This is an optimization exercise on Yosys and OpenROAD, whose aim is a short achievable clock period and few clock cycles, not a production implementation. At most, simulation tests tie the RTL to the original design; equivalence was not proved. Not every run is shown, and edits may drop behaviour that the tests do not exercise. Only the layout flow was run in runs 2 and 4 to 7; the RTL was not checked for function there. No activity file was given, so power comes from the tool's default toggle rates.

`config.mk`:
```
export PLATFORM = sky130hd
export DESIGN_NAME = arm
export DESIGN_NICKNAME = arm
export VERILOG_FILES = /design/flow/design.v
export SDC_FILE = /design/flow/constraint.sdc
export NUM_CORES = 4
export LEC_CHECK = 0
export CAP_MARGIN = 20
export CORE_MARGIN = 2
export CORE_UTILIZATION = 40
export SLEW_MARGIN = 20
```
`constraint.sdc`:
```
create_clock -name core_clock -period 16.0 [get_ports {clk}]
set_input_delay 3.2000 -clock core_clock [delete_from_list [all_inputs] [get_ports {clk}]]
set_output_delay 3.2000 -clock core_clock [all_outputs]
set_load 0.01 [all_outputs]
```
`design.v`:
```
module FullAdder (A, B, cin, sum, cout);
	input logic A, B, cin;
	output logic sum, cout;
	assign sum = A ^ B ^ cin;
	assign cout = A&B | cin & (A^B);
endmodule 
module adder #(parameter N = 3) (
	input logic [N-1:0] a, b, 
	input logic cin,
	output logic [N-1:0] result,
	output logic cout0
	);
	wire [N-1:0]cout;
	assign cout0 = cout[N-1];
	genvar i;
	generate 
		for(i=0; i<N; i++) begin : Adders
			if (i==0) FullAdder FA0 (.A(a[i]), .B(b[i]), .cin(cin), .sum(result[i]), .cout(cout[i]));
			else FullAdder FA (.A(a[i]), .B(b[i]), .cin(cout[i-1]), .sum(result[i]), .cout(cout[i]));
		end
	endgenerate
endmodule 
module alu (
	input logic [31:0] a, b,
	input logic [1:0] ALUControl,
	output logic [31:0] Result,
	output logic [3:0] ALUFlags
	);
	logic [31:0] sum, AND, OR, b_new;
	logic cout;
	always_comb begin
		if (ALUControl[0]) b_new = ~b;  
		else b_new = b;                 
	end
	adder #(.N(32)) adding (.a, .b(b_new), .cin(ALUControl[0]), .result(sum), .cout0(cout));
	assign AND = a & b;
	assign OR = a | b;
	always_comb begin
		case(ALUControl)
			2'b10: Result = AND;
			2'b11: Result = OR;
			default: Result = sum;
		endcase
	end
	assign ALUFlags[0] = ~( (ALUControl[0]) ^ (a[31]) ^ (b[31]) ) & ( (a[31]) ^ (sum[31]) ) & ~( ALUControl[1] );
	assign ALUFlags[1] = ~ALUControl[1] & cout;
	assign ALUFlags[2] = (Result == 0);
	assign ALUFlags[3] = Result[31];
endmodule 
module reg_file(clk, wr_en, write_data, write_addr, read_addr1,
							read_addr2, read_data1, read_data2);
	input logic clk, wr_en;
	input logic [31:0] write_data;
	input logic [3:0] write_addr; 
	input logic [3:0]	read_addr1, read_addr2;
	output logic [31:0] read_data1, read_data2;
	logic [15:0][31:0] memory;
	always_ff @(posedge clk) begin
		if (wr_en) begin
			memory[write_addr] <= write_data;
		end
	end
	assign read_data1 = (wr_en && (write_addr == read_addr1)) ? write_data : memory[read_addr1];
	assign read_data2 = (wr_en && (write_addr == read_addr2)) ? write_data : memory[read_addr2];
endmodule
module arm (
    input  logic        clk, rst,
    input  logic [31:0] Instr,
    input  logic [31:0] ReadData,
    output logic [31:0] WriteData, 
    output logic [31:0] PC, ALUResult,
    output logic        MemWrite
);
    logic [31:0] PCF, PCPrime, PCPlus4F, PCPlus8D;  
	 logic [31:0] InstrF, InstrD;                    
	 logic [ 3:0] CondE;                             
    logic [ 3:0] RA1D, RA2D, RA1E, RA2E;            
    logic [31:0] RD1, RD2, RD1D, RD2D, RD1E, RD2E;  
	 logic [31:0] temp1, temp2;                      
	 logic [31:0] ExtImmD, ExtImmE;                  
	 logic [31:0] SrcAE, SrcBE;                      
    logic [ 3:0] ALUFlags;                          
    logic [31:0] ALUResultE, ALUOutM, ALUOutW;      
	 logic [ 3:0] WA3E, WA3M, WA3W;                  
	 logic [31:0] WriteDataE, WriteDataM;            
	 logic [31:0] ReadDataM, ReadDataW;              
    logic [31:0] ResultW;                           
	 logic [ 3:0] FlagsPrime, FlagsRegE;             
    logic       PCSrcD, PCSrcE, PCSrcM, PCSrcW;              
	 logic       MemtoRegD, MemtoRegE, MemtoRegM, MemtoRegW;  
	 logic       ALUSrcD, ALUSrcE;                            
	 logic       RegWriteD, RegWriteE, RegWriteM, RegWriteW;  
	 logic       CondExE;                                     
	 logic       MemWriteD, MemWriteE, MemWriteM;             
	 logic [1:0] ALUControlD, ALUControlE;                    
	 logic       BranchD, BranchE;                            
	 logic [1:0] FlagWD, FlagWE;                              
	 logic [1:0] FlagsWriteE;                                 
	 logic [1:0] RegSrcD;                                     
	 logic [1:0] ImmSrcD;                                     
	 logic       Match_1E_M, Match_2E_M;    
	 logic       Match_1E_W, Match_2E_W;    
	 logic [1:0] ForwardAE, ForwardBE;      
	 logic       Match_12D_E;               
	 logic       Idrstall, StallF, StallD;  
	 logic       FlushF, FlushD, FlushE;    
	 logic       BranchTakenE;              
	 assign PC        = PCF;         
	 assign ALUResult = ALUOutM;     
	 assign WriteData = WriteDataM;  
	 assign MemWrite  = MemWriteM;   
	 always_comb begin
		if (BranchTakenE)  PCPrime = ALUResultE;
		else if (PCSrcW) PCPrime = ResultW;
		else               PCPrime = PCPlus4F;
	 end
    assign PCPlus4F = PCF + 'd4;                      
    assign PCPlus8D = PCPlus4F;                       
    always_ff @(posedge clk) begin
        if (rst) PCF <= '0; 
        else if (~StallF) PCF <= PCPrime;
    end
	 localparam logic [31:0] BUBBLE = 32'hF00F000F;
	 assign InstrF = (rst | FlushF) ? BUBBLE : Instr;
	 always_ff @(posedge clk) begin
		if (~StallD) InstrD <= InstrF;  
		else if (FlushD) InstrD <= BUBBLE;  
	 end
    assign RA1D = RegSrcD[0] ? 4'd15        : InstrD[19:16];
    assign RA2D = RegSrcD[1] ? InstrD[15:12] : InstrD[ 3: 0];
    reg_file u_reg_file (
        .clk       (clk), 
        .wr_en     (RegWriteW),
        .write_data(ResultW),
        .write_addr(WA3W),
        .read_addr1(RA1D), 
        .read_addr2(RA2D),
        .read_data1(RD1),  
        .read_data2(RD2)   
    );
    always_comb begin
		  if (FlushD) ExtImmD = '0;
        else if      (ImmSrcD == 'b00) ExtImmD = {{24{InstrD[7]}},InstrD[7:0]};           
        else if (ImmSrcD == 'b01) ExtImmD = {20'b0, InstrD[11:0]};                  
        else                      ExtImmD = {{6{InstrD[23]}}, InstrD[23:0], 2'b00};  
    end
	 always_comb begin
			RD1D = (FlushD) ? '0 : ((RA1D == 'd15) ? PCPlus8D : RD1);
			RD2D = (FlushD) ? '0 : ((RA2D == 'd15) ? PCPlus8D : RD2);
	 end
	 always_ff @(posedge clk) begin
		if(FlushE) begin  
			RD1E <= '0;
			RD2E <= '0;
			WA3E <= '0;
			ExtImmE <= '0;
			RA1E <= '0;
			RA2E <= '0;
		end
		else begin  
			RD1E <= RD1D;
			RD2E <= RD2D;
			WA3E <= InstrD[15:12];
			ExtImmE <= ExtImmD;
			RA1E <= RA1D;
			RA2E <= RA2D;
		end
	 end
	 assign SrcAE = temp1;
	 assign SrcBE = (ALUSrcE) ? ExtImmE : temp2;
	 assign WriteDataE = temp2; 
	 always_comb begin
			case(ForwardAE)
				2'b00: temp1 = RD1E;
				2'b01: temp1 = ResultW;
				2'b10: temp1 = ALUOutM;
				default: temp1 = 'X;
			endcase
			case(ForwardBE)
				2'b00: temp2 = RD2E;
				2'b01: temp2 = ResultW;
				2'b10: temp2 = ALUOutM;
				default: temp2 = 'X;
			endcase
	 end
    alu u_alu (
        .a          (SrcAE), 
        .b          (SrcBE),
        .ALUControl (ALUControlE),
        .Result     (ALUResultE),
        .ALUFlags   (ALUFlags)
    );
	 assign FlagsWriteE = {2{CondExE}} & FlagWE;
	 assign FlagsPrime[3:2] = FlagsWriteE[1] ? ALUFlags[3:2] : FlagsRegE[3:2];
	 assign FlagsPrime[1:0] = FlagsWriteE[0] ? ALUFlags[1:0] : FlagsRegE[1:0]; 
	 always_ff @(posedge clk) begin
		if (rst) begin
			FlagsRegE <= '0;
		end
		else begin
			FlagsRegE <= FlagsPrime; 
		end
	 end
	 always_ff @(posedge clk) begin
		if (rst) begin 
			ALUOutM    <= '0;
			WriteDataM <= '0;
			WA3M       <= '0;
		end
		else begin
			ALUOutM    <= ALUResultE;
			WriteDataM <= WriteDataE;
			WA3M       <= WA3E;
		end
	 end
	 assign ReadDataM = ReadData;
	 always_ff @(posedge clk) begin
		if (rst) begin
			ReadDataW <= '0;
			ALUOutW   <= '0;
			WA3W      <= '0;
		end
		else begin
			ReadDataW <= ReadDataM;
			ALUOutW   <= ALUOutM;
			WA3W      <= WA3M;
		end
	 end
    assign ResultW = MemtoRegW ? ReadDataW : ALUOutW;     
    always_comb begin
		if (FlushD) begin  
			PCSrcD    = 0; 
         MemtoRegD = 0;  
         MemWriteD = 0; 
         ALUSrcD   = 0;
         RegWriteD = 0;
			BranchD = 0;
			FlagWD = 2'b00;
         RegSrcD   = 'b00;
         ImmSrcD   = 'b00; 
         ALUControlD = 'b00;   
		end
		else begin
        casez (InstrD[27:20])
            8'b00?_0100_? : begin    
                PCSrcD    = 0;
                MemtoRegD = 0; 
                MemWriteD = 0; 
                ALUSrcD   = InstrD[25];  
                RegWriteD = 1;
					 BranchD = 0;
					 FlagWD = InstrD[20] ? 2'b11 : 2'b00;
                RegSrcD   = 'b00;
                ImmSrcD   = 'b00; 
                ALUControlD = 'b00;
            end
            8'b00?_0010_? : begin    
                PCSrcD    = 0; 
                MemtoRegD = 0; 
                MemWriteD = 0; 
                ALUSrcD   = InstrD[25];  
                RegWriteD = 1; 
					 BranchD = 0;
					 FlagWD = InstrD[20] ? 2'b11 : 2'b00;  
                RegSrcD   = 'b00;
                ImmSrcD   = 'b00; 
                ALUControlD = 'b01;
            end
            8'b000_0000_? : begin
                PCSrcD    = 0; 
                MemtoRegD = 0; 
                MemWriteD = 0; 
                ALUSrcD   = 0; 
                RegWriteD = 1;
					 BranchD = 0;
					 FlagWD = InstrD[20] ? 2'b10 : 2'b00;
                RegSrcD   = 'b00;
                ImmSrcD   = 'b00;     
                ALUControlD = 'b10;  
            end
            8'b000_1100_? : begin
                PCSrcD    = 0; 
                MemtoRegD = 0; 
                MemWriteD = 0; 
                ALUSrcD   = 0; 
                RegWriteD = 1;
					 BranchD = 0;
					 FlagWD = InstrD[20] ? 2'b10 : 2'b00;
                RegSrcD   = 'b00;
                ImmSrcD   = 'b00;     
                ALUControlD = 'b11;
            end
            8'b010_1100_1 : begin
                PCSrcD    = 0; 
                MemtoRegD = 1; 
                MemWriteD = 0; 
                ALUSrcD   = 1;
                RegWriteD = 1;
					 BranchD = 0;
					 FlagWD = 2'b00;
                RegSrcD   = 'b10;     
                ImmSrcD   = 'b01; 
                ALUControlD = 'b00;   
            end
            8'b010_1100_0 : begin
                PCSrcD    = 0; 
                MemtoRegD = 0;  
                MemWriteD = 1; 
                ALUSrcD   = 1;
                RegWriteD = 0;
					 BranchD = 0;
					 FlagWD = 2'b00;
                RegSrcD   = 'b10;     
                ImmSrcD   = 'b01; 
                ALUControlD = 'b00;   
            end
            8'b1010_???? : begin
                    PCSrcD    = 0;  
                    MemtoRegD = 0;
                    MemWriteD = 0; 
                    ALUSrcD   = 1;
                    RegWriteD = 0;
						  BranchD = 1;
						  FlagWD = 2'b00;
                    RegSrcD   = 'b01;
                    ImmSrcD   = 'b10; 
                    ALUControlD = 'b00;   
            end
			default: begin
					PCSrcD    = 0; 
               MemtoRegD = 0;  
               MemWriteD = 0; 
               ALUSrcD   = 0;
               RegWriteD = 0;
					BranchD = 0;
					FlagWD = 2'b00;
               RegSrcD   = 'b00;
               ImmSrcD   = 'b00; 
               ALUControlD = 'b00;   
			end
        endcase
		end
    end
	 always_ff @(posedge clk) begin
		if(FlushE) begin  
			PCSrcE <= '0;
			RegWriteE <= '0;
			MemtoRegE <= '0;
			MemWriteE <= '0;
			ALUControlE <= '0;
			BranchE <= '0;
			ALUSrcE <= '0;
			FlagWE <= '0;
			CondE <= '1;  
		end
		else begin  
			PCSrcE <= PCSrcD;
			RegWriteE <= RegWriteD;
			MemtoRegE <= MemtoRegD;
			MemWriteE <= MemWriteD;
			ALUControlE <= ALUControlD;
			BranchE <= BranchD;
			ALUSrcE <= ALUSrcD;
			FlagWE <= FlagWD;
			CondE <= InstrD[31:28];
		end
	 end
	 always_comb begin
			case (CondE) 
				4'b0000: CondExE = FlagsRegE[2];                                  
				4'b0001: CondExE = ~FlagsRegE[2];                                 
				4'b0010: CondExE = FlagsRegE[1];                                  
				4'b0011: CondExE = ~FlagsRegE[1];                                 
				4'b0100: CondExE = FlagsRegE[3];                                  
				4'b0101: CondExE = ~FlagsRegE[3];                                 
				4'b0110: CondExE = FlagsRegE[0];                                  
				4'b0111: CondExE = ~FlagsRegE[0];                                 
				4'b1000: CondExE = ~FlagsRegE[2] & FlagsRegE[1];                   
				4'b1001: CondExE = FlagsRegE[2] | ~FlagsRegE[1];                   
				4'b1010: CondExE = ~(FlagsRegE[3] ^ FlagsRegE[0]);                 
				4'b1011: CondExE = FlagsRegE[3] ^ FlagsRegE[0];                    
				4'b1100: CondExE = ~FlagsRegE[2] & ~(FlagsRegE[3] ^ FlagsRegE[0]);  
				4'b1101: CondExE = FlagsRegE[2] | (FlagsRegE[3] ^ FlagsRegE[0]);    
				4'b1110: CondExE = 1;                                            
				default: CondExE = 0; 
			endcase
	 end
	 assign BranchTakenE = (CondExE) ? BranchE : '0;
	 always_ff @(posedge clk) begin
		if (rst) begin 
			PCSrcM    <= '0;
			RegWriteM <= '0;
			MemtoRegM <= '0;
			MemWriteM <= '0;
		end
		else begin
			PCSrcM    <= (PCSrcE & CondExE); 
			RegWriteM <= RegWriteE & CondExE;
			MemtoRegM <= MemtoRegE;
			MemWriteM <= MemWriteE & CondExE;
		end
	 end
	 always_ff @(posedge clk) begin
		if (rst) begin
			PCSrcW    <= '0;
			RegWriteW <= '0;
			MemtoRegW <= '0;
		end
		else begin
			PCSrcW    <= PCSrcM;
			RegWriteW <= RegWriteM;
			MemtoRegW <= MemtoRegM;
		end
	 end
	 assign Match_1E_M = (RA1E == WA3M);
	 assign Match_2E_M = (RA2E == WA3M);
	 assign Match_1E_W = (RA1E == WA3W);
	 assign Match_2E_W = (RA2E == WA3W);
	 always_comb begin
			if (Match_1E_M * RegWriteM) ForwardAE = 2'b10;
			else if (Match_1E_W * RegWriteW) ForwardAE = 2'b01;
			else ForwardAE = 2'b00;
			if (Match_2E_M * RegWriteM) ForwardBE = 2'b10;
			else if (Match_2E_W * RegWriteW) ForwardBE = 2'b01;
			else ForwardBE = 2'b00; 
	 end
	 assign FlushF = (rst) ? '0 : (BranchD | BranchTakenE);   
	 assign FlushD = (rst) ? '0 : BranchTakenE;               
	 assign FlushE = (rst) ? '0 : (Idrstall | BranchTakenE);  
	 assign Match_12D_E = (RA1D == WA3E) | (RA2D == WA3E);
	 assign Idrstall = (MemtoRegE) ? Match_12D_E : '0;
	 assign StallF = (rst) ? '0 : (Idrstall | BranchD);
	 assign StallD = (rst) ? '0 : (Idrstall);
endmodule 
```
`run.sh`:
```
#!/bin/bash
# synth_recipe.tcl (not shown) runs the flow's synth.tcl, then flattens the netlist and writes it again
# the make line also repeats each setting of config.mk as NAME=value (left out here)
make -C /OpenROAD-flow-scripts/flow DESIGN_CONFIG=/design/flow/config.mk WORK_HOME=/design/flow/orfs CLKGATE_MAP_FILE= SYNTH_SCRIPT=/design/flow/synth_recipe.tcl finish
```
### Cells colored by class, run 1

Fill, decap, tap and diode cells in gray.
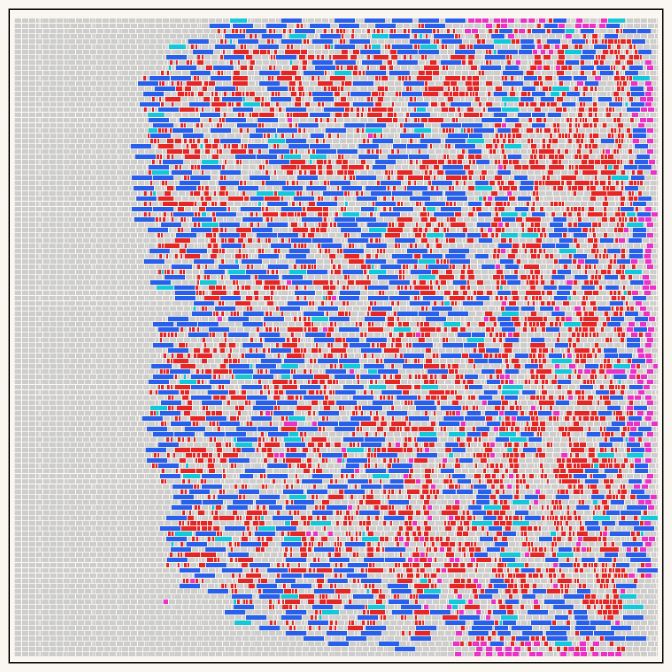
class	color	cells
remaining buffers and delay cells	magenta	274
combinational and other logic	red	3,169
sequential cells	blue	836
clock drivers and dummy loads	cyan	168
cell row count: 122
final core occ: 46.0%
final instance area: 51,000 µm²
CORE AREA: 111,000 µm²

### Placed standard cells, run 1

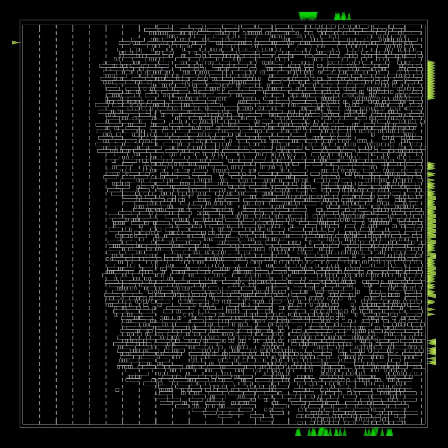
Tapcell Cnt: 1,488
Finished Layout Cells: 5,943

==> impl_metrics.yaml, run 1 <==
cts:
  ctsHoldBuffers: 0
  numCtsBuffers: 90
  clk_pin_slew_ns: 0.06
  clock_path_buffers: 3
  postCtsSetupBuffers: 0
  cts_resized: 0
  clk_latency_ns: 0.68
  root_buffer: "clkbuf_16"
  htree_levels: 3
  cts_tree: "done"
  cts_sinks: 836
drt:
  drcViolationCount: 0
  vias_per_cell: 6.05
  ant_nets: 0
  via_count: 36000
  routed_wl_um: 157000
  wire_per_inst_um: 26.5
  dr.pass1.iters: 6
synthesis:
  syn-cell-area_um2: 44800
  async_flop_share_pct: 0
  synth.area.top_cells: "edfxtp_1 36%, dfxtp_1 13%, mux4_2 6.5%, mux2i_1 6.1%, o21ai_0 5.3%"
  synth_flop_cell: "edfxtp_1"
  synth_top_area_share_pct: 36.4
  syn_avg_cell_area_um2: 10.2
  ys_seq_elements: 836
  synth_edf_count: 544
  synth_cells: 4398
  synth_cell_types: 78
  yosysWarnings: 3
  synth_top_area_cell: "edfxtp_1"
  synth_seq_area_share_pct: 49.5
layout:
  drive_gt1_share_pct: 11.3
  most-common-layout-cells: "544 x edfxtp_1, 522 x nand2_1, 473 x o21ai_0"
  area_growth_syn_to_layout_pct: 13.8
  regArea_um2: 22200
  fill_cells: 10400
  multi_input_area_um2: 21300
  nets: 4471
die:
  die_h_um: 339
  io_pins: 163
  start_util_pct: 40.4
  die-area_um2: 115000
setup_path:
  reg2reg_to: "FlagsRegE[2]$_SDFFE_PP0P_"
  crit_top_cell: "fa_2"
  r2r_setup_slack_ns: 1.15
  startpoint: "WA3M[3]$_SDFF_PP0_"
  path_buf_inv: 3
  critPathSlowestCell: "nor3_1"
  end_kind: "flop"
  crit_family: "adder cells"
  timing_worst_setup_path_type: "flop to flop"
  crit_cells: 44
  r2r-start: "WA3M[3]$_SDFF_PP0_"
  arrival_ns: 15.41
  crit_path_max_fanout: 25
  setup.worst_path.start_class: "flop"
  slowest_delay_ns: 0.62
  required_ns: 16.56
  r2r_cells: 44
  endpoint: "FlagsRegE[2]$_SDFFE_PP0P_"
outcome:
  status: "complete, no violations"
run:
  cap_violations: 0
global_routing:
  grt_pass1_wl_um: 231000
  grtUsageTotal_pct: 26.6
  grt_max_degree: 87
  gr-total-overflow: 0
  grt_pass1_vias: 33700
power:
  max-vdd-ir-drop_mv: 0.0725
  powerDensity_nw_per_um2: 114
  p_leak_uw: 0.0182
worst_hold_path:
  hold_class: "flop to flop"
timing:
  max-slew-margin-rel_pct: 26.5
  period_needed_ns: 14.85
  rsz0062_at_grt: "false"
  fin_crit_sh_pct: 92.8
  setup_violations: 0
  hold_viol: 0
  fmax_mhz: 67.3
  clock_skew_ns: 0.0264
  hold_ws_ns: 0.427
  slew_viol_final: 0
  tightest_slew_ns: 1.10
place:
  placed_cells: 5766
  hpwl_um: 97900
  gp_congestion: 0.931
  portBuffers: 162
Testbench counts for the RTL of run 1, summed over its fixed seeds: cycles 39,379.
### Routed metal per tile, run 1

The die is cut into 34 by 34 equal tiles; black is low, pale yellow is high, scaled to the fullest tile. Values are wire area over tile area, all layers added.
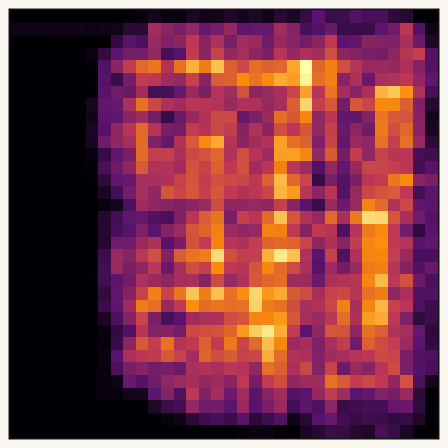
tiles over half the peak	26%
nearly empty tiles	23%
mean over tiles	0.23
densest ninth of the die	middle
fullest tile	0.71
emptiest ninth of the die	bottom left

### Gate-type map, run 1

Bar = 100 µm.
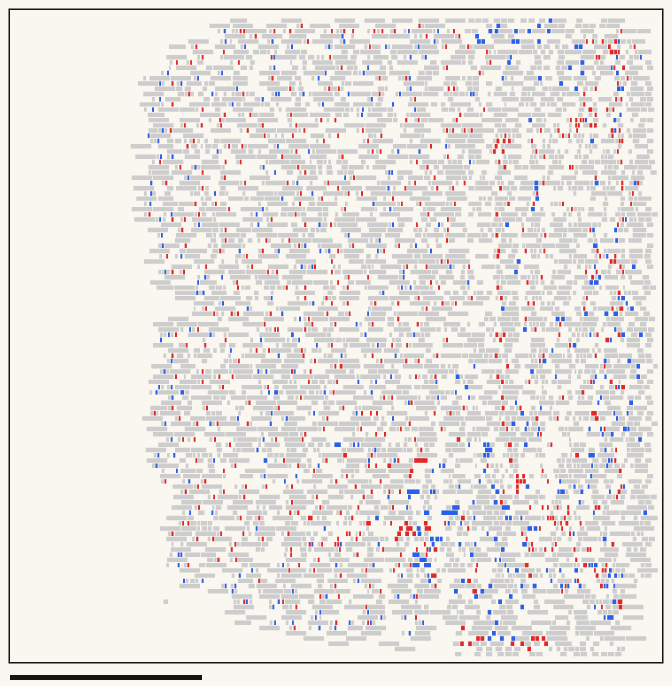
family	color	cells	most used
nor cells	blue	460	nor2_1
nand cells	red	627	nand2_1
multi-input combinational area share: 41.8%
most common cell after layout, fill and taps aside: edfxtp_1

==> run 1: sequential cells by signal (all words and copies together) (netlist names), 26 cells and up <==
name               cells
ALUOutM               32
ALUOutW               32
ExtImmE               26
InstrD                32
PCF                   32
RD1E                  32
RD2E                  32
ReadDataW             32
WriteDataM            32
u_reg_file.memory    512
==> run 1: logic make-up (layout without fill, tap and decap cells) <==
| family | after synthesis | count (layout) | share of synthesized area, % |
|---|---|---|---|
| other | 0 | 8 | 0 |
| XOR/XNOR | 95 | 95 | 1.86 |
| AO/OA/AOI/OAI | 1336 | 1336 | 17.7 |
| adder cells (fa/ha/maj) | 37 | 37 | 1.54 |
| buffers and inverters | 427 | 476 | 3.72 |
| AND/OR/NAND/NOR | 1235 | 1235 | 12.4 |
| flip-flops | 836 | 836 | 49.5 |
| multiplexers | 432 | 432 | 13.3 |
==> run 1: stage by stage <==
| stage | util [%] | TNS (ns) | total power, µW | instance area, µm² | setup slack, ns |
|---|---|---|---|---|---|
| 3_3_place_gp | 43.2 | 0 | 3690 | 48000 | 1.25 |
| 6_report | 46.0 | 0 | 5840 | 51000 | 1.15 |
| 4_1_cts | 45.9 | 0 | 5830 | 50900 | 1.14 |
| 3_5_place_dp | 43.2 | 0 | 3700 | 48000 | 1.22 |
| 5_1_grt | 45.9 | 0 | 6020 | 51000 | 0.585 |
| 2_1_floorplan | - | -8.10 | 3200 | 44900 | -1.15 |
==> run 1: area by class of cell <==
cell class              count  area share [%]
inverters                  34           0.250
flip-flops and latches    836            43.5
multi-input cells        3135            41.8
repair buffers            274            4.89
clock buffers             126            5.09
diodes                      8          0.0393
clock inverters            42           0.763
well taps                1488            3.65
==> run 1: Yosys cell counts, types with 23 or more instances <==
cell type  count
nor2_1       318
nand2b_1      23
xor2_1        36
fa_1          31
nand2_1      531
clkbuf_1     313
inv_1         31
nor3_1        33
buf_2         40
o2bb2ai_1     24
mux2_2        27
buf_1         38
mux2i_1      275
o221ai_1      32
a221oi_1      53
a22oi_1       42
edfxtp_1     544
nor2b_1       88
nand3_1       59
dfxtp_1      292
a221o_1       26
o21ai_0      478
and2_1       113
a211o_1       27
xnor2_1       59
a21oi_1      466
a211oi_1      43
o22ai_1       32
a31oi_1       32
mux4_2       129
==> run 1: power breakdown <==
group / total [µW] / internal, µW / leakage [µW] / switching (µW)
Clock: 2150 / 1230 / 0.00146 / 917
Sequential: 2550 / 2420 / 0.00739 / 132
Combinational: 1140 / 438 / 0.00933 / 698
Total: 5840 / 4090 / 0.0182 / 1750
==> run 1: layer usage <==
layer	track usage (%)	vias to the layer above	part of all wire, %
met5	0	-	0
met4	11.4	0	4.5
met3	5.20	338	9.5
met2	40.6	1865	44
met1	36.8	17600	42
li1	-	16200	-
==> run 1: worst min path at each step <==
stage,to,slack [ns],start,depth (start not counted)
2_1_floorplan,CondE[0]$_SDFF_PP1_,0.41,InstrD[28]$_SDFFCE_PP1P_,1
3_3_place_gp,CondE[0]$_SDFF_PP1_,0.41,InstrD[28]$_SDFFCE_PP1P_,1
3_5_place_dp,CondE[0]$_SDFF_PP1_,0.41,InstrD[28]$_SDFFCE_PP1P_,1
4_1_cts,CondE[0]$_SDFF_PP1_,0.43,InstrD[28]$_SDFFCE_PP1P_,1
5_1_grt,CondE[1]$_SDFF_PP1_,0.45,InstrD[29]$_SDFFCE_PP1P_,1
6_report,CondE[0]$_SDFF_PP1_,0.43,InstrD[28]$_SDFFCE_PP1P_,1
## Run 2: files that changed since run 1, shown whole
==> design.v <==
module FullAdder (A, B, cin, sum, cout);
	input logic A, B, cin;
	output logic sum, cout;
	assign sum = A ^ B ^ cin;
	assign cout = A&B | cin & (A^B);
endmodule 
module adder #(parameter N = 32) (
	input  logic [N-1:0] a, b,
	input  logic         cin,
	output logic [N-1:0] result,
	output logic         cout0
	);
	localparam int L = $clog2(N);
	logic [N-1:0] p0;
	logic [N-1:0] g [0:L];
	logic [N-1:0] p [0:L];
	assign p0   = a ^ b;
	assign g[0] = (a & b) | {{(N-1){1'b0}}, p0[0] & cin};
	assign p[0] = p0;
	genvar i, k;
	generate
		for (k = 0; k < L; k++) begin : lvl
			for (i = 0; i < N; i++) begin : bit_
				if (i >= (1 << k)) begin : comb
					assign g[k+1][i] = g[k][i] | (p[k][i] & g[k][i - (1 << k)]);
					assign p[k+1][i] = p[k][i] & p[k][i - (1 << k)];
				end else begin : pass
					assign g[k+1][i] = g[k][i];
					assign p[k+1][i] = p[k][i];
				end
			end
		end
	endgenerate
	assign result = p0 ^ {g[L][N-2:0], cin};
	assign cout0  = g[L][N-1];
endmodule
module alu (
	input  logic [31:0] a, b,
	input  logic        sub,       
	input  logic        do_and,    
	input  logic        do_orr,    
	output logic [31:0] Result,
	output logic [3:0]  ALUFlags   
	);
	logic [31:0] bx, sum, pz;
	logic        cout, zsum, zlog;
	assign bx = sub ? ~b : b;
	adder #(.N(32)) adding (.a(a), .b(bx), .cin(sub), .result(sum), .cout0(cout));
	assign pz   = (a ^ bx) ^ {(a[30:0] | bx[30:0]), sub};
	assign zsum = ~|pz;
	assign zlog = do_and ? ~|(a & b) : ~|(a | b);
	always_comb begin
		if (do_and)      Result = a & b;
		else if (do_orr) Result = a | b;
		else             Result = sum;
	end
	assign ALUFlags[3] = Result[31];
	assign ALUFlags[2] = (do_and | do_orr) ? zlog : zsum;
	assign ALUFlags[1] = cout;
	assign ALUFlags[0] = ~(a[31] ^ bx[31]) & (a[31] ^ sum[31]);
endmodule
module reg_file (
	input  logic        clk, wr_en,
	input  logic [31:0] write_data,
	input  logic [3:0]  write_addr,
	input  logic [3:0]  read_addr1, read_addr2,
	output logic [31:0] read_data1, read_data2
	);
	logic [14:0][31:0] memory;
	genvar i;
	generate
		for (i = 0; i < 15; i++) begin : regs
			always_ff @(posedge clk)
				if (wr_en && write_addr == i) memory[i] <= write_data;
		end
	endgenerate
	assign read_data1 = (wr_en && write_addr == read_addr1) ? write_data : memory[read_addr1];
	assign read_data2 = (wr_en && write_addr == read_addr2) ? write_data : memory[read_addr2];
endmodule
module arm (
    input  logic        clk, rst,
    input  logic [31:0] Instr,
    input  logic [31:0] ReadData,
    output logic [31:0] WriteData,
    output logic [31:0] PC, ALUResult,
    output logic        MemWrite
);
    logic [29:0] PCF;
    logic [3:0]       btb_v;
    logic [3:0][7:0]  btb_tag;    
    logic [3:0][9:0]  btb_tgt;    
    logic [31:0] InstrD;
    logic [29:0] PCD;
    logic        validD;
    logic        validE;
    logic [3:0]  CondE;
    logic        RegWriteE, MemWriteE, MemtoRegE, SubE, AndE, OrrE;
    logic        FlagNZE, FlagCVE;
    logic [3:0]  WA3E;
    logic [31:0] SrcAE, SrcBE, StDataE;
    logic        FwdAME, FwdAWE, FwdBME, FwdBWE, FwdSME, FwdSWE;
    logic [3:0]  FlagsReg;        
    logic [31:0] ALUOutM, WriteDataM;
    logic [3:0]  WA3M;
    logic        RegWriteM, MemWriteM, MemtoRegM;
    logic [31:0] ResultW;
    logic [3:0]  WA3W;
    logic        RegWriteW;
    assign PC        = {PCF, 2'b00};
    assign ALUResult = ALUOutM;
    assign WriteData = WriteDataM;
    assign MemWrite  = MemWriteM;
    function automatic logic cond_pass(input logic [3:0] c, input logic [3:0] f);
        logic n, z, cf, v;
        {n, z, cf, v} = f;
        case (c)
            4'h0: cond_pass = z;
            4'h1: cond_pass = ~z;
            4'h2: cond_pass = cf;
            4'h3: cond_pass = ~cf;
            4'h4: cond_pass = n;
            4'h5: cond_pass = ~n;
            4'h6: cond_pass = v;
            4'h7: cond_pass = ~v;
            4'h8: cond_pass = cf & ~z;
            4'h9: cond_pass = ~cf | z;
            4'hA: cond_pass = ~(n ^ v);
            4'hB: cond_pass = n ^ v;
            4'hC: cond_pass = ~z & ~(n ^ v);
            4'hD: cond_pass = z | (n ^ v);
            4'hE: cond_pass = 1'b1;
            default: cond_pass = 1'b0;
        endcase
    endfunction
    logic [7:0] opD;
    logic isAddD, isSubD, isAndD, isOrrD, isLdrD, isStrD, isBD, immD;
    logic useAD, useBD, aluImmD;
    logic [3:0] RA1D, RA2D;
    logic [31:0] RD1, RD2, PC8D, ImmD;
    logic stall;
    assign opD    = InstrD[27:20];
    assign immD   = InstrD[25];
    assign isAddD = (opD[7:6] == 2'b00) & (opD[4:1] == 4'b0100);
    assign isSubD = (opD[7:6] == 2'b00) & (opD[4:1] == 4'b0010);
    assign isAndD = (opD[7:1] == 7'b0000000);
    assign isOrrD = (opD[7:1] == 7'b0001100);
    assign isLdrD = (opD == 8'b01011001);
    assign isStrD = (opD == 8'b01011000);
    assign isBD   = (opD[7:4] == 4'b1010);
    assign aluImmD = ((isAddD | isSubD) & immD) | isLdrD | isStrD;
    assign useAD   = isAddD | isSubD | isAndD | isOrrD | isLdrD | isStrD;
    assign useBD   = ((isAddD | isSubD) & ~immD) | isAndD | isOrrD | isStrD;
    assign RA1D = InstrD[19:16];
    assign RA2D = isStrD ? InstrD[15:12] : InstrD[3:0];
    assign ImmD = (isLdrD | isStrD) ? {20'b0, InstrD[11:0]} : {{24{InstrD[7]}}, InstrD[7:0]};
    assign PC8D = {PCD + 30'd2, 2'b00};
    reg_file u_reg_file (
        .clk       (clk),
        .wr_en     (RegWriteW),
        .write_data(ResultW),
        .write_addr(WA3W),
        .read_addr1(RA1D),
        .read_addr2(RA2D),
        .read_data1(RD1),
        .read_data2(RD2)
    );
    logic [31:0] RD1D, RD2D;
    assign RD1D = (RA1D == 4'd15) ? PC8D : RD1;
    assign RD2D = (RA2D == 4'd15) ? PC8D : RD2;
    logic fa_m, fa_w, fb_m, fb_w;
    assign fa_m = (RA1D != 4'd15) & (RA1D == WA3E);
    assign fa_w = (RA1D != 4'd15) & (RA1D == WA3M) & RegWriteM;
    assign fb_m = (RA2D != 4'd15) & (RA2D == WA3E);
    assign fb_w = (RA2D != 4'd15) & (RA2D == WA3M) & RegWriteM;
    logic condPassE;
    assign stall = validD & validE & MemtoRegE & condPassE &
                   ((useAD & fa_m) | (useBD & fb_m));
    logic [31:0] A, B, StData, ALUResultE;
    logic [3:0]  ALUFlags, FlagsPrime;
    always_comb begin
        if (FwdAME & RegWriteM)      A = ALUOutM;
        else if (FwdAWE)             A = ResultW;
        else                         A = SrcAE;
        if (FwdBME & RegWriteM)      B = ALUOutM;
        else if (FwdBWE)             B = ResultW;
        else                         B = SrcBE;
        if (FwdSME & RegWriteM)      StData = ALUOutM;
        else if (FwdSWE)             StData = ResultW;
        else                         StData = StDataE;
    end
    alu u_alu (
        .a       (A),
        .b       (B),
        .sub     (SubE),
        .do_and  (AndE),
        .do_orr  (OrrE),
        .Result  (ALUResultE),
        .ALUFlags(ALUFlags)
    );
    assign condPassE = cond_pass(CondE, FlagsReg);
    logic doE;
    assign doE = validE & condPassE;
    assign FlagsPrime[3:2] = (doE & FlagNZE) ? ALUFlags[3:2] : FlagsReg[3:2];
    assign FlagsPrime[1:0] = (doE & FlagCVE) ? ALUFlags[1:0] : FlagsReg[1:0];
    logic [29:0] TargetD, PC4D;
    logic takenD, mispD;
    assign TargetD = PCD + 30'd2 + {{6{InstrD[23]}}, InstrD[23:0]};
    assign PC4D    = PCD + 30'd1;
    assign takenD  = isBD & cond_pass(InstrD[31:28], FlagsPrime);
    assign mispD   = validD & (takenD ? (TargetD != PCF) : (PC4D != PCF));
    logic [1:0]  fidx;
    logic        btb_hit;
    assign fidx    = PCF[1:0];
    assign btb_hit = btb_v[fidx] & (btb_tag[fidx] == PCF[9:2]);
    always_ff @(posedge clk) begin
        if (rst)          PCF <= '0;
        else if (mispD)   PCF <= takenD ? TargetD : PC4D;
        else if (stall)   PCF <= PCF;
        else if (btb_hit) PCF <= {PCF[29:10], btb_tgt[fidx]};
        else              PCF <= PCF + 30'd1;
    end
    always_ff @(posedge clk) begin
        if (rst) btb_v <= '0;
        else if (mispD) begin
            btb_v[PCD[1:0]]   <= takenD;
            btb_tag[PCD[1:0]] <= PCD[9:2];
            btb_tgt[PCD[1:0]] <= TargetD[9:0];
        end
    end
    always_ff @(posedge clk) begin
        if (!stall) begin
            InstrD <= Instr;
            PCD    <= PCF;
        end
        if (rst)        validD <= 1'b0;
        else if (!stall) validD <= ~mispD;
    end
    always_ff @(posedge clk) begin
        if (rst) validE <= 1'b0;
        else     validE <= validD & ~stall;
        CondE     <= InstrD[31:28];
        RegWriteE <= isAddD | isSubD | isAndD | isOrrD | isLdrD;
        MemWriteE <= isStrD;
        MemtoRegE <= isLdrD;
        SubE      <= isSubD;
        AndE      <= isAndD;
        OrrE      <= isOrrD;
        FlagNZE   <= InstrD[20] & (isAddD | isSubD | isAndD | isOrrD);
        FlagCVE   <= InstrD[20] & (isAddD | isSubD);
        WA3E      <= InstrD[15:12];
        SrcAE     <= RD1D;
        SrcBE     <= aluImmD ? ImmD : RD2D;
        StDataE   <= RD2D;
        FwdAME    <= fa_m;
        FwdAWE    <= fa_w;
        FwdBME    <= fb_m & ~aluImmD;
        FwdBWE    <= fb_w & ~aluImmD;
        FwdSME    <= fb_m;
        FwdSWE    <= fb_w;
    end
    always_ff @(posedge clk) begin
        if (rst) FlagsReg <= '0;
        else     FlagsReg <= FlagsPrime;
    end
    always_ff @(posedge clk) begin
        if (rst) begin
            RegWriteM <= 1'b0;
            MemWriteM <= 1'b0;
        end else begin
            RegWriteM <= doE & RegWriteE;
            MemWriteM <= doE & MemWriteE;
        end
        MemtoRegM  <= MemtoRegE;
        ALUOutM    <= ALUResultE;
        WriteDataM <= StData;
        WA3M       <= WA3E;
    end
    always_ff @(posedge clk) begin
        if (rst) RegWriteW <= 1'b0;
        else     RegWriteW <= RegWriteM;
        ResultW <= MemtoRegM ? ReadData : ALUOutM;
        WA3W    <= WA3M;
    end
endmodule
==> config.mk <==
export PLATFORM = sky130hd
export DESIGN_NAME = arm
export DESIGN_NICKNAME = arm
export VERILOG_FILES = /design/flow/design.v
export SDC_FILE = /design/flow/constraint.sdc
export NUM_CORES = 4
export LEC_CHECK = 0
export ABC_CLOCK_PERIOD_IN_PS = 4000
export CAP_MARGIN = 20
export CORE_MARGIN = 2
export CORE_UTILIZATION = 40
export SLEW_MARGIN = 20
### Cells colored by class, run 2

Fill, decap, tap and diode cells in gray.
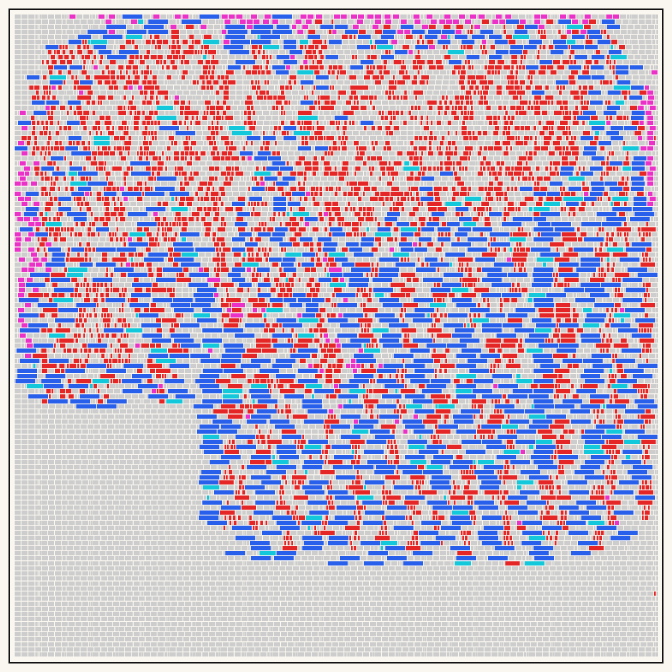
CORE AREA: 119,000 µm²
final core occ: 45.6%

### Routed metal per tile, run 2

The die is cut into 35 by 35 equal tiles; black is low, pale yellow is high, scaled to the fullest tile. Values are wire area over tile area, all layers added.
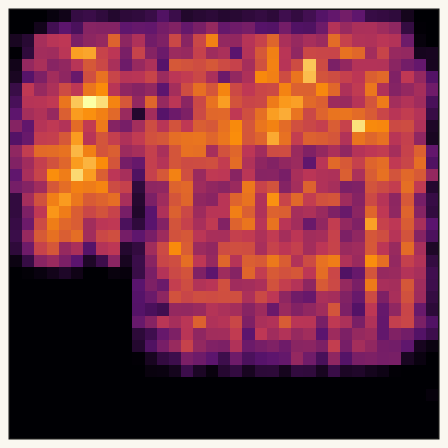
mean over tiles	0.22
fullest tile	0.65
nearly empty tiles	23%
tiles over half the peak	31%

==> run 2 against run 1 <==
  * Synthesized cell count down 1.3%
  * First-iteration DRC count rose by 2.7%
  * Die area rose by 7.0%
  * Critical path type unchanged
  * Highest routed layer is now met5
==> impl_metrics.yaml, run 2 <==
place:
  hpwl_um: 111000
  dp_slack_ns: 7.15
  portBuffers: 160
  dpl-instance-area_um2: 51300
  gp_congestion: 0.993
drt:
  routed_wl_um: 165000
  drt-met1-wl_um: 70000
  ant_nets: 0
  wl_met3_um: 13600
  via_count: 36700
  wire_per_inst_um: 27.3
  drcViolationCount: 0
  top_layer: "met5"
  vias_per_cell: 6.06
layout:
  drive_gt1_share_pct: 13.5
  area_growth_syn_to_layout_pct: 13.6
  regMostFlops: "u_reg_file.memory"
  nets: 4541
  final_area_um2: 54500
  most-common-layout-cells: "634 x nand2_1, 614 x edfxtp_1, 262 x dfxtp_1"
  largest_reg_flops: 480
synthesis:
  synth.area.top_cells: "edfxtp_1 38%, dfxtp_1 11%, mux4_2 8.4%, nand2_1 5.0%, mux2i_1 4.1%"
  ys_seq_elements: 880
  synth_cells: 4343
  synthSimpleGateAreaFrac_pct: 12.5
  synth_fa_ha_area_share_pct: 2.66
  syn-cell-area_um2: 48000
  synth_top_area_share_pct: 38.4
  synth_top_family_by_area: "multiplexers"
  synth_edf_count: 614
  synth_xor_area_share_pct: 4.80
  synth_compound_gate_area_share_pct: 11.9
  synth_flop_cell: "edfxtp_1"
  synth.area.mux_share_pct: 15.2
  synth_seq_area_share_pct: 49.5
  async_flop_share_pct: 0
  netlist_top_cells_count: "635 x nand2_1, 614 x edfxtp_1, 266 x dfxtp_1, 247 x a21oi_1, 241 x o21ai_0"
  yosysMostFrequentCell: "nand2_1"
  synth_cell_types: 101
  syn_avg_cell_area_um2: 11.1
global_routing:
  grt_max_degree: 153
  grtUsageTotal_pct: 26.5
  grt_pass1_wl_um: 239000
  gr-total-overflow: 0
cts:
  cts_tree: "done"
  htree_levels: 3
  clk_pin_slew_ns: 0.06
  ctsHoldBuffers: 0
  root_buffer: "clkbuf_16"
  cts_sinks: 880
  cts_resized: 0
  clock_path_buffers: 3
  numCtsBuffers: 93
  clk_latency_ns: 0.72
die:
  die-area_um2: 123000
  die_h_um: 350
  start_util_pct: 40.2
  io_pins: 163
  rows: 127
outcome:
  status: "complete, no violations"
setup_path:
  path_buf_inv: 4
  end_kind: "flop"
  required_ns: 16.32
  crit_path_max_fanout: 73
  timing_worst_setup_path_type: "flop to flop"
  slowest_delay_ns: 0.84
  arrival_ns: 9.43
  crit_top_cell: "nor2_1"
  critPathSlowestCell: "o31a_1"
timing:
  fin_crit_sh_pct: 56.9
  period_needed_ns: 9.11
  slew_viol_final: 0
  max-slew-margin-rel_pct: 20.8
  setup_violations: 0
  clock_skew_ns: 0.0460
  rsz0062_at_grt: "false"
  tightest_slew_ns: 1.18
  fin_ws_ns: 6.89
  fmax_mhz: 110
  timing.setup.tns_ns: 0
power:
  powerDensity_nw_per_um2: 121
  power_frac_seq_pct: 46.6
  p_int_uw: 4530
  p_leak_uw: 0.0195
  max-vdd-ir-drop_mv: 0.0875
  clkPwrFrac_pct: 34.6
  comb_power_share_pct: 18.9
  p_switching_uw: 2040
  p_sw_share_pct: 31.0
worst_hold_path:
  hold_class: "flop to flop"
run:
  cap_violations: 0
### Gate-type map, run 2

Bar = 100 µm.
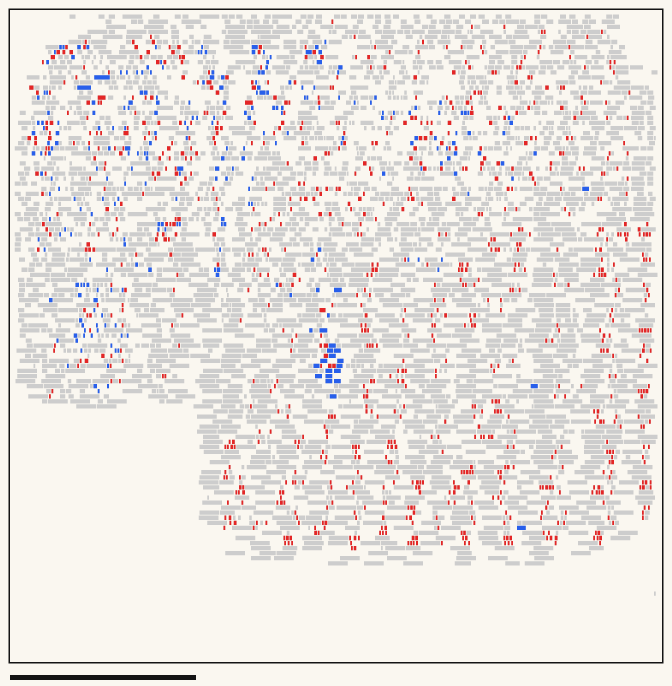
most common cell after layout, fill and taps aside: nand2_1
multi-input combinational area share: 41.9%
Finished Layout Cells: 6,065

-- run 2: path summary, 6_finish.rpt --
check | start | to | slack, ns | cells after the start
max | FwdBWE$_DFF_P_ | btb_tag[10]$_DFFE_PP_ | 6.89 | 24
max reg2reg | FwdBWE$_DFF_P_ | btb_tag[10]$_DFFE_PP_ | 6.89 | 24
min reg2reg | MemtoRegE$_DFF_P_ | MemtoRegM$_DFF_P_ | 0.35 | 0
min | MemtoRegE$_DFF_P_ | MemtoRegM$_DFF_P_ | 0.35 | 0
-- run 2: cell families after synthesis --
| logic type | Yosys count |
|---|---|
| multiplexers | 486 |
| buffers and inverters | 416 |
| AND/OR/NAND/NOR | 1301 |
| flip-flops | 880 |
| AO/OA/AOI/OAI | 895 |
| adder cells (fa/ha/maj) | 101 |
| other | 1 |
| XOR/XNOR | 263 |
-- run 2: metrics by stage --
stage	total power (µW)	instances	hold WS, ns
after floorplan	3690	4344	0.331
after global placement	4320	5891	0.334
after detailed placement	4320	5891	0.340
after CTS	6570	6064	0.349
after global routing	6780	6064	0.353
final	6570	6065	0.347
-- run 2: power groups by stage --
| stage | Sequential, µW | Clock (µW) | Combinational, µW |
|---|---|---|---|
| 2_1_floorplan | 2990 | 0 | 694 |
| 3_3_place_gp | 3110 | 0 | 1220 |
| 3_5_place_dp | 3110 | 0 | 1210 |
| 4_1_cts | 3060 | 2290 | 1220 |
| 5_1_grt | 3090 | 2380 | 1320 |
| 6_report | 3060 | 2270 | 1240 |
-- run 2: area by class of cell --
cell class	instances	area, µm²
clock buffer	120	2610
fill	11100	65000
sequential	880	23800
clock inverter	53	598
antenna	1	2.50
tap	1612	2020
timing repair buffer	243	2270
multi-input combinational	3048	22900
inverter	108	405
-- run 2: layer usage --
metal,track usage [%],vias up
li1,-,16200
met1,36.9,18400
met2,41.4,1807
met3,4.11,298
met4,10.3,4
met5,0,-
-- run 2: worst reg2reg max path, cell delays in order (launching register included) --
cell	delay, ns
dfxtp_1	0.42
buf_4	0.50
mux2_2	0.45
mux2i_1	0.41
xnor2_1	0.17
ha_1	0.47
nand4_1	0.27
nor3_1	0.40
nor2_1	0.10
nor3_1	0.35
nor2_1	0.21
a2111oi_4	0.37
nor2_1	0.09
a21o_2	0.24
a211oi_4	0.48
nor2_1	0.23
a21oi_4	0.18
buf_4	0.45
nand2_1	0.10
o21ai_1	0.16
xor2_1	0.50
o31a_1	0.84
nand2_1	0.37
inv_2	0.10
buf_4	0.75
==> run 3, diff against run 2 <==
--- a/design.v
+++ b/design.v
@@ -11,5 +11,5 @@
 	output logic         cout0
 	);
-	localparam int L = $clog2(N);
+	localparam int L = 5;  
 	logic [N-1:0] p0;
 	logic [N-1:0] g [0:L];
--- a/config.mk
+++ b/config.mk
@@ -6,5 +6,4 @@
 export NUM_CORES = 4
 export LEC_CHECK = 0
-export ABC_CLOCK_PERIOD_IN_PS = 4000
 export CAP_MARGIN = 20
 export CORE_MARGIN = 2
### Placed standard cells, run 3

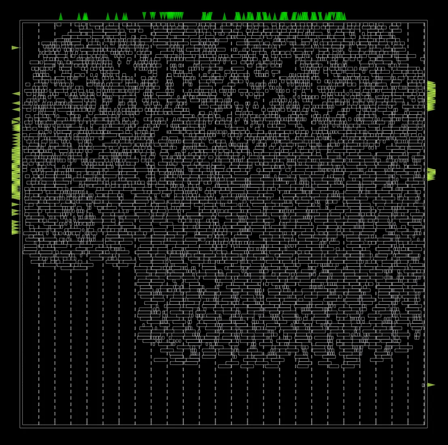
Tapcell Cnt: 1,612
sequential cell area share: 43.6%

==> run 3 against run 2 <==
  * Worst hold slack did not move
  * Register-to-register slack barely moved
  * Still clean on timing, DRC and antenna
  * Utilization is the same
  * Die area did not move
  * Critical endpoint unchanged
  * Critical path depth stayed put
  * Largest power group unchanged
==> impl_metrics.yaml, run 3 <==
synthesis:
  synth_top_area_share_pct: 38.4
  yosysWarnings: 6
  synth_edf_count: 614
  syn_avg_cell_area_um2: 11.1
  netlist_top_cells_count: "635 x nand2_1, 614 x edfxtp_1, 266 x dfxtp_1, 247 x a21oi_1, 241 x o21ai_0"
  synth_seq_area_share_pct: 49.5
  synth_cells: 4343
  syn-cell-area_um2: 48000
  synth.area.top_cells: "edfxtp_1 38%, dfxtp_1 11%, mux4_2 8.4%, nand2_1 5.0%, mux2i_1 4.1%"
timing:
  fin_crit_sh_pct: 56.9
  hold_viol: 0
  max-slew-margin-rel_pct: 20.8
  period_needed_ns: 9.11
  clock_skew_ns: 0.0460
  setup_violations: 0
  hold_ws_ns: 0.347
  slew_viol_final: 0
  fmax_mhz: 110
  timing.setup.tns_ns: 0
  rsz0062_at_grt: "false"
  tightest_slew_ns: 1.18
layout:
  final_common_cell: "nand2_1"
  fill_cells: 11100
  multi_input_area_um2: 22900
  area_growth_syn_to_layout_pct: 13.6
  drive_gt1_share_pct: 13.5
  most-common-layout-cells: "634 x nand2_1, 614 x edfxtp_1, 262 x dfxtp_1"
  largest_reg_flops: 480
cts:
  cts_sinks: 880
  cts_tree: "done"
  clock_path_buffers: 3
  postCtsSetupBuffers: 0
  htree_levels: 3
  root_buffer: "clkbuf_16"
  clk_latency_ns: 0.72
  numCtsBuffers: 93
  ctsHoldBuffers: 0
  cts_resized: 0
setup_path:
  startpoint: "FwdBWE$_DFF_P_"
  timing_worst_setup_path_type: "flop to flop"
  end_kind: "flop"
  crit_path_max_fanout: 73
  arrival_ns: 9.43
  required_ns: 16.32
  r2r-start: "FwdBWE$_DFF_P_"
power:
  p_int_uw: 4530
  p_switching_uw: 2040
  max-vdd-ir-drop_mv: 0.0875
  p_sw_share_pct: 31.0
  power_frac_seq_pct: 46.6
  comb_power_share_pct: 18.9
  powerDensity_nw_per_um2: 121
run:
  cap_violations: 0
die:
  die_h_um: 350
  io_pins: 163
  die-area_um2: 123000
  start_util_pct: 40.2
  rows: 127
  core_area_um2: 119000
outcome:
  status: "complete, no violations"
global_routing:
  grt_pass1_vias: 35000
  gr-total-overflow: 0
  grt_max_degree: 153
  grt_pass1_wl_um: 239000
  grtUsageTotal_pct: 26.5
drt:
  routed_wl_um: 165000
  vias_per_cell: 6.06
worst_hold_path:
  hold_class: "flop to flop"
  min_from: "MemtoRegE$_DFF_P_"
Testbench counts for the RTL of run 3, summed over its fixed seeds: cycles 33,683.
### Register map, names as in the netlist, run 3

Bar = 100 µm. Other sequential cells in the stronger gray, the rest of the logic in the fainter gray.
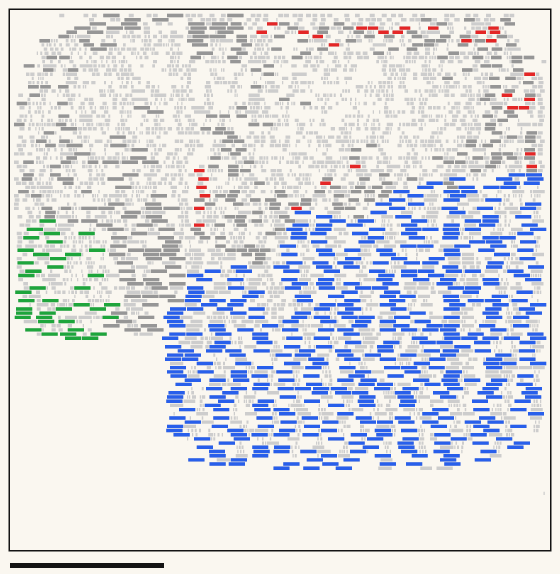
netlist name	color	flops
`ResultW`	red	32
`btb_tgt`	green	40
`u_reg_file.memory`	blue	480
not colored	328

==> run 3: cell counts in the layout (fill, tap and decap cells not counted) <==
Identical to the previous run, type by type.
==> run 3: stage by stage <==
stage                     worst slack (ns)  total power (µW)  instance area, µm²  utilization, %  std cells
after floorplan                       8.53              3690               48000               -       4344
after global placement                7.27              4320               51300            42.9       5891
after detailed placement              7.15              4320               51300            42.9       5891
after CTS                             7.10              6570               54500            45.6       6064
after global routing                  6.33              6780               54500            45.6       6064
final                                 6.89              6570               54500            45.6       6065
==> run 3: kinds of logic (layout without fill, tap and decap cells) <==
logic type      after synthesis  count (layout)  share of synthesized area [%]
flops                       880             880                           49.5
fa+ha+maj                   101             101                           2.66
buf+inv                     416             524                           3.44
mux                         486             486                           15.2
simple gates               1301            1301                           12.5
compound gates              895             895                           11.9
other cells                   1               3                        0.00781
xor+xnor                    263             263                           4.80
==> run 3: path summary, 6_finish.rpt <==
check | end | slack [ns] | cells past startpoint
setup / recovery | btb_tag[10]$_DFFE_PP_ | 6.89 | 24
hold / removal | MemtoRegM$_DFF_P_ | 0.35 | 0
setup reg to reg | btb_tag[10]$_DFFE_PP_ | 6.89 | 24
hold reg to reg | MemtoRegM$_DFF_P_ | 0.35 | 0
==> run 3: cell type report <==
class                           instances  area share (%)
Clock buffer                          120            4.78
Inverter                              108           0.744
Timing Repair Buffer                  243            4.17
Sequential cell                       880            43.6
Clock inverter                         53            1.10
Antenna cell                            1         0.00459
Multi-Input combinational cell       3048            41.9
Tap cell                             1612            3.70
==> run 3: critical path, cell delays in order, from the launching register on <==
cell       delay [ns]
dfxtp_1          0.42
buf_4            0.50
mux2_2           0.41
mux2i_1          0.41
xnor2_1          0.17
ha_1             0.47
nand4_1          0.27
nor3_1           0.40
nor2_1           0.10
nor3_1           0.35
nor2_1           0.21
a2111oi_4        0.37
nor2_1           0.09
a21o_2           0.24
a211oi_4         0.48
nor2_1           0.23
a21oi_4          0.18
buf_4            0.45
nand2_1          0.10
o21ai_1          0.16
xor2_1           0.50
o31a_1           0.84
nand2_1          0.37
inv_2            0.10
buf_4            0.75
==> run 3: power groups by stage <==
stage	clock (µW)	combinational [µW]	sequential [µW]
after detailed placement	0	1210	3110
final	2270	1240	3060
after global placement	0	1220	3110
after global routing	2380	1320	3090
after floorplan	0	694	2990
after CTS	2290	1220	3060
==> run 3: metal layers <==
metal,track usage (%),routed length [µm],up-vias
li1,-,-,16200
met1,36.9,70000,18400
met4,10.3,6710,4
met3,4.11,13600,298
met5,0,27,-
met2,41.4,75200,1807
==> run 4, diff against run 3 <==
--- a/design.v
+++ b/design.v
@@ -41,5 +41,6 @@
 	input  logic        do_orr,    
 	output logic [31:0] Result,
-	output logic [3:0]  ALUFlags   
+	output logic [3:0]  ALUFlags,  
+	output logic        ZFast      
 	);
 	logic [31:0] bx, sum, pz;
@@ -56,5 +57,6 @@
 	end
 	assign ALUFlags[3] = Result[31];
-	assign ALUFlags[2] = (do_and | do_orr) ? zlog : zsum;
+	assign ZFast       = (do_and | do_orr) ? zlog : zsum;
+	assign ALUFlags[2] = ZFast;
 	assign ALUFlags[1] = cout;
 	assign ALUFlags[0] = ~(a[31] ^ bx[31]) & (a[31] ^ sum[31]);
@@ -174,6 +176,7 @@
     assign fb_w = (RA2D != 4'd15) & (RA2D == WA3M) & RegWriteM;
     logic condPassE;
-    assign stall = validD & validE & MemtoRegE & condPassE &
-                   ((useAD & fa_m) | (useBD & fb_m));
+    logic bstall;
+    assign stall = (validD & validE & MemtoRegE & condPassE &
+                    ((useAD & fa_m) | (useBD & ~isStrD & fb_m))) | bstall;
     logic [31:0] A, B, StData, ALUResultE;
     logic [3:0]  ALUFlags, FlagsPrime;
@@ -185,8 +188,9 @@
         else if (FwdBWE)             B = ResultW;
         else                         B = SrcBE;
-        if (FwdSME & RegWriteM)      StData = ALUOutM;
+        if (FwdSME & RegWriteM)      StData = MemtoRegM ? ReadData : ALUOutM;
         else if (FwdSWE)             StData = ResultW;
         else                         StData = StDataE;
     end
+    logic ZFastE;
     alu u_alu (
         .a       (A),
@@ -196,5 +200,6 @@
         .do_orr  (OrrE),
         .Result  (ALUResultE),
-        .ALUFlags(ALUFlags)
+        .ALUFlags(ALUFlags),
+        .ZFast   (ZFastE)
     );
     assign condPassE = cond_pass(CondE, FlagsReg);
@@ -204,9 +209,29 @@
     assign FlagsPrime[1:0] = (doE & FlagCVE) ? ALUFlags[1:0] : FlagsReg[1:0];
     logic [29:0] TargetD, PC4D;
+    logic [3:0]  condD, FlagsD;
     logic takenD, mispD;
+    logic needN, needZ, needC, needV, setNZ, setCV;
+    assign condD = InstrD[31:28];
+    always_comb begin
+        needN = 1'b0; needZ = 1'b0; needC = 1'b0; needV = 1'b0;
+        case (condD)
+            4'h0, 4'h1: needZ = 1'b1;
+            4'h2, 4'h3: needC = 1'b1;
+            4'h4, 4'h5: needN = 1'b1;
+            4'h6, 4'h7: needV = 1'b1;
+            4'h8, 4'h9: begin needC = 1'b1; needZ = 1'b1; end
+            4'hA, 4'hB: begin needN = 1'b1; needV = 1'b1; end
+            4'hC, 4'hD: begin needN = 1'b1; needV = 1'b1; needZ = 1'b1; end
+            default: ;
+        endcase
+    end
+    assign setNZ  = validE & condPassE & FlagNZE;
+    assign setCV  = validE & condPassE & FlagCVE;
+    assign bstall = validD & isBD & ((needN & setNZ) | ((needC | needV) & setCV));
+    assign FlagsD = {FlagsReg[3], setNZ ? ZFastE : FlagsReg[2], FlagsReg[1:0]};
     assign TargetD = PCD + 30'd2 + {{6{InstrD[23]}}, InstrD[23:0]};
     assign PC4D    = PCD + 30'd1;
-    assign takenD  = isBD & cond_pass(InstrD[31:28], FlagsPrime);
-    assign mispD   = validD & (takenD ? (TargetD != PCF) : (PC4D != PCF));
+    assign takenD  = isBD & cond_pass(condD, FlagsD);
+    assign mispD   = validD & ~bstall & (takenD ? (TargetD != PCF) : (PC4D != PCF));
     logic [1:0]  fidx;
     logic        btb_hit;
@@ -220,10 +245,19 @@
         else              PCF <= PCF + 30'd1;
     end
+    logic       upd, upd_v;
+    logic [9:0] upd_pc, upd_tgt;
+    always_ff @(posedge clk) begin
+        if (rst) upd <= 1'b0;
+        else     upd <= mispD;
+        upd_v   <= takenD;
+        upd_pc  <= PCD[9:0];
+        upd_tgt <= TargetD[9:0];
+    end
     always_ff @(posedge clk) begin
         if (rst) btb_v <= '0;
-        else if (mispD) begin
-            btb_v[PCD[1:0]]   <= takenD;
-            btb_tag[PCD[1:0]] <= PCD[9:2];
-            btb_tgt[PCD[1:0]] <= TargetD[9:0];
+        else if (upd) begin
+            btb_v[upd_pc[1:0]]   <= upd_v;
+            btb_tag[upd_pc[1:0]] <= upd_pc[9:2];
+            btb_tgt[upd_pc[1:0]] <= upd_tgt;
         end
     end
==> flow/run.sh (new file) <==
#!/bin/bash
# The standard ORFS layout (standard.sh), with repair_timing asked to leave
# SETUP_SLACK_MARGIN ns of setup slack beyond the clock period, so that gates on
# the critical paths are sized and buffered for speed. The clock, the SDC and
# every other step are unchanged. standard.sh's output goes to standard.log;
# each ORFS step's own log is under orfs/logs/.
set -euo pipefail
export SETUP_SLACK_MARGIN="${MARGIN:-11}"
bash standard.sh > standard.log 2>&1
==> standard.sh (new file) <==
#!/bin/bash
# synth_recipe.tcl (not shown) runs the flow's synth.tcl, then flattens the netlist and writes it again
# the make line also repeats each setting of config.mk as NAME=value (left out here)
make -C /OpenROAD-flow-scripts/flow DESIGN_CONFIG=/design/flow/config.mk WORK_HOME=/design/flow/orfs CLKGATE_MAP_FILE= SYNTH_SCRIPT=/design/flow/synth_recipe.tcl "${@:-finish}"
--- a/config.mk
+++ b/config.mk
@@ -6,4 +6,5 @@
 export NUM_CORES = 4
 export LEC_CHECK = 0
+export ABC_CLOCK_PERIOD_IN_PS = 4000
 export CAP_MARGIN = 20
 export CORE_MARGIN = 2
removed: run.sh
### Routed metal per tile, run 4

The die is cut into 35 by 35 equal tiles; black is low, pale yellow is high, scaled to the fullest tile. Values are wire area over tile area, all layers added.
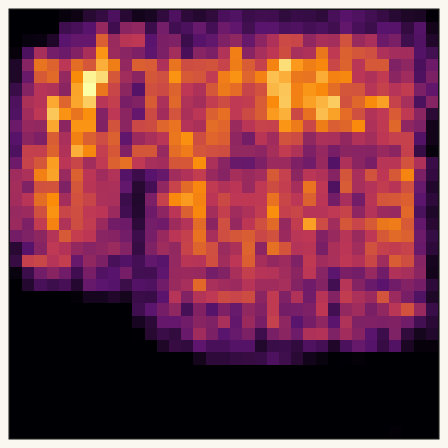
tiles over half the peak	26%
mean over tiles	0.22
emptiest ninth of the die	bottom left
nearly empty tiles	24%
fullest tile	0.68

### Cells colored by class, run 4

Fill, decap, tap and diode cells in gray.
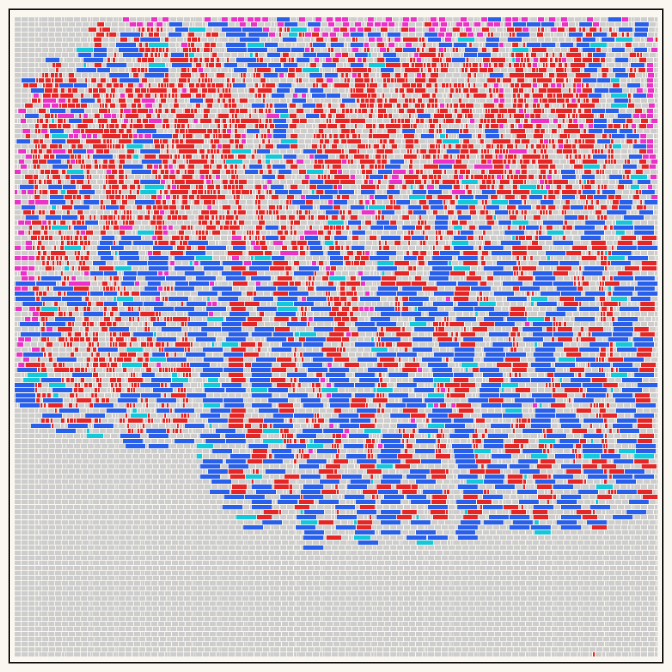
class	color	cells
clock drivers and dummy loads	cyan	175
combinational and other logic	red	2,843
remaining buffers and delay cells	magenta	352
sequential cells	blue	905
final instance area: 57,100 µm²
cell row count: 126
CORE AREA: 118,000 µm²
final core occ: 48.3%
sequential cell area share: 42.7%

==> run 4 against run 3 <==
  * Setup slack gained 3.9 ns
  * Register-to-register slack improved by 3.9 ns
  * Synthesized cell count down 7.9%
  * Largest power group unchanged
  * Utilization rose by 2.7 points
  * Critical path depth did not move
  * Final area grew 4.7%
  * Non-clock buffer count up 109
  * Die area is 0.74% lower
  * Clock power shrank 2%
  * Cell count decreased by 4.2%
==> impl_metrics.yaml, run 4 <==
synthesis:
  synth_cell_types: 99
  yosysWarnings: 6
  netlist_top_cells_count: "614 x edfxtp_1, 404 x nand2_1, 291 x dfxtp_1, 256 x o21ai_0, 243 x mux4_2"
  synth_top_area_share_pct: 38.7
  synth_flop_cell: "edfxtp_1"
  synth_edf_count: 614
  synth_seq_area_share_pct: 50.9
  syn-cell-area_um2: 47600
  ys_seq_elements: 905
  async_flop_share_pct: 0
  synth.area.top_cells: "edfxtp_1 39%, dfxtp_1 12%, mux4_2 11%, mux2i_1 4.2%, xnor2_1 3.4%"
  synth_cells: 3998
  syn_avg_cell_area_um2: 11.9
  synth_top_area_cell: "edfxtp_1"
  yosysMostFrequentCell: "edfxtp_1"
global_routing:
  gr-total-overflow: 0
  grt_pass1_vias: 34100
  antenna_found_initial: 4
  grt-busiest-layer: "met2"
  grtUsageMet2_pct: 40.7
  grt_pass1_wl_um: 231000
  grt_util_met1_pct: 35.5
  grtUsageTotal_pct: 25.5
  grt_max_degree: 99
  grtUsageMet3_pct: 3.66
setup_path:
  critPathSlowestCell: "dfxtp_4"
  slowest_delay_ns: 0.43
  setup.worst_path.start_class: "flop"
  timing_worst_setup_path_type: "flop to flop"
  critical_path.cell_chain: "buf_12, buf_16, mux2_2, mux2i_4, xnor2_2, inv_1, ha_4, xnor2_2, nor4_4, nand2_1, nor3_4, nor3_2, o211a_4, o21ai_4, buf_6, buf_6, nand3_4, a32oi_2, nand4_1, nor4_4, buf_4, nand4bb_4, and3_1, a211oi_1"
  arrival_ns: 5.83
  end_kind: "flop"
  crit_path_max_fanout: 7
  required_ns: 16.60
  r2r_setup_slack_ns: 10.77
drt:
  routed_wl_um: 159000
  vias_per_cell: 6.11
  drcViolationCount: 0
  drt-initial-drc-count: 4270
  ant_nets: 0
  via_count: 35500
  dr.pass1.iters: 6
  wire_per_inst_um: 27.4
power:
  powerDensity_nw_per_um2: 119
  p_leak_uw: 0.0202
  max-vdd-ir-drop_mv: 0.120
cts:
  clk_latency_ns: 0.69
  numCtsBuffers: 94
  htree_levels: 3
  clock_path_buffers: 3
  cts_sinks: 905
  cts_tree: "done"
  root_buffer: "clkbuf_16"
  clk_pin_slew_ns: 0.07
  ctsHoldBuffers: 0
timing:
  hold_ws_ns: 0.373
  fmax_mhz: 191
  slew_viol_final: 0
  timing.setup.tns_ns: 0
  max-slew-margin-rel_pct: 16.9
  clock_skew_ns: 0.0378
  rsz0062_at_grt: "true"
  fin_crit_sh_pct: 32.7
  period_needed_ns: 5.23
  setup_violations: 0
  tightest_slew_ns: 1.24
  hold_viol: 0
layout:
  antenna_cells: 0
  area_growth_syn_to_layout_pct: 19.8
  largest_reg_flops: 480
  regArea_um2: 24400
  regMostFlops: "u_reg_file.memory"
  most-common-layout-cells: "614 x edfxtp_1, 400 x nand2_1, 250 x o21ai_0"
  final_common_cell: "edfxtp_1"
  multi_input_area_um2: 23500
  drive_gt1_share_pct: 24.0
  nets: 4368
run:
  cap_violations: 0
die:
  start_util_pct: 40.3
  die-area_um2: 122000
  die_h_um: 349
  io_pins: 163
  die_w_um: 349
place:
  portBuffers: 160
  gp_congestion: 0.982
  hpwl_um: 104000
outcome:
  status: "complete, no violations"
worst_hold_path:
  hold_class: "flop to flop"
### Placed standard cells, run 4

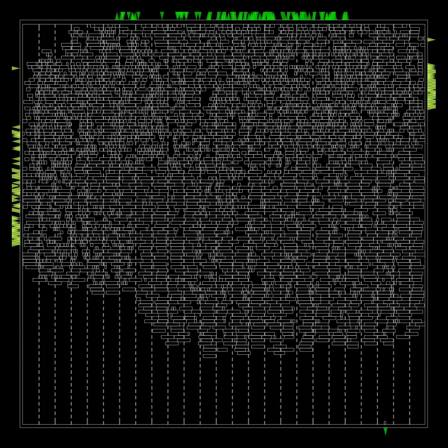
FF+latch count: 905
filler cell count: 10,400
Finished Layout Cells: 5,811
Tapcell Cnt: 1,536

[run 4: cell types whose count changed in the layout (fill, tap and decap cells not counted), moves of 64 or more]
| cell | delta |
|---|---|
| mux4_2 | +64 |
| nand3_1 | -83 |
| inv_1 | +75 |
| buf_4 | +77 |
| nand2_1 | -234 |
| a21oi_1 | -65 |
[run 4: area by class of cell]
type / instances / area share, %
flip-flops and latches: 905 / 42.7
multi-input cells: 2666 / 41.3
repair buffers: 352 / 5.98
clock buffers: 120 / 4.48
well taps: 1536 / 3.37
inverters: 177 / 1.19
clock inverters: 55 / 0.998
[run 4: layer usage]
metal	up-vias	part of all wire, %
met5	-	0.021
met4	4	3.9
met3	301	8.8
met2	1933	46
met1	17800	41
li1	15500	-
[run 4: path summary, 6_finish.rpt]
check	start	end	cells past startpoint
setup reg to reg	FwdBWE$_DFF_P_	PCF[20]$_SDFFE_PP0P_	24
setup / recovery	FwdBWE$_DFF_P_	PCF[20]$_SDFFE_PP0P_	24
hold / removal	MemtoRegE$_DFF_P_	MemtoRegM$_DFF_P_	0
hold reg to reg	MemtoRegE$_DFF_P_	MemtoRegM$_DFF_P_	0
[run 4: logic make-up after synthesis]
kind of cell / count (synthesis) / share of synthesized area (%)
other: 1 / 0.00787
buffers and inverters: 436 / 3.58
xor gates and xnor gates: 255 / 4.69
muxes: 551 / 18.3
adders and majority gates: 106 / 2.82
and+or+nand+nor: 988 / 9.74
AOI/OAI and AO/OA: 756 / 9.97
DFF: 905 / 50.9
[run 4: metrics by stage]
step | instances | instance area (µm²) | setup slack [ns] | total power [µW]
2_1_floorplan | 3999 | 47700 | 11.00 | 3790
3_3_place_gp | 5508 | 50900 | 8.39 | 4400
3_5_place_dp | 5508 | 50900 | 8.26 | 4410
4_1_cts | 5798 | 56700 | 10.93 | 6750
5_1_grt | 5811 | 57100 | 10.62 | 7000
6_report | 5811 | 57100 | 10.77 | 6780
[run 4: report_power, final]
part	switching (µW)	leakage [µW]	total, µW	internal, µW
Combinational	772	0.0105	1370	599
Clock	981	0.00152	2220	1240
Sequential	350	0.00813	3190	2840
[run 4: repair_timing]
item                                    4_1_cts  5_1_grt
setup buffers                               101       13
gates cloned                                 14        0
resized for setup                           318       77
endpoints found under the setup margin      196       68
pin swaps                                    59       30
[run 4: critical path, delay by kind of cell (launching register included)]
family,cells,cell delay [ns]
mux,2,0.57
simple gates,9,1.91
fa+ha+maj,1,0.24
flops,1,0.43
xor+xnor,2,0.34
buf+inv,6,0.82
compound gates,4,0.80
==> run 5, diff against run 4 <==
--- a/flow/run.sh
+++ b/flow/run.sh
@@ -6,4 +6,4 @@
 # each ORFS step's own log is under orfs/logs/.
 set -euo pipefail
-export SETUP_SLACK_MARGIN="${MARGIN:-11}"
+export SETUP_SLACK_MARGIN="${MARGIN:-12.5}"
 bash standard.sh > standard.log 2>&1
### Gate-type map, run 5

Bar = 100 µm.
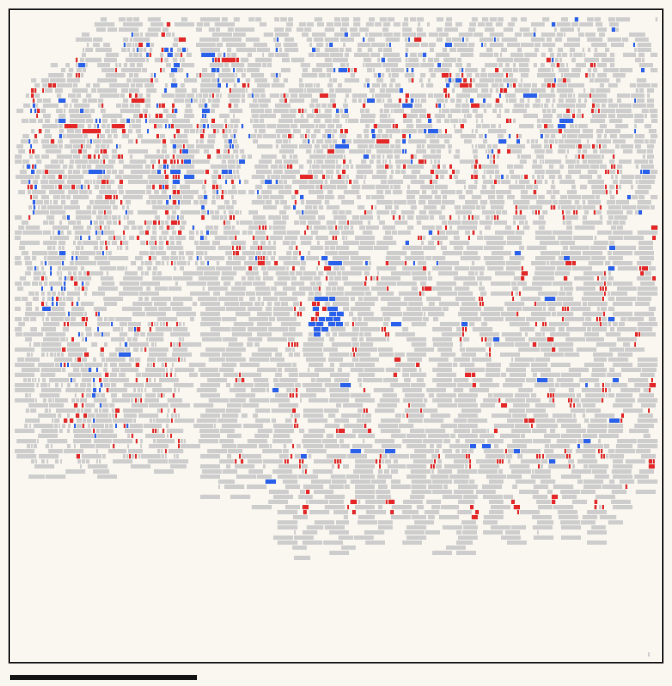
multi-input combinational area share: 40.2%
Finished Layout Cells: 6,098
most common cell after layout, fill and taps aside: edfxtp_1

### Routed metal per tile, run 5

The die is cut into 35 by 35 equal tiles; black is low, pale yellow is high, scaled to the fullest tile. Values are wire area over tile area, all layers added.
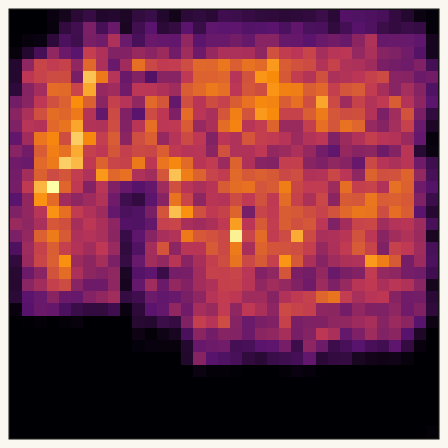
tiles over half the peak	27%
densest ninth of the die	middle
mean over tiles	0.24
emptiest ninth of the die	bottom left
fullest tile	0.72
nearly empty tiles	22%
vias: 37,700
wire per inst: 28.4 µm
GRT Util Overall: 27.4%

==> run 5 against run 4 <==
  * Critical path depth down 2
  * Die area unchanged
  * Still clean
  * Synthesized cell count unchanged
  * Non-clock buffer count up 283
==> impl_metrics.yaml, run 5 <==
synthesis:
  ys_seq_elements: 905
  synth_top_area_cell: "edfxtp_1"
  yosysMostFrequentCell: "edfxtp_1"
  synth_flop_cell: "edfxtp_1"
  netlist_top_cells_count: "614 x edfxtp_1, 404 x nand2_1, 291 x dfxtp_1, 256 x o21ai_0, 243 x mux4_2"
  synth_top_area_share_pct: 38.7
  synth_seq_area_share_pct: 50.9
  synth_cells: 3998
  synth_cell_types: 99
  syn-cell-area_um2: 47600
  synth_edf_count: 614
setup_path:
  timing_worst_setup_path_type: "flop to flop"
  end_kind: "flop"
  startpoint: "FwdBWE$_DFF_P_"
  arrival_ns: 5.80
  crit_path_max_fanout: 7
  r2r-start: "FwdBWE$_DFF_P_"
  setup.worst_path.start_class: "flop"
cts:
  clock_path_buffers: 3
  clk_pin_slew_ns: 0.06
  root_buffer: "clkbuf_16"
  cts_sinks: 905
  cts_tree: "done"
  htree_levels: 3
  clk_latency_ns: 0.69
drt:
  routed_wl_um: 173000
  ant_nets: 0
  drcViolationCount: 0
  dr.pass1.iters: 6
layout:
  regMostFlops: "u_reg_file.memory"
  largest_reg_flops: 480
  drive_gt1_share_pct: 37.7
  multi_input_area_um2: 25500
  most-common-layout-cells: "614 x edfxtp_1, 368 x nand2_1, 270 x buf_4"
  area_growth_syn_to_layout_pct: 33.1
worst_hold_path:
  hold_class: "flop to flop"
die:
  start_util_pct: 40.3
  rows: 126
  core_area_um2: 118000
  die-area_um2: 122000
  io_pins: 163
  die_h_um: 349
power:
  p_leak_uw: 0.0232
  p_int_uw: 5030
  power_uw: 7260
  powerDensity_nw_per_um2: 115
  power_frac_seq_pct: 44.3
place:
  placed_cells: 5499
  gp_congestion: 0.961
  portBuffers: 160
timing:
  fin_crit_sh_pct: 32.8
  tightest_slew_ns: 1.07
  timing.setup.tns_ns: 0
  hold_ws_ns: 0.344
  rsz0062_at_grt: "true"
  period_needed_ns: 5.24
  clock_skew_ns: 0.0340
  fmax_mhz: 191
  setup_violations: 0
  hold_viol: 0
  fin_ws_ns: 10.76
  slew_viol_final: 0
global_routing:
  grt_pass1_wl_um: 246000
  gr-total-overflow: 0
  grt_pass1_vias: 35900
  antenna_found_initial: 5
outcome:
  status: "complete, no violations"
run:
  cap_violations: 0
### Placed standard cells, run 5

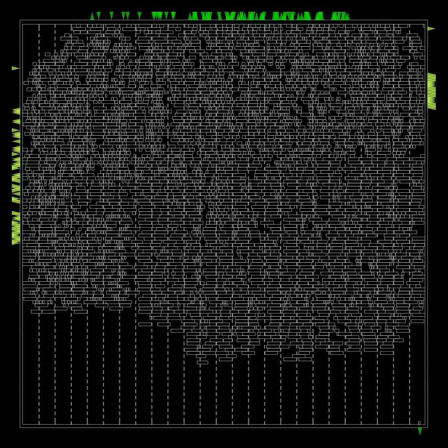
final core occ: 53.7%
sequential cell area share: 38.8%
filler cell count: 9,731

[run 5: what timing repair did]
action	in CTS	in global routing
gates resized for setup	1001	361
gates cloned	42	7
pin swaps	96	137
setup buffers	254	116
hold buffers	0	0
setup endpoints to repair	440	385
[run 5: final timing paths]
check | end | slack, ns | depth (start not counted)
max | PCF[11]$_SDFFE_PP0P_ | 10.76 | 22
min | MemtoRegM$_DFF_P_ | 0.34 | 0
max reg2reg | PCF[11]$_SDFFE_PP0P_ | 10.76 | 22
min reg2reg | MemtoRegM$_DFF_P_ | 0.34 | 0
[run 5: logic make-up after synthesis]
family          share of synthesized area [%]
simple gates                             9.74
mux                                      18.3
buf+inv                                  3.58
compound gates                           9.97
fa+ha+maj                                2.82
xor+xnor                                 4.69
other cells                           0.00787
flops                                    50.9
[run 5: worst max-delay path, cell delays in order (launching register included)]
cell and delay, ns:
dfxtp_4 0.37, buf_12 0.14, buf_16 0.14, mux2_4 0.31, mux2i_4 0.21, xnor2_2 0.19
ha_4 0.28, xnor2_4 0.14, nor4_4 0.41, nand4_1 0.23, nor3_4 0.34, nor3_2 0.10
o211a_4 0.18, o21ai_4 0.22, nand2_8 0.10, a2111oi_4 0.34, a41oi_2 0.17, o32a_1 0.39
buf_4 0.15, nand4bb_4 0.30, buf_6 0.20, nand4_1 0.12, o31ai_2 0.08
[run 5: area by class of cell]
| class | count | share of cell area [%] |
|---|---|---|
| Clock inverter | 43 | 0.760 |
| Timing Repair inverter | 1 | 0.0138 |
| Tap cell | 1536 | 3.03 |
| Inverter | 177 | 1.09 |
| Sequential cell | 905 | 38.8 |
| Clock buffer | 136 | 4.38 |
| Multi-Input combinational cell | 2664 | 40.2 |
| Antenna cell | 1 | 0.00395 |
| Timing Repair Buffer | 635 | 11.8 |
[run 5: power groups by stage]
stage	clock network (µW)	logic (µW)	registers (µW)
finish	2310	1740	3220
global route	2420	1820	3240
CTS	2330	1570	3210
detailed placement	0	1240	3260
global placement	0	1240	3260
floorplan	0	777	3110
[run 5: metrics by stage]
step                      area (µm²)  utilization, %
final                          63400            53.7
after CTS                      60800            51.5
after global placement         51800            43.9
after detailed placement       51800            43.9
after floorplan                48800               -
after global routing           63400            53.7
[run 5: per-layer routing]
metal	global-route usage [%]	up-vias	wire length [µm]
met3	3.52	400	14900
li1	-	16100	-
met1	38.2	19100	70400
met4	11.6	2	8230
met2	43.2	2158	79800
met5	0	-	10
## Run 6: files that changed since run 5, shown whole
==> design.v <==
module FullAdder (A, B, cin, sum, cout);
	input logic A, B, cin;
	output logic sum, cout;
	assign sum = A ^ B ^ cin;
	assign cout = A&B | cin & (A^B);
endmodule 
module adder #(parameter N = 32) (
	input  logic [N-1:0] a, b,
	input  logic         cin,
	output logic [N-1:0] result,
	output logic         cout0
	);
	localparam int L = 5;  
	logic [N-1:0] p0;
	logic [N-1:0] g [0:L];
	logic [N-1:0] p [0:L];
	assign p0   = a ^ b;
	assign g[0] = (a & b) | {{(N-1){1'b0}}, p0[0] & cin};
	assign p[0] = p0;
	genvar i, k;
	generate
		for (k = 0; k < L; k++) begin : lvl
			for (i = 0; i < N; i++) begin : bit_
				if (i >= (1 << k)) begin : comb
					assign g[k+1][i] = g[k][i] | (p[k][i] & g[k][i - (1 << k)]);
					assign p[k+1][i] = p[k][i] & p[k][i - (1 << k)];
				end else begin : pass
					assign g[k+1][i] = g[k][i];
					assign p[k+1][i] = p[k][i];
				end
			end
		end
	endgenerate
	assign result = p0 ^ {g[L][N-2:0], cin};
	assign cout0  = g[L][N-1];
endmodule
module alu (
	input  logic [31:0] a, b,
	input  logic        sub,       
	input  logic        do_and,    
	input  logic        do_orr,    
	output logic [31:0] Result,
	output logic [3:0]  ALUFlags,  
	output logic        ZFast      
	);
	logic [31:0] bx, sum, pz;
	logic        cout, zsum, zlog;
	assign bx = sub ? ~b : b;
	adder #(.N(32)) adding (.a(a), .b(bx), .cin(sub), .result(sum), .cout0(cout));
	assign pz   = (a ^ bx) ^ {(a[30:0] | bx[30:0]), sub};
	assign zsum = ~|pz;
	assign zlog = do_and ? ~|(a & b) : ~|(a | b);
	always_comb begin
		if (do_and)      Result = a & b;
		else if (do_orr) Result = a | b;
		else             Result = sum;
	end
	assign ALUFlags[3] = Result[31];
	assign ZFast       = (do_and | do_orr) ? zlog : zsum;
	assign ALUFlags[2] = ZFast;
	assign ALUFlags[1] = cout;
	assign ALUFlags[0] = ~(a[31] ^ bx[31]) & (a[31] ^ sum[31]);
endmodule
module reg_file (
	input  logic        clk, wr_en,
	input  logic [31:0] write_data,
	input  logic [3:0]  write_addr,
	input  logic [3:0]  read_addr1, read_addr2,
	output logic [31:0] read_data1, read_data2
	);
	logic [14:0][31:0] memory;
	genvar i;
	generate
		for (i = 0; i < 15; i++) begin : regs
			always_ff @(posedge clk)
				if (wr_en && write_addr == i) memory[i] <= write_data;
		end
	endgenerate
	assign read_data1 = (wr_en && write_addr == read_addr1) ? write_data : memory[read_addr1];
	assign read_data2 = (wr_en && write_addr == read_addr2) ? write_data : memory[read_addr2];
endmodule
module arm (
    input  logic        clk, rst,
    input  logic [31:0] Instr,
    input  logic [31:0] ReadData,
    output logic [31:0] WriteData,
    output logic [31:0] PC, ALUResult,
    output logic        MemWrite
);
    logic [29:0] PCF;
    logic [3:0]       btb_v;
    logic [3:0][7:0]  btb_tag;    
    logic [3:0][9:0]  btb_tgt;    
    logic [31:0] InstrD;
    logic [29:0] PCD;
    logic        validD;
    logic        validE;
    logic [3:0]  CondE;
    logic        RegWriteE, MemWriteE, MemtoRegE, SubE, AndE, OrrE;
    logic        FlagNZE, FlagCVE;
    logic [3:0]  WA3E;
    logic [31:0] SrcAE, SrcBE, StDataE;
    logic        FwdAE, FwdBE, FwdSE;     
    logic [3:0]  FlagsReg;                
    logic [31:0] ALUOutM, WriteDataM;
    logic [3:0]  WA3M;
    logic        RegWriteM, MemWriteM, MemtoRegM;
    logic [31:0] ResultW;
    logic [3:0]  WA3W;
    logic        RegWriteW;
    assign PC        = {PCF, 2'b00};
    assign ALUResult = ALUOutM;
    assign WriteData = WriteDataM;
    assign MemWrite  = MemWriteM;
    function automatic logic cond_pass(input logic [3:0] c, input logic [3:0] f);
        logic n, z, cf, v;
        {n, z, cf, v} = f;
        case (c)
            4'h0: cond_pass = z;
            4'h1: cond_pass = ~z;
            4'h2: cond_pass = cf;
            4'h3: cond_pass = ~cf;
            4'h4: cond_pass = n;
            4'h5: cond_pass = ~n;
            4'h6: cond_pass = v;
            4'h7: cond_pass = ~v;
            4'h8: cond_pass = cf & ~z;
            4'h9: cond_pass = ~cf | z;
            4'hA: cond_pass = ~(n ^ v);
            4'hB: cond_pass = n ^ v;
            4'hC: cond_pass = ~z & ~(n ^ v);
            4'hD: cond_pass = z | (n ^ v);
            4'hE: cond_pass = 1'b1;
            default: cond_pass = 1'b0;
        endcase
    endfunction
    logic condPassE, doE;
    assign condPassE = cond_pass(CondE, FlagsReg);
    assign doE       = validE & condPassE;
    logic [7:0] opD;
    logic isAddD, isSubD, isAndD, isOrrD, isLdrD, isStrD, isBD, immD;
    logic useAD, useBD, aluImmD;
    logic [3:0] RA1D, RA2D;
    logic [31:0] RD1, RD2, PC8D, ImmD, ResultM;
    assign opD    = InstrD[27:20];
    assign immD   = InstrD[25];
    assign isAddD = (opD[7:6] == 2'b00) & (opD[4:1] == 4'b0100);
    assign isSubD = (opD[7:6] == 2'b00) & (opD[4:1] == 4'b0010);
    assign isAndD = (opD[7:1] == 7'b0000000);
    assign isOrrD = (opD[7:1] == 7'b0001100);
    assign isLdrD = (opD == 8'b01011001);
    assign isStrD = (opD == 8'b01011000);
    assign isBD   = (opD[7:4] == 4'b1010);
    assign aluImmD = ((isAddD | isSubD) & immD) | isLdrD | isStrD;
    assign useAD   = isAddD | isSubD | isAndD | isOrrD | isLdrD | isStrD;
    assign useBD   = ((isAddD | isSubD) & ~immD) | isAndD | isOrrD | isStrD;
    assign RA1D = InstrD[19:16];
    assign RA2D = isStrD ? InstrD[15:12] : InstrD[3:0];
    assign ImmD = (isLdrD | isStrD) ? {20'b0, InstrD[11:0]} : {{24{InstrD[7]}}, InstrD[7:0]};
    assign PC8D = {PCD + 30'd2, 2'b00};
    reg_file u_reg_file (
        .clk       (clk),
        .wr_en     (RegWriteW),
        .write_data(ResultW),
        .write_addr(WA3W),
        .read_addr1(RA1D),
        .read_addr2(RA2D),
        .read_data1(RD1),
        .read_data2(RD2)
    );
    assign ResultM = MemtoRegM ? ReadData : ALUOutM;
    logic fa_m, fa_w, fb_m, fb_w;
    assign fa_m = (RA1D != 4'd15) & (RA1D == WA3E);
    assign fa_w = (RA1D != 4'd15) & (RA1D == WA3M) & RegWriteM;
    assign fb_m = (RA2D != 4'd15) & (RA2D == WA3E);
    assign fb_w = (RA2D != 4'd15) & (RA2D == WA3M) & RegWriteM;
    logic [31:0] RD1D, RD2D;
    always_comb begin
        if (RA1D == 4'd15) RD1D = PC8D;
        else if (fa_w)     RD1D = ResultM;
        else               RD1D = RD1;
        if (RA2D == 4'd15) RD2D = PC8D;
        else if (fb_w)     RD2D = ResultM;
        else               RD2D = RD2;
    end
    logic wrE;
    assign wrE = doE & RegWriteE;
    logic stall, lstall, bstall;
    assign lstall = validD & wrE & MemtoRegE &
                    ((useAD & fa_m) | (useBD & ~isStrD & fb_m));
    assign stall  = lstall | bstall;
    logic [29:0] TargetD, PC4D, PCPlus1F, PCHoldF;
    logic [3:0]  condD;
    logic needN, needC, needV, setNZ, setCV, ZFastE, ZD;
    logic neT, neN, btb_hit;
    logic taken0, taken1, misp0, misp1, mispD, takenD;
    logic [29:0] next0, next1;
    logic [1:0]  fidx;
    assign condD = InstrD[31:28];
    always_comb begin
        needN = 1'b0; needC = 1'b0; needV = 1'b0;
        case (condD)
            4'h2, 4'h3, 4'h8, 4'h9: needC = 1'b1;
            4'h4, 4'h5:             needN = 1'b1;
            4'h6, 4'h7:             needV = 1'b1;
            4'hA, 4'hB, 4'hC, 4'hD: begin needN = 1'b1; needV = 1'b1; end
            default: ;
        endcase
    end
    assign setNZ  = doE & FlagNZE;
    assign setCV  = doE & FlagCVE;
    assign bstall = validD & isBD & ((needN & setNZ) | ((needC | needV) & setCV));
    assign TargetD = PCD + 30'd2 + {{6{InstrD[23]}}, InstrD[23:0]};
    assign PC4D    = PCD + 30'd1;
    assign neT     = (TargetD != PCF);
    assign neN     = (PC4D != PCF);
    assign taken0 = isBD & cond_pass(condD, {FlagsReg[3], 1'b0, FlagsReg[1:0]});
    assign taken1 = isBD & cond_pass(condD, {FlagsReg[3], 1'b1, FlagsReg[1:0]});
    assign misp0  = validD & ~bstall & (taken0 ? neT : neN);
    assign misp1  = validD & ~bstall & (taken1 ? neT : neN);
    assign fidx     = PCF[1:0];
    assign btb_hit  = btb_v[fidx] & (btb_tag[fidx] == PCF[9:2]);
    assign PCPlus1F = PCF + 30'd1;
    always_comb begin
        if (stall)        PCHoldF = PCF;
        else if (btb_hit) PCHoldF = {PCF[29:10], btb_tgt[fidx]};
        else              PCHoldF = PCPlus1F;
    end
    assign next0 = misp0 ? (taken0 ? TargetD : PC4D) : PCHoldF;
    assign next1 = misp1 ? (taken1 ? TargetD : PC4D) : PCHoldF;
    assign ZD     = setNZ ? ZFastE : FlagsReg[2];
    assign mispD  = ZD ? misp1 : misp0;
    assign takenD = ZD ? taken1 : taken0;
    always_ff @(posedge clk) begin
        if (rst) PCF <= '0;
        else     PCF <= ZD ? next1 : next0;
    end
    logic       upd, upd_v;
    logic [9:0] upd_pc, upd_tgt;
    always_ff @(posedge clk) begin
        if (rst) upd <= 1'b0;
        else     upd <= mispD;
        upd_v   <= takenD;
        upd_pc  <= PCD[9:0];
        upd_tgt <= TargetD[9:0];
    end
    always_ff @(posedge clk) begin
        if (rst) btb_v <= '0;
        else if (upd) begin
            btb_v[upd_pc[1:0]]   <= upd_v;
            btb_tag[upd_pc[1:0]] <= upd_pc[9:2];
            btb_tgt[upd_pc[1:0]] <= upd_tgt;
        end
    end
    logic [31:0] A, B, StData, ALUResultE;
    logic [3:0]  ALUFlags;
    assign A      = FwdAE ? ALUOutM : SrcAE;
    assign B      = FwdBE ? ALUOutM : SrcBE;
    assign StData = FwdSE ? ResultM : StDataE;
    alu u_alu (
        .a       (A),
        .b       (B),
        .sub     (SubE),
        .do_and  (AndE),
        .do_orr  (OrrE),
        .Result  (ALUResultE),
        .ALUFlags(ALUFlags),
        .ZFast   (ZFastE)
    );
    always_ff @(posedge clk) begin
        if (!stall) begin
            InstrD <= Instr;
            PCD    <= PCF;
        end
        if (rst)         validD <= 1'b0;
        else if (!stall) validD <= ~mispD;
    end
    always_ff @(posedge clk) begin
        if (rst) validE <= 1'b0;
        else     validE <= validD & ~stall;
        CondE     <= InstrD[31:28];
        RegWriteE <= isAddD | isSubD | isAndD | isOrrD | isLdrD;
        MemWriteE <= isStrD;
        MemtoRegE <= isLdrD;
        SubE      <= isSubD;
        AndE      <= isAndD;
        OrrE      <= isOrrD;
        FlagNZE   <= InstrD[20] & (isAddD | isSubD | isAndD | isOrrD);
        FlagCVE   <= InstrD[20] & (isAddD | isSubD);
        WA3E      <= InstrD[15:12];
        SrcAE     <= RD1D;
        SrcBE     <= aluImmD ? ImmD : RD2D;
        StDataE   <= RD2D;
        FwdAE     <= fa_m & wrE;
        FwdBE     <= fb_m & wrE & ~aluImmD;
        FwdSE     <= fb_m & wrE;
    end
    always_ff @(posedge clk) begin
        if (rst) FlagsReg <= '0;
        else begin
            if (doE & FlagNZE) FlagsReg[3:2] <= ALUFlags[3:2];
            if (doE & FlagCVE) FlagsReg[1:0] <= ALUFlags[1:0];
        end
    end
    always_ff @(posedge clk) begin
        if (rst) begin
            RegWriteM <= 1'b0;
            MemWriteM <= 1'b0;
        end else begin
            RegWriteM <= wrE;
            MemWriteM <= doE & MemWriteE;
        end
        MemtoRegM  <= MemtoRegE;
        ALUOutM    <= ALUResultE;
        WriteDataM <= StData;
        WA3M       <= WA3E;
    end
    always_ff @(posedge clk) begin
        if (rst) RegWriteW <= 1'b0;
        else     RegWriteW <= RegWriteM;
        ResultW <= ResultM;
        WA3W    <= WA3M;
    end
endmodule
### Routed metal per tile, run 6

The die is cut into 36 by 36 equal tiles; black is low, pale yellow is high, scaled to the fullest tile. Values are wire area over tile area, all layers added.
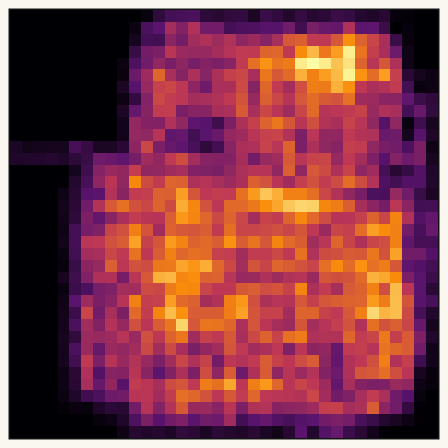
tiles over half the peak	33%
mean over tiles	0.28
fullest tile	0.79
nearly empty tiles	18%
emptiest ninth of the die	top left

### Placed standard cells, run 6

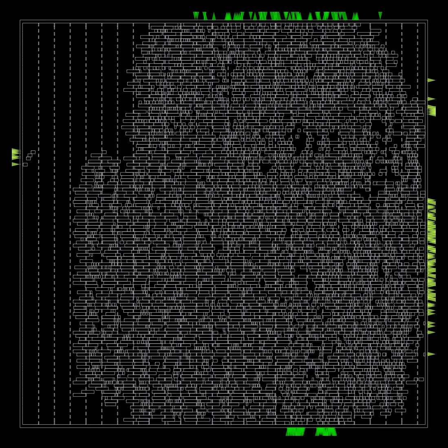
FF+latch count: 902
Tapcell Cnt: 1,637

==> run 6 against run 5 <==
  * Utilization grew 0.79 points
  * Largest cell class unchanged
  * Synthesized cell count increased by 18%
  * Largest power group unchanged
  * Maximum frequency is 11% higher
  * Count of clock-buffer cells in the layout up 1
  * Sequential share of layout area down 2.4 points
  * Cell count is 14% higher
  * Synthesized area grew 4.2%
  * Clock skew grew 0.018 ns
  * Total power is 9.7% higher
  * Still clean on timing, DRC and antenna
==> impl_metrics.yaml, run 6 <==
layout:
  fill_cells: 10300
  most-common-layout-cells: "628 x nand2_1, 614 x edfxtp_1, 365 x buf_4"
  nets: 5393
  regMostFlops: "u_reg_file.memory"
  area_growth_syn_to_layout_pct: 35.5
  final_area_um2: 67300
  largest_reg_flops: 480
  drive_gt1_share_pct: 33.0
cts:
  clock_path_buffers: 3
  numCtsBuffers: 96
  cts_sinks: 902
  root_buffer: "clkbuf_16"
  htree_levels: 3
  cts_tree: "done"
  clk_pin_slew_ns: 0.07
  clk_latency_ns: 0.72
  ctsHoldBuffers: 0
timing:
  slew_viol_final: 0
  fin_ws_ns: 11.27
  clock_skew_ns: 0.0524
  tightest_slew_ns: 1.13
  rsz0062_at_grt: "true"
  timing.setup.tns_ns: 0
  hold_viol: 0
  max-slew-margin-rel_pct: 24.5
  fmax_mhz: 211
  fin_crit_sh_pct: 29.6
  period_needed_ns: 4.73
  setup_violations: 0
setup_path:
  critical_path.cell_chain: "buf_4, nand4_1, buf_6, nor4_4, buf_6, nand3_4, xnor2_2, buf_4, ha_4, nand2_8, nor2_4, a21oi_2, buf_4, o311ai_4, nor2_4, xor2_2, a2111o_1, nor4_4, nand3_4, buf_12, buf_16, nand4_1, o221ai_2"
  end_kind: "flop"
  crit_top_cell: "buf_4"
  path_buf_inv: 7
  required_ns: 16.56
  crit_family: "simple AND/OR/NAND/NOR gates"
  slowest_delay_ns: 0.44
  timing_worst_setup_path_type: "flop to flop"
  setup.worst_path.start_class: "flop"
  crit_path_max_fanout: 8
  critPathSlowestCell: "edfxtp_1"
  arrival_ns: 5.29
place:
  portBuffers: 160
  hpwl_um: 117000
  dpl-instance-area_um2: 53700
  gp_congestion: 0.962
  dp_slack_ns: 9.78
drt:
  drcViolationCount: 0
  dr.pass1.iters: 6
  ant_nets: 0
  drt-initial-drc-count: 5623
  via_count: 43400
  vias_per_cell: 6.26
  routed_wl_um: 206000
  wire_per_inst_um: 29.7
synthesis:
  synth.area.top_cells: "edfxtp_1 37%, dfxtp_1 12%, mux4_2 7.0%, nand2_1 4.9%, mux2i_1 3.7%"
  async_flop_share_pct: 0
  yosysWarnings: 6
  synth_seq_area_share_pct: 48.8
  synth_top_family_by_area: "simple AND/OR/NAND/NOR gates"
  syn-cell-area_um2: 49600
  syn_avg_cell_area_um2: 10.5
  synth_top_area_share_pct: 37.1
  synthSimpleGateAreaFrac_pct: 14.7
  yosysMostFrequentCell: "nand2_1"
  synth_edf_count: 614
  synth_xor_area_share_pct: 5.36
  synth.area.mux_share_pct: 11.4
  synth_top_area_cell: "edfxtp_1"
  ys_seq_elements: 902
  synth_compound_gate_area_share_pct: 12.5
  synth_cell_types: 94
  synth_fa_ha_area_share_pct: 2.70
  netlist_top_cells_count: "645 x nand2_1, 614 x edfxtp_1, 288 x dfxtp_1, 258 x a21oi_1, 257 x nor2_1"
  synth_cells: 4736
  synth_flop_cell: "edfxtp_1"
die:
  io_pins: 163
  die_h_um: 356
  die_w_um: 356
  core_area_um2: 123000
  die-area_um2: 127000
  rows: 129
  start_util_pct: 40.2
power:
  max-vdd-ir-drop_mv: 0.0979
  powerDensity_nw_per_um2: 118
  power_uw: 7970
  p_leak_uw: 0.0252
global_routing:
  grt_pass1_wl_um: 288000
  grt_pass1_vias: 41000
  grtUsageTotal_pct: 31.0
  grt_max_degree: 63
  gr-total-overflow: 0
  antenna_found_initial: 5
outcome:
  status: "complete, no violations"
worst_hold_path:
  hold_class: "flop to flop"
run:
  cap_violations: 0
### Gate-type map, run 6

Bar = 100 µm.
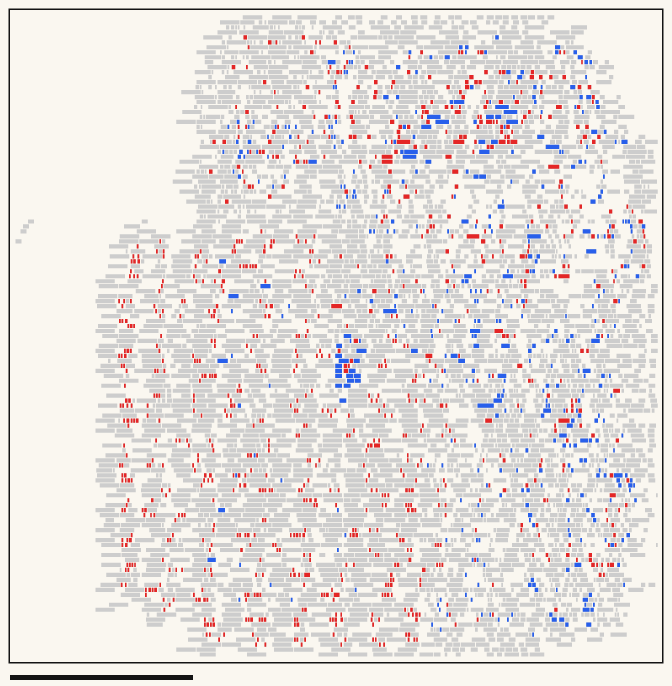
multi-input combinational area share: 41.3%
most common cell after layout, fill and taps aside: nand2_1

[run 6: cell count changes after synthesis, sizes merged, moves of 33 or more]
cell | previous run | this run
and3 | 31 | 84
a211oi | 11 | 44
inv | 176 | 223
a311oi | 5 | 48
a21oi | 186 | 259
buf | 63 | 111
clkbuf | 196 | 248
nor2b | 18 | 55
nand2 | 408 | 645
nor2 | 170 | 257
mux2 | 108 | 30
nand3 | 108 | 156
mux4 | 243 | 154
o21ai | 260 | 212
[run 6: report_power, final]
group | internal, µW | leakage, µW | switching (µW) | total [µW]
registers | 2890 | 0.00812 | 343 | 3230
clock network | 1340 | 0.00162 | 1010 | 2350
logic | 1030 | 0.0155 | 1360 | 2390
total | 5260 | 0.0252 | 2710 | 7970
[run 6: cell type report]
class / instances / area, µm² / share of cell area, %
clock buffer: 137 / 2840 / 4.22
antenna: 1 / 2.50 / 0.00372
inverter: 224 / 860 / 1.28
sequential: 902 / 24500 / 36.4
clock inverter: 42 / 465 / 0.692
tap: 1637 / 2050 / 3.04
multi-input combinational: 3259 / 27800 / 41.3
timing repair buffer: 738 / 8760 / 13.0
[run 6: worst reg2reg max path: cells and delay by family (launching register included)]
| family | cells | cell delay, ns |
|---|---|---|
| flip-flops | 1 | 0.44 |
| AO/OA/AOI/OAI | 4 | 0.94 |
| XOR/XNOR | 2 | 0.32 |
| adder cells (fa/ha/maj) | 1 | 0.35 |
| AND/OR/NAND/NOR | 9 | 1.42 |
| buffers and inverters | 7 | 1.12 |
[run 6: final timing paths]
path,from,endpoint,slack (ns),cells after the start
max,PCD[10]$_DFFE_PN_,PCF[14]$_SDFF_PP0_,11.27,23
min,MemtoRegE$_DFF_P_,MemtoRegM$_DFF_P_,0.35,0
max reg2reg,PCD[10]$_DFFE_PN_,PCF[14]$_SDFF_PP0_,11.27,23
min reg2reg,MemtoRegE$_DFF_P_,MemtoRegM$_DFF_P_,0.35,0
[run 6: cell families (layout without fill, tap and decap cells)]
| logic type | after synthesis | in the layout |
|---|---|---|
| flip-flops | 902 | 902 |
| AO/OA/AOI/OAI | 953 | 954 |
| XOR/XNOR | 283 | 283 |
| other | 1 | 3 |
| adder cells (fa/ha/maj) | 106 | 106 |
| buffers and inverters | 583 | 1141 |
| multiplexers | 369 | 375 |
| AND/OR/NAND/NOR | 1539 | 1539 |
[run 6: per-stage QoR]
stage	hold WS, ns	util [%]	instances
finish	0.347	54.5	6940
global route	0.360	54.5	6939
CTS	0.348	52.6	6833
detailed placement	0.339	43.5	6242
global placement	0.337	43.5	6242
floorplan	0.331	-	4737
[run 6: what timing repair did]
item                       4_1_cts  5_1_grt
gates resized for setup       1241      278
pin swaps                      183      185
cloned                          65       18
buffers inserted               347       88
setup endpoints to repair      421      380
[run 6: per-layer routing]
metal / GRT usage [%] / vias up / share of wire [%]
met4: 17.6 / 8 / 6.7
met3: 6.07 / 591 / 11
met1: 41.2 / 21600 / 38
li1: - / 18500 / -
met5: 0 / - / 0.024
met2: 47.3 / 2768 / 44
==> run 7, diff against run 6 <==
--- a/design.v
+++ b/design.v
@@ -93,5 +93,5 @@
     logic [3:0][9:0]  btb_tgt;    
     logic [31:0] InstrD;
-    logic [29:0] PCD;
+    logic [29:0] PCD, PCD4, PCD8;     
     logic        validD;
     logic        validE;
@@ -158,5 +158,5 @@
     assign RA2D = isStrD ? InstrD[15:12] : InstrD[3:0];
     assign ImmD = (isLdrD | isStrD) ? {20'b0, InstrD[11:0]} : {{24{InstrD[7]}}, InstrD[7:0]};
-    assign PC8D = {PCD + 30'd2, 2'b00};
+    assign PC8D = {PCD8, 2'b00};
     reg_file u_reg_file (
         .clk       (clk),
@@ -190,5 +190,5 @@
                     ((useAD & fa_m) | (useBD & ~isStrD & fb_m));
     assign stall  = lstall | bstall;
-    logic [29:0] TargetD, PC4D, PCPlus1F, PCHoldF;
+    logic [29:0] TargetD, PC4D, PCPlus1F, PCPlus2F, PCHoldF;
     logic [3:0]  condD;
     logic needN, needC, needV, setNZ, setCV, ZFastE, ZD;
@@ -211,8 +211,13 @@
     assign setCV  = doE & FlagCVE;
     assign bstall = validD & isBD & ((needN & setNZ) | ((needC | needV) & setCV));
-    assign TargetD = PCD + 30'd2 + {{6{InstrD[23]}}, InstrD[23:0]};
-    assign PC4D    = PCD + 30'd1;
-    assign neT     = (TargetD != PCF);
-    assign neN     = (PC4D != PCF);
+    logic [29:0] OffD, csS, csC, zt;
+    assign OffD    = {{6{InstrD[23]}}, InstrD[23:0]};
+    assign TargetD = PCD8 + OffD;
+    assign PC4D    = PCD4;
+    assign csS = PCD8 ^ OffD ^ ~PCF;
+    assign csC = {(PCD8[28:0] & OffD[28:0]) | (PCD8[28:0] & ~PCF[28:0]) | (OffD[28:0] & ~PCF[28:0]), 1'b0};
+    assign zt  = (csS ^ csC) ^ {(csS[28:0] | csC[28:0]), 1'b1};
+    assign neT = |zt;
+    assign neN = (PC4D != PCF);
     assign taken0 = isBD & cond_pass(condD, {FlagsReg[3], 1'b0, FlagsReg[1:0]});
     assign taken1 = isBD & cond_pass(condD, {FlagsReg[3], 1'b1, FlagsReg[1:0]});
@@ -222,4 +227,5 @@
     assign btb_hit  = btb_v[fidx] & (btb_tag[fidx] == PCF[9:2]);
     assign PCPlus1F = PCF + 30'd1;
+    assign PCPlus2F = PCF + 30'd2;
     always_comb begin
         if (stall)        PCHoldF = PCF;
@@ -272,4 +278,6 @@
             InstrD <= Instr;
             PCD    <= PCF;
+            PCD4   <= PCPlus1F;
+            PCD8   <= PCPlus2F;
         end
         if (rst)         validD <= 1'b0;
==> flow/run.sh (replaced) <==
#!/bin/bash
# The standard ORFS layout (standard.sh), with two resizer options changed:
# repair_timing is asked to leave SETUP_SLACK_MARGIN ns of setup slack beyond
# the clock period, so that gates on the critical paths are sized and buffered
# for speed, and it may swap a cell for one of another footprint
# (MATCH_CELL_FOOTPRINT=0), so that slow port buffers can be replaced. The
# clock, the SDC and every other step are unchanged. standard.sh's output goes
# to standard.log; each ORFS step's own log is under orfs/logs/.
set -euo pipefail
export SETUP_SLACK_MARGIN="${MARGIN:-12.5}"
bash standard.sh MATCH_CELL_FOOTPRINT=0 finish > standard.log 2>&1
### Cells colored by class, run 7

Fill, decap, tap and diode cells in gray.
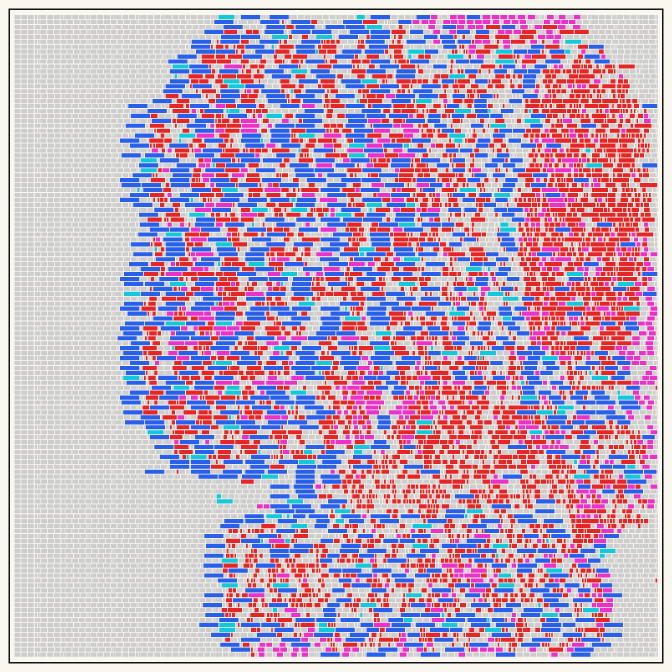
class	color	cells
sequential cells	blue	941
combinational and other logic	red	3,194
remaining buffers and delay cells	magenta	654
clock drivers and dummy loads	cyan	187

### Placed standard cells, run 7

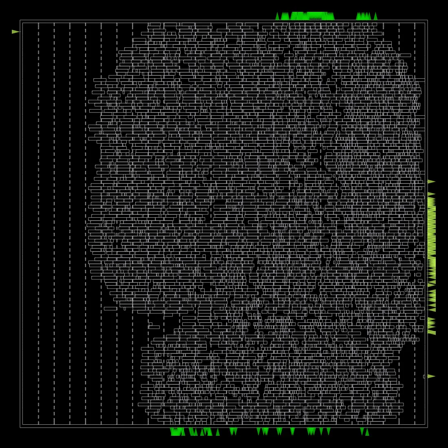
Finished Layout Cells: 6,628
filler cell count: 10,100
Tapcell Cnt: 1,650

==> run 7 against run 6 <==
  * Still clean on timing, DRC and antenna
  * Synthesized cell count decreased by 5.9%
  * Setup slack improved by 0.26 ns
  * Final area increased by 0.80%
  * Cell count decreased by 4.5%
  * Synthesized area increased by 1.5%
  * Critical path depth decreased by 22
  * Clock power increased by 2%
  * Clock skew decreased by 0.0086 ns
  * Maximum frequency increased by 5.7%
  * Register-to-register slack improved by 0.65 ns
  * Worst hold slack got worse by 0.0077 ns
  * Count of clock-buffer cells in the layout increased by 5
  * Highest routed layer unchanged
==> impl_metrics.yaml, run 7 <==
outcome:
  status: "complete, no violations"
synthesis:
  synth_edf_count: 653
  async_flop_share_pct: 0
  netlist_top_cells_count: "653 x edfxtp_1, 395 x nand2_1, 288 x dfxtp_1, 242 x clkbuf_1, 233 x nor2_1"
  ys_seq_elements: 941
  synth_top_area_share_pct: 38.9
  syn-cell-area_um2: 50400
  synth_seq_area_share_pct: 50.4
  synth.area.top_cells: "edfxtp_1 39%, dfxtp_1 11%, mux4_2 6.5%, xnor2_1 3.6%, mux2i_1 3.5%"
  syn_avg_cell_area_um2: 11.3
  synth_cells: 4458
  yosysWarnings: 6
  synth_cell_types: 95
  yosysMostFrequentCell: "edfxtp_1"
  synth_top_area_cell: "edfxtp_1"
  synth_flop_cell: "edfxtp_1"
worst_hold_path:
  hold_class: "flop to flop"
  min_from: "PCD[1]$_DFFE_PN_"
die:
  die-area_um2: 129000
  die_h_um: 359
  core_area_um2: 125000
  start_util_pct: 40.2
  io_pins: 163
  rows: 130
  die_w_um: 359
global_routing:
  grtUsageMet2_pct: 44.2
  grt_pass1_vias: 39300
  grt_pass1_wl_um: 278000
  grt_max_degree: 65
  gr-total-overflow: 0
  grtUsageTotal_pct: 29.0
  antenna_found_initial: 2
  grt-busiest-layer: "met2"
  grt_util_met1_pct: 38.2
  grtUsageMet3_pct: 7.29
timing:
  hold_viol: 0
  max-slew-margin-rel_pct: 23.7
  clock_skew_ns: 0.0438
  setup_violations: 0
  fmax_mhz: 224
  period_needed_ns: 4.47
  fin_crit_sh_pct: 28.0
  timing.setup.tns_ns: 0
  slew_viol_final: 0
  rsz0062_at_grt: "true"
  tightest_slew_ns: 1.14
layout:
  fin_util_pct: 54.1
  nets: 5116
  largest_reg_flops: 480
  most-common-layout-cells: "653 x edfxtp_1, 346 x nand2_1, 278 x buf_4"
  area_growth_syn_to_layout_pct: 34.6
  regMostFlops: "u_reg_file.memory"
  drive_gt1_share_pct: 35.1
  final_common_cell: "edfxtp_1"
  final_area_um2: 67800
setup_path:
  path_buf_inv: 1
  critPathSlowestCell: "dfxtp_4"
  startpoint: "ALUOutM[15]$_DFF_P_"
  r2r_setup_slack_ns: 11.92
  setup.worst_path.start_class: "flop"
  required_ns: 12.80
  slowest_delay_ns: 0.40
  r2r-start: "FwdBE$_DFF_P_"
  crit_family: "flip-flops"
  timing_worst_setup_path_type: "flop to output port"
  arrival_ns: 1.27
  critical_path.cell_chain: "buf_6"
  crit_path_max_fanout: 2
  end_kind: "output port"
cts:
  root_buffer: "clkbuf_16"
  numCtsBuffers: 100
  clk_latency_ns: 0.76
  htree_levels: 3
  cts_tree: "done"
  clock_path_buffers: 3
  ctsHoldBuffers: 0
  clk_pin_slew_ns: 0.07
  cts_sinks: 941
power:
  powerDensity_nw_per_um2: 120
  p_sw_share_pct: 34.1
  clkPwrFrac_pct: 29.4
  max-vdd-ir-drop_mv: 0.0868
  comb_power_share_pct: 28.8
  power_frac_seq_pct: 41.9
  p_switching_uw: 2770
  p_leak_uw: 0.0250
  power_uw: 8150
  p_int_uw: 5370
run:
  cap_violations: 0
place:
  hpwl_um: 115000
  gp_congestion: 0.937
  portBuffers: 160
  dpl-instance-area_um2: 54300
drt:
  ant_nets: 0
  drt-initial-drc-count: 5992
  dr.pass1.iters: 6
  via_count: 42300
  drcViolationCount: 0
  routed_wl_um: 202000
  vias_per_cell: 6.38
  wire_per_inst_um: 30.5
### Gate-type map, run 7

Bar = 100 µm.
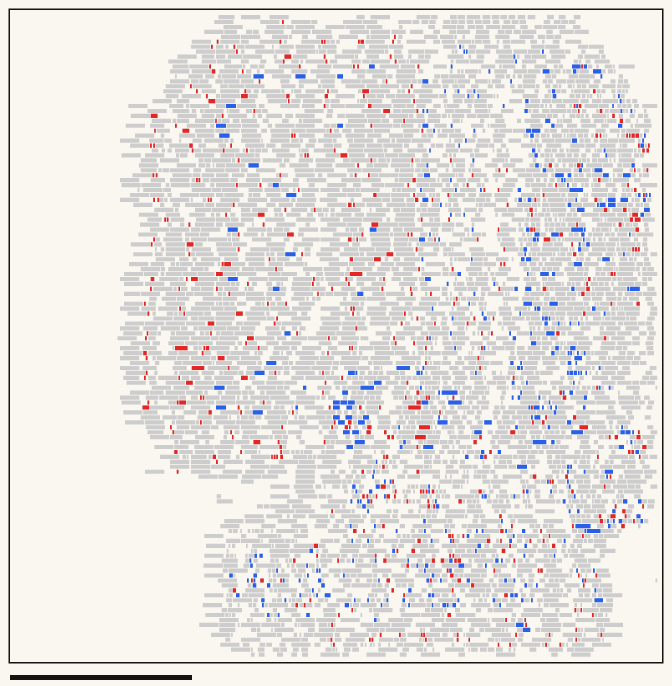
family	color	cells	most used
nor cells	blue	444	nor2_1
nand cells	red	508	nand2_1

## run 7: kinds of logic (layout without fill, tap and decap cells)
kind of cell    Yosys count  in the layout  share of synthesized area (%)
compound gates         1037           1039                           14.4
xor+xnor                276            276                           4.80
fa+ha+maj               159            159                           4.41
buf+inv                 569           1074                           4.59
flops                   941            941                           50.4
mux                     339            339                           10.4
other cells               1              4                        0.00745
simple gates           1136           1146                           11.0
## run 7: path summary, 6_finish.rpt
| path | to | cells past startpoint |
|---|---|---|
| worst max register to register | PCF[29]$_SDFF_PP0_ | 19 |
| worst max-delay path | ALUResult[15] | 1 |
| worst min-delay path | upd_pc[1]$_DFF_P_ | 0 |
| worst min register to register | upd_pc[1]$_DFF_P_ | 0 |
## run 7: layout make-up
class	instances	area, µm²
clock buffers	142	2950
well taps	1650	2060
inverters	231	920
flip-flops and latches	941	25700
diodes	2	5.00
fillers	10100	57400
clock inverters	45	380
repair buffers	654	7760
repair inverters	2	22.5
multi-input cells	2961	28000
## run 7: routing by layer
layer  up-vias  routed length [µm]
met3       666               23000
met2      3017               89500
met4         2               12900
met5         -                  13
li1      17600                   -
met1     21000               76500
## run 7: power by group through the flow
stage | Combinational [µW] | Clock, µW | Sequential (µW)
after floorplan | 1050 | 0 | 3300
after CTS | 2010 | 2400 | 3390
after global placement | 1580 | 0 | 3500
final | 2340 | 2390 | 3410
after detailed placement | 1590 | 0 | 3500
after global routing | 2430 | 2490 | 3430
## run 7: repair_timing
item	CTS	global route
cloned	62	21
pin swaps	192	312
setup endpoints to repair	450	259
resized for setup	1022	508
buffers inserted	215	141
## run 7: per-stage QoR
step / instances / setup slack (ns) / hold WS, ns
2_1_floorplan: 4459 / 11.19 / 0.323
3_3_place_gp: 6000 / 10.59 / 0.327
3_5_place_dp: 6000 / 10.57 / 0.327
4_1_cts: 6464 / 11.50 / 0.337
5_1_grt: 6627 / 11.52 / 0.347
6_report: 6628 / 11.53 / 0.340
==> run 8, diff against run 7 <==
--- a/design.v
+++ b/design.v
@@ -36,5 +36,5 @@
 endmodule
 module alu (
-	input  logic [31:0] a, b,
+	input  logic [31:0] a, b,      
 	input  logic        sub,       
 	input  logic        do_and,    
@@ -46,5 +46,5 @@
 	logic [31:0] bx, sum, pz;
 	logic        cout, zsum, zlog;
-	assign bx = sub ? ~b : b;
+	assign bx = b;
 	adder #(.N(32)) adding (.a(a), .b(bx), .cin(sub), .result(sum), .cout0(cout));
 	assign pz   = (a ^ bx) ^ {(a[30:0] | bx[30:0]), sub};
@@ -66,6 +66,6 @@
 	input  logic [31:0] write_data,
 	input  logic [3:0]  write_addr,
-	input  logic [3:0]  read_addr1, read_addr2,
-	output logic [31:0] read_data1, read_data2
+	input  logic [3:0]  read_addr1, read_addr2, read_addr3,
+	output logic [31:0] read_data1, read_data2, read_data3
 	);
 	logic [14:0][31:0] memory;
@@ -79,4 +79,5 @@
 	assign read_data1 = (wr_en && write_addr == read_addr1) ? write_data : memory[read_addr1];
 	assign read_data2 = (wr_en && write_addr == read_addr2) ? write_data : memory[read_addr2];
+	assign read_data3 = (wr_en && write_addr == read_addr3) ? write_data : memory[read_addr3];
 endmodule
 module arm (
@@ -101,5 +102,6 @@
     logic [3:0]  WA3E;
     logic [31:0] SrcAE, SrcBE, StDataE;
-    logic        FwdAE, FwdBE, FwdSE;     
+    logic        FwdAE, FwdSE;            
+    logic        FwdBE, FwdBpE, FwdBnE;   
     logic [3:0]  FlagsReg;                
     logic [31:0] ALUOutM, WriteDataM;
@@ -141,6 +143,6 @@
     logic isAddD, isSubD, isAndD, isOrrD, isLdrD, isStrD, isBD, immD;
     logic useAD, useBD, aluImmD;
-    logic [3:0] RA1D, RA2D;
-    logic [31:0] RD1, RD2, PC8D, ImmD, ResultM;
+    logic [3:0] RA1D, RA2D, RA3D;
+    logic [31:0] RD1, RD2, RD3, PC8D, ImmD, ResultM;
     assign opD    = InstrD[27:20];
     assign immD   = InstrD[25];
@@ -154,7 +156,8 @@
     assign aluImmD = ((isAddD | isSubD) & immD) | isLdrD | isStrD;
     assign useAD   = isAddD | isSubD | isAndD | isOrrD | isLdrD | isStrD;
-    assign useBD   = ((isAddD | isSubD) & ~immD) | isAndD | isOrrD | isStrD;
+    assign useBD   = ((isAddD | isSubD) & ~immD) | isAndD | isOrrD;
     assign RA1D = InstrD[19:16];
-    assign RA2D = isStrD ? InstrD[15:12] : InstrD[3:0];
+    assign RA2D = InstrD[3:0];      
+    assign RA3D = InstrD[15:12];    
     assign ImmD = (isLdrD | isStrD) ? {20'b0, InstrD[11:0]} : {{24{InstrD[7]}}, InstrD[7:0]};
     assign PC8D = {PCD8, 2'b00};
@@ -166,14 +169,18 @@
         .read_addr1(RA1D),
         .read_addr2(RA2D),
+        .read_addr3(RA3D),
         .read_data1(RD1),
-        .read_data2(RD2)
+        .read_data2(RD2),
+        .read_data3(RD3)
     );
     assign ResultM = MemtoRegM ? ReadData : ALUOutM;
-    logic fa_m, fa_w, fb_m, fb_w;
+    logic fa_m, fa_w, fb_m, fb_w, fs_m, fs_w;
     assign fa_m = (RA1D != 4'd15) & (RA1D == WA3E);
     assign fa_w = (RA1D != 4'd15) & (RA1D == WA3M) & RegWriteM;
     assign fb_m = (RA2D != 4'd15) & (RA2D == WA3E);
     assign fb_w = (RA2D != 4'd15) & (RA2D == WA3M) & RegWriteM;
-    logic [31:0] RD1D, RD2D;
+    assign fs_m = (RA3D != 4'd15) & (RA3D == WA3E);
+    assign fs_w = (RA3D != 4'd15) & (RA3D == WA3M) & RegWriteM;
+    logic [31:0] RD1D, RD2D, RD3D, OpBD;
     always_comb begin
         if (RA1D == 4'd15) RD1D = PC8D;
@@ -183,10 +190,14 @@
         else if (fb_w)     RD2D = ResultM;
         else               RD2D = RD2;
+        if (RA3D == 4'd15) RD3D = PC8D;
+        else if (fs_w)     RD3D = ResultM;
+        else               RD3D = RD3;
     end
+    assign OpBD = aluImmD ? ImmD : RD2D;
     logic wrE;
     assign wrE = doE & RegWriteE;
     logic stall, lstall, bstall;
     assign lstall = validD & wrE & MemtoRegE &
-                    ((useAD & fa_m) | (useBD & ~isStrD & fb_m));
+                    ((useAD & fa_m) | (useBD & fb_m));
     assign stall  = lstall | bstall;
     logic [29:0] TargetD, PC4D, PCPlus1F, PCPlus2F, PCHoldF;
@@ -262,5 +273,6 @@
     logic [3:0]  ALUFlags;
     assign A      = FwdAE ? ALUOutM : SrcAE;
-    assign B      = FwdBE ? ALUOutM : SrcBE;
+    assign B      = ({32{FwdBpE}} & ALUOutM) | ({32{FwdBnE}} & ~ALUOutM) |
+                    ({32{~FwdBE}} & SrcBE);
     assign StData = FwdSE ? ResultM : StDataE;
     alu u_alu (
@@ -298,9 +310,11 @@
         WA3E      <= InstrD[15:12];
         SrcAE     <= RD1D;
-        SrcBE     <= aluImmD ? ImmD : RD2D;
-        StDataE   <= RD2D;
+        SrcBE     <= isSubD ? ~OpBD : OpBD;
+        StDataE   <= RD3D;
         FwdAE     <= fa_m & wrE;
         FwdBE     <= fb_m & wrE & ~aluImmD;
-        FwdSE     <= fb_m & wrE;
+        FwdBpE    <= fb_m & wrE & ~aluImmD & ~isSubD;
+        FwdBnE    <= fb_m & wrE & ~aluImmD & isSubD;
+        FwdSE     <= fs_m & wrE;
     end
     always_ff @(posedge clk) begin
### Gate-type map, run 8

Bar = 100 µm.
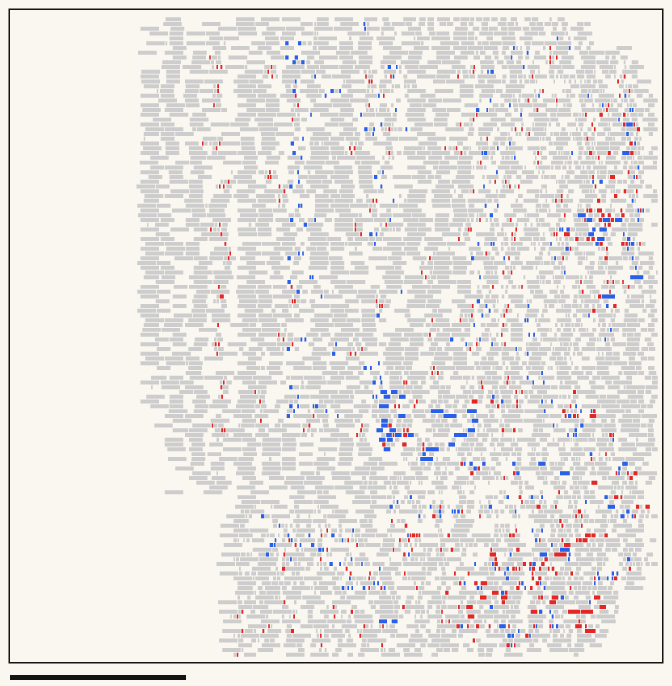
family	color	cells	most used
nand cells	red	419	nand2_1
nor cells	blue	335	nor2_1
most common cell after layout, fill and taps aside: edfxtp_1
Finished Layout Cells: 6,455
multi-input combinational area share: 43.7%

### Register map, names as in the netlist, run 8

Bar = 100 µm. Other sequential cells in the stronger gray, the rest of the logic in the fainter gray.
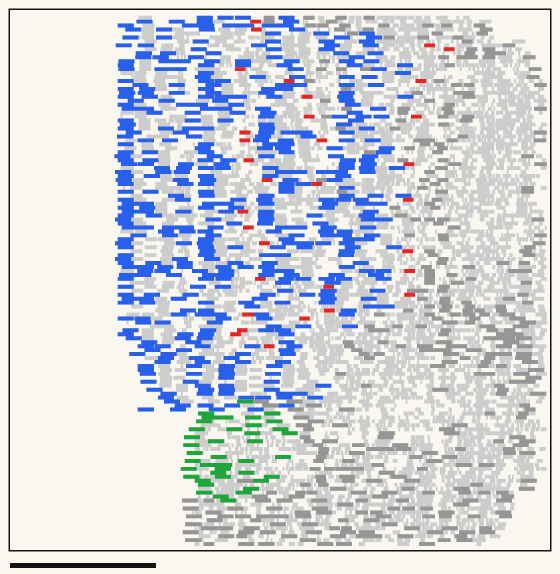
netlist name	color	flops
`btb_tgt`	green	40
`ResultW`	red	32
`u_reg_file.memory`	blue	480

==> run 8 against run 7 <==
  * Still clean on timing, DRC and antenna
  * Non-clock buffer count fell by 207
  * Cell count shrank 2.6%
  * Clock skew shrank 0.011 ns
  * Synthesized cell count shrank 2.1%
  * First-iteration DRC count decreased by 9.6%
  * Sequential power decreased by 2%
  * Count of clock-buffer cells in the layout is 22 lower
  * Critical path depth unchanged
  * Total power shrank 1.6%
  * Register-to-register slack better by 0.28 ns
  * Via count down 5.0%
  * Setup slack improved by 0.016 ns
  * Critical endpoint is now ALUResult[14]
==> impl_metrics.yaml, run 8 <==
outcome:
  status: "complete, no violations"
setup_path:
  timing_worst_setup_path_type: "flop to output port"
  crit_family: "flip-flops"
  end_kind: "output port"
  crit_path_max_fanout: 4
  slowest_delay_ns: 0.41
  critical_path.cell_chain: "buf_6"
  path_buf_inv: 1
  critPathSlowestCell: "dfxtp_4"
  setup.worst_path.start_class: "flop"
  required_ns: 12.80
  arrival_ns: 1.26
cts:
  clk_latency_ns: 0.73
  cts_sinks: 943
  htree_levels: 3
  root_buffer: "clkbuf_16"
  cts_tree: "done"
  clock_path_buffers: 3
  ctsHoldBuffers: 0
  numCtsBuffers: 100
  clk_pin_slew_ns: 0.06
synthesis:
  synth_fa_ha_area_share_pct: 4.21
  ys_seq_elements: 943
  synth_top_family_by_area: "multiplexers"
  synth_compound_gate_area_share_pct: 9.71
  synth_flop_cell: "edfxtp_1"
  synth_top_area_share_pct: 36.4
  synth.area.top_cells: "edfxtp_1 36%, mux4_2 17%, dfxtp_1 11%, mux2i_1 5.4%, ha_1 3.0%"
  yosysMostFrequentCell: "edfxtp_1"
  syn-cell-area_um2: 53900
  syn_avg_cell_area_um2: 12.4
  yosysWarnings: 6
  synth_cell_types: 92
  synth_edf_count: 653
  synth.area.mux_share_pct: 22.8
  synthSimpleGateAreaFrac_pct: 6.96
  netlist_top_cells_count: "653 x edfxtp_1, 402 x mux4_2, 303 x nand2_1, 293 x mux2i_1, 290 x dfxtp_1"
  synth_top_area_cell: "edfxtp_1"
  async_flop_share_pct: 0
  synth_xor_area_share_pct: 4.87
  synth_cells: 4363
  synth_seq_area_share_pct: 47.1
layout:
  drive_gt1_share_pct: 32.8
  largest_reg_flops: 480
  nets: 4829
  regMostFlops: "u_reg_file.memory"
  most-common-layout-cells: "653 x edfxtp_1, 402 x mux4_2, 291 x nand2_1"
  area_growth_syn_to_layout_pct: 22.8
drt:
  wire_per_inst_um: 30.2
  vias_per_cell: 6.22
  via_count: 40200
  drcViolationCount: 0
  dr.pass1.iters: 6
  routed_wl_um: 195000
  ant_nets: 0
  drt-initial-drc-count: 5417
global_routing:
  grtUsageTotal_pct: 27.4
  gr-total-overflow: 0
  grt_max_degree: 89
  grt_pass1_wl_um: 275000
  grt_pass1_vias: 38800
  antenna_found_initial: 0
die:
  die_h_um: 371
  start_util_pct: 40.3
  die-area_um2: 138000
  die_w_um: 371
  rows: 134
  io_pins: 163
run:
  cap_violations: 0
place:
  gp_congestion: 0.926
  hpwl_um: 116000
  portBuffers: 160
timing:
  clock_skew_ns: 0.0327
  max-slew-margin-rel_pct: 20.9
  hold_viol: 0
  fmax_mhz: 224
  rsz0062_at_grt: "true"
  setup_violations: 0
  timing.setup.tns_ns: 0
  fin_crit_sh_pct: 27.9
  slew_viol_final: 0
  tightest_slew_ns: 1.18
  period_needed_ns: 4.46
power:
  p_leak_uw: 0.0237
  max-vdd-ir-drop_mv: 0.0768
  powerDensity_nw_per_um2: 121
worst_hold_path:
  hold_class: "flop to flop"
Testbench counts for the RTL of run 8, summed over its fixed seeds: cycles 33,433.
### Placed standard cells, run 8

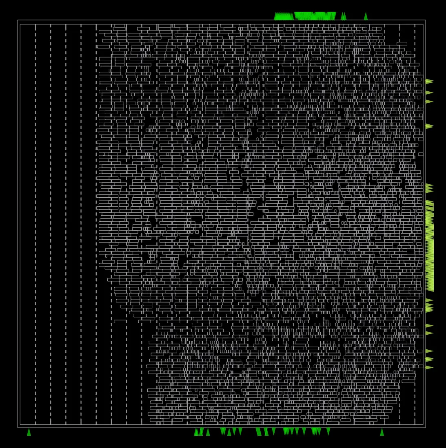
final core occ: 49.5%
CORE AREA: 134,000 µm²
sequential cell area share: 38.8%

run 8: cell count changes in the layout (fill, tap and decap cells not counted), sizes merged, moves of 41 or more:
cell	before	now
a211oi	229	84
xor2	69	130
a311oi	63	2
o21ai	167	289
and3	120	31
mux4	146	402
a221oi	50	3
mux2i	179	296
clkbuf	184	143
nand2	398	310
nor3	80	33
buf	548	390
run 8: cells by family (layout without fill, tap and decap cells):
kind of cell    Yosys count  count (layout)
compound gates          841             841
mux                     719             719
buf+inv                 590             901
flops                   943             943
simple gates            807             817
xor+xnor                300             300
fa+ha+maj               162             162
other cells               1               4
run 8: cell type report:
class                      count  area, µm²
timing repair inverter         1       7.51
fill                       11400      67400
sequential                   943      25700
clock inverter                66        698
clock buffer                 120       2680
timing repair buffer         447       4920
inverter                     267       1030
multi-input combinational   2841      28900
tap                         1768       2210
antenna                        2       5.00
run 8: report_power, final:
part | leakage, µW | switching (µW) | total (µW) | internal [µW]
logic | 0.0135 | 1280 | 2260 | 976
clock network | 0.00165 | 1040 | 2430 | 1390
registers | 0.00861 | 327 | 3330 | 3000
total | 0.0237 | 2650 | 8020 | 5370
run 8: stage by stage:
stage          hold WS (ns)  std cells  power [µW]  instance area, µm²  setup WS, ns
6_report              0.339       6455        8020               66200         11.54
3_5_place_dp          0.329       6038        5120               58200         10.54
4_1_cts               0.342       6372        7820               64300         11.49
2_1_floorplan         0.323       4364        4380               54900         11.19
5_1_grt               0.338       6453        8270               66200         11.54
3_3_place_gp          0.326       6038        5110               58200         10.60
run 8: path summary, 6_finish.rpt:
path | startpoint | to | slack (ns) | cells past startpoint
max | ALUOutM[14]$_DFF_P_ | ALUResult[14] | 11.54 | 1
min | PCD[9]$_DFFE_PN_ | upd_pc[9]$_DFF_P_ | 0.34 | 0
max reg2reg | InstrD[23]$_DFFE_PN_ | PCF[13]$_SDFF_PP0_ | 12.20 | 15
min reg2reg | PCD[9]$_DFFE_PN_ | upd_pc[9]$_DFF_P_ | 0.34 | 0
run 8: layer usage:
| metal | vias up | global-route usage, % | part of all wire, % |
|---|---|---|---|
| met5 | - | 0 | 0 |
| met2 | 2337 | 43.2 | 46 |
| met3 | 491 | 5.76 | 9.6 |
| met1 | 20400 | 36.2 | 39 |
| li1 | 17000 | - | - |
| met4 | 0 | 13.1 | 5.0 |
run 8: repair_timing:
action | CTS | global route
setup endpoints to repair | 439 | 301
pin swaps | 102 | 120
resized for setup | 795 | 252
buffers inserted | 125 | 66
gates cloned | 23 | 15

[static timing again, ports no longer ideal]
In the flow no input, the clock included, has a driving cell. The finished layouts below were timed again as built, in two steps. Step 1: set_driving_cell puts a clkbuf_16 on clk and a buf_2 on each other input, an assumption about the parent block. Step 2 adds t to the input delays and takes it off the output delays; t is the mean of the earliest and latest rising clock arrival at the registers after step 1. Input paths then give back, and output paths get back, about the clock's delay inside the block. Three values: ideal, step 1, step 2; two values: the first two.
run | t, ns | setup slack, ns | slew at the worst register clock pin (ns)
run 1 | 0.742 | 1.148 / 1.148 / 1.148 | 0.07 / 0.07
run 2 | 0.771 | 6.892 / 6.892 / 6.892 | 0.07 / 0.07
run 3 | 0.771 | 6.892 / 6.892 / 6.892 | 0.07 / 0.07
run 4 | 0.751 | 10.771 / 10.771 / 10.771 | 0.07 / 0.07
run 5 | 0.747 | 10.758 / 10.758 / 10.758 | 0.07 / 0.07
run 6 | 0.777 | 11.270 / 11.270 / 11.235 | 0.07 / 0.07
run 7 | 0.823 | 11.526 / 11.442 / 11.177 | 0.07 / 0.07
run 8 | 0.792 | 11.542 / 11.462 / 11.272 | 0.07 / 0.07
After both steps every run listed still meets setup and hold. The setup slack of run 7, which loses most, moves by -0.084 ns with the drivers and by -0.349 ns with both steps.
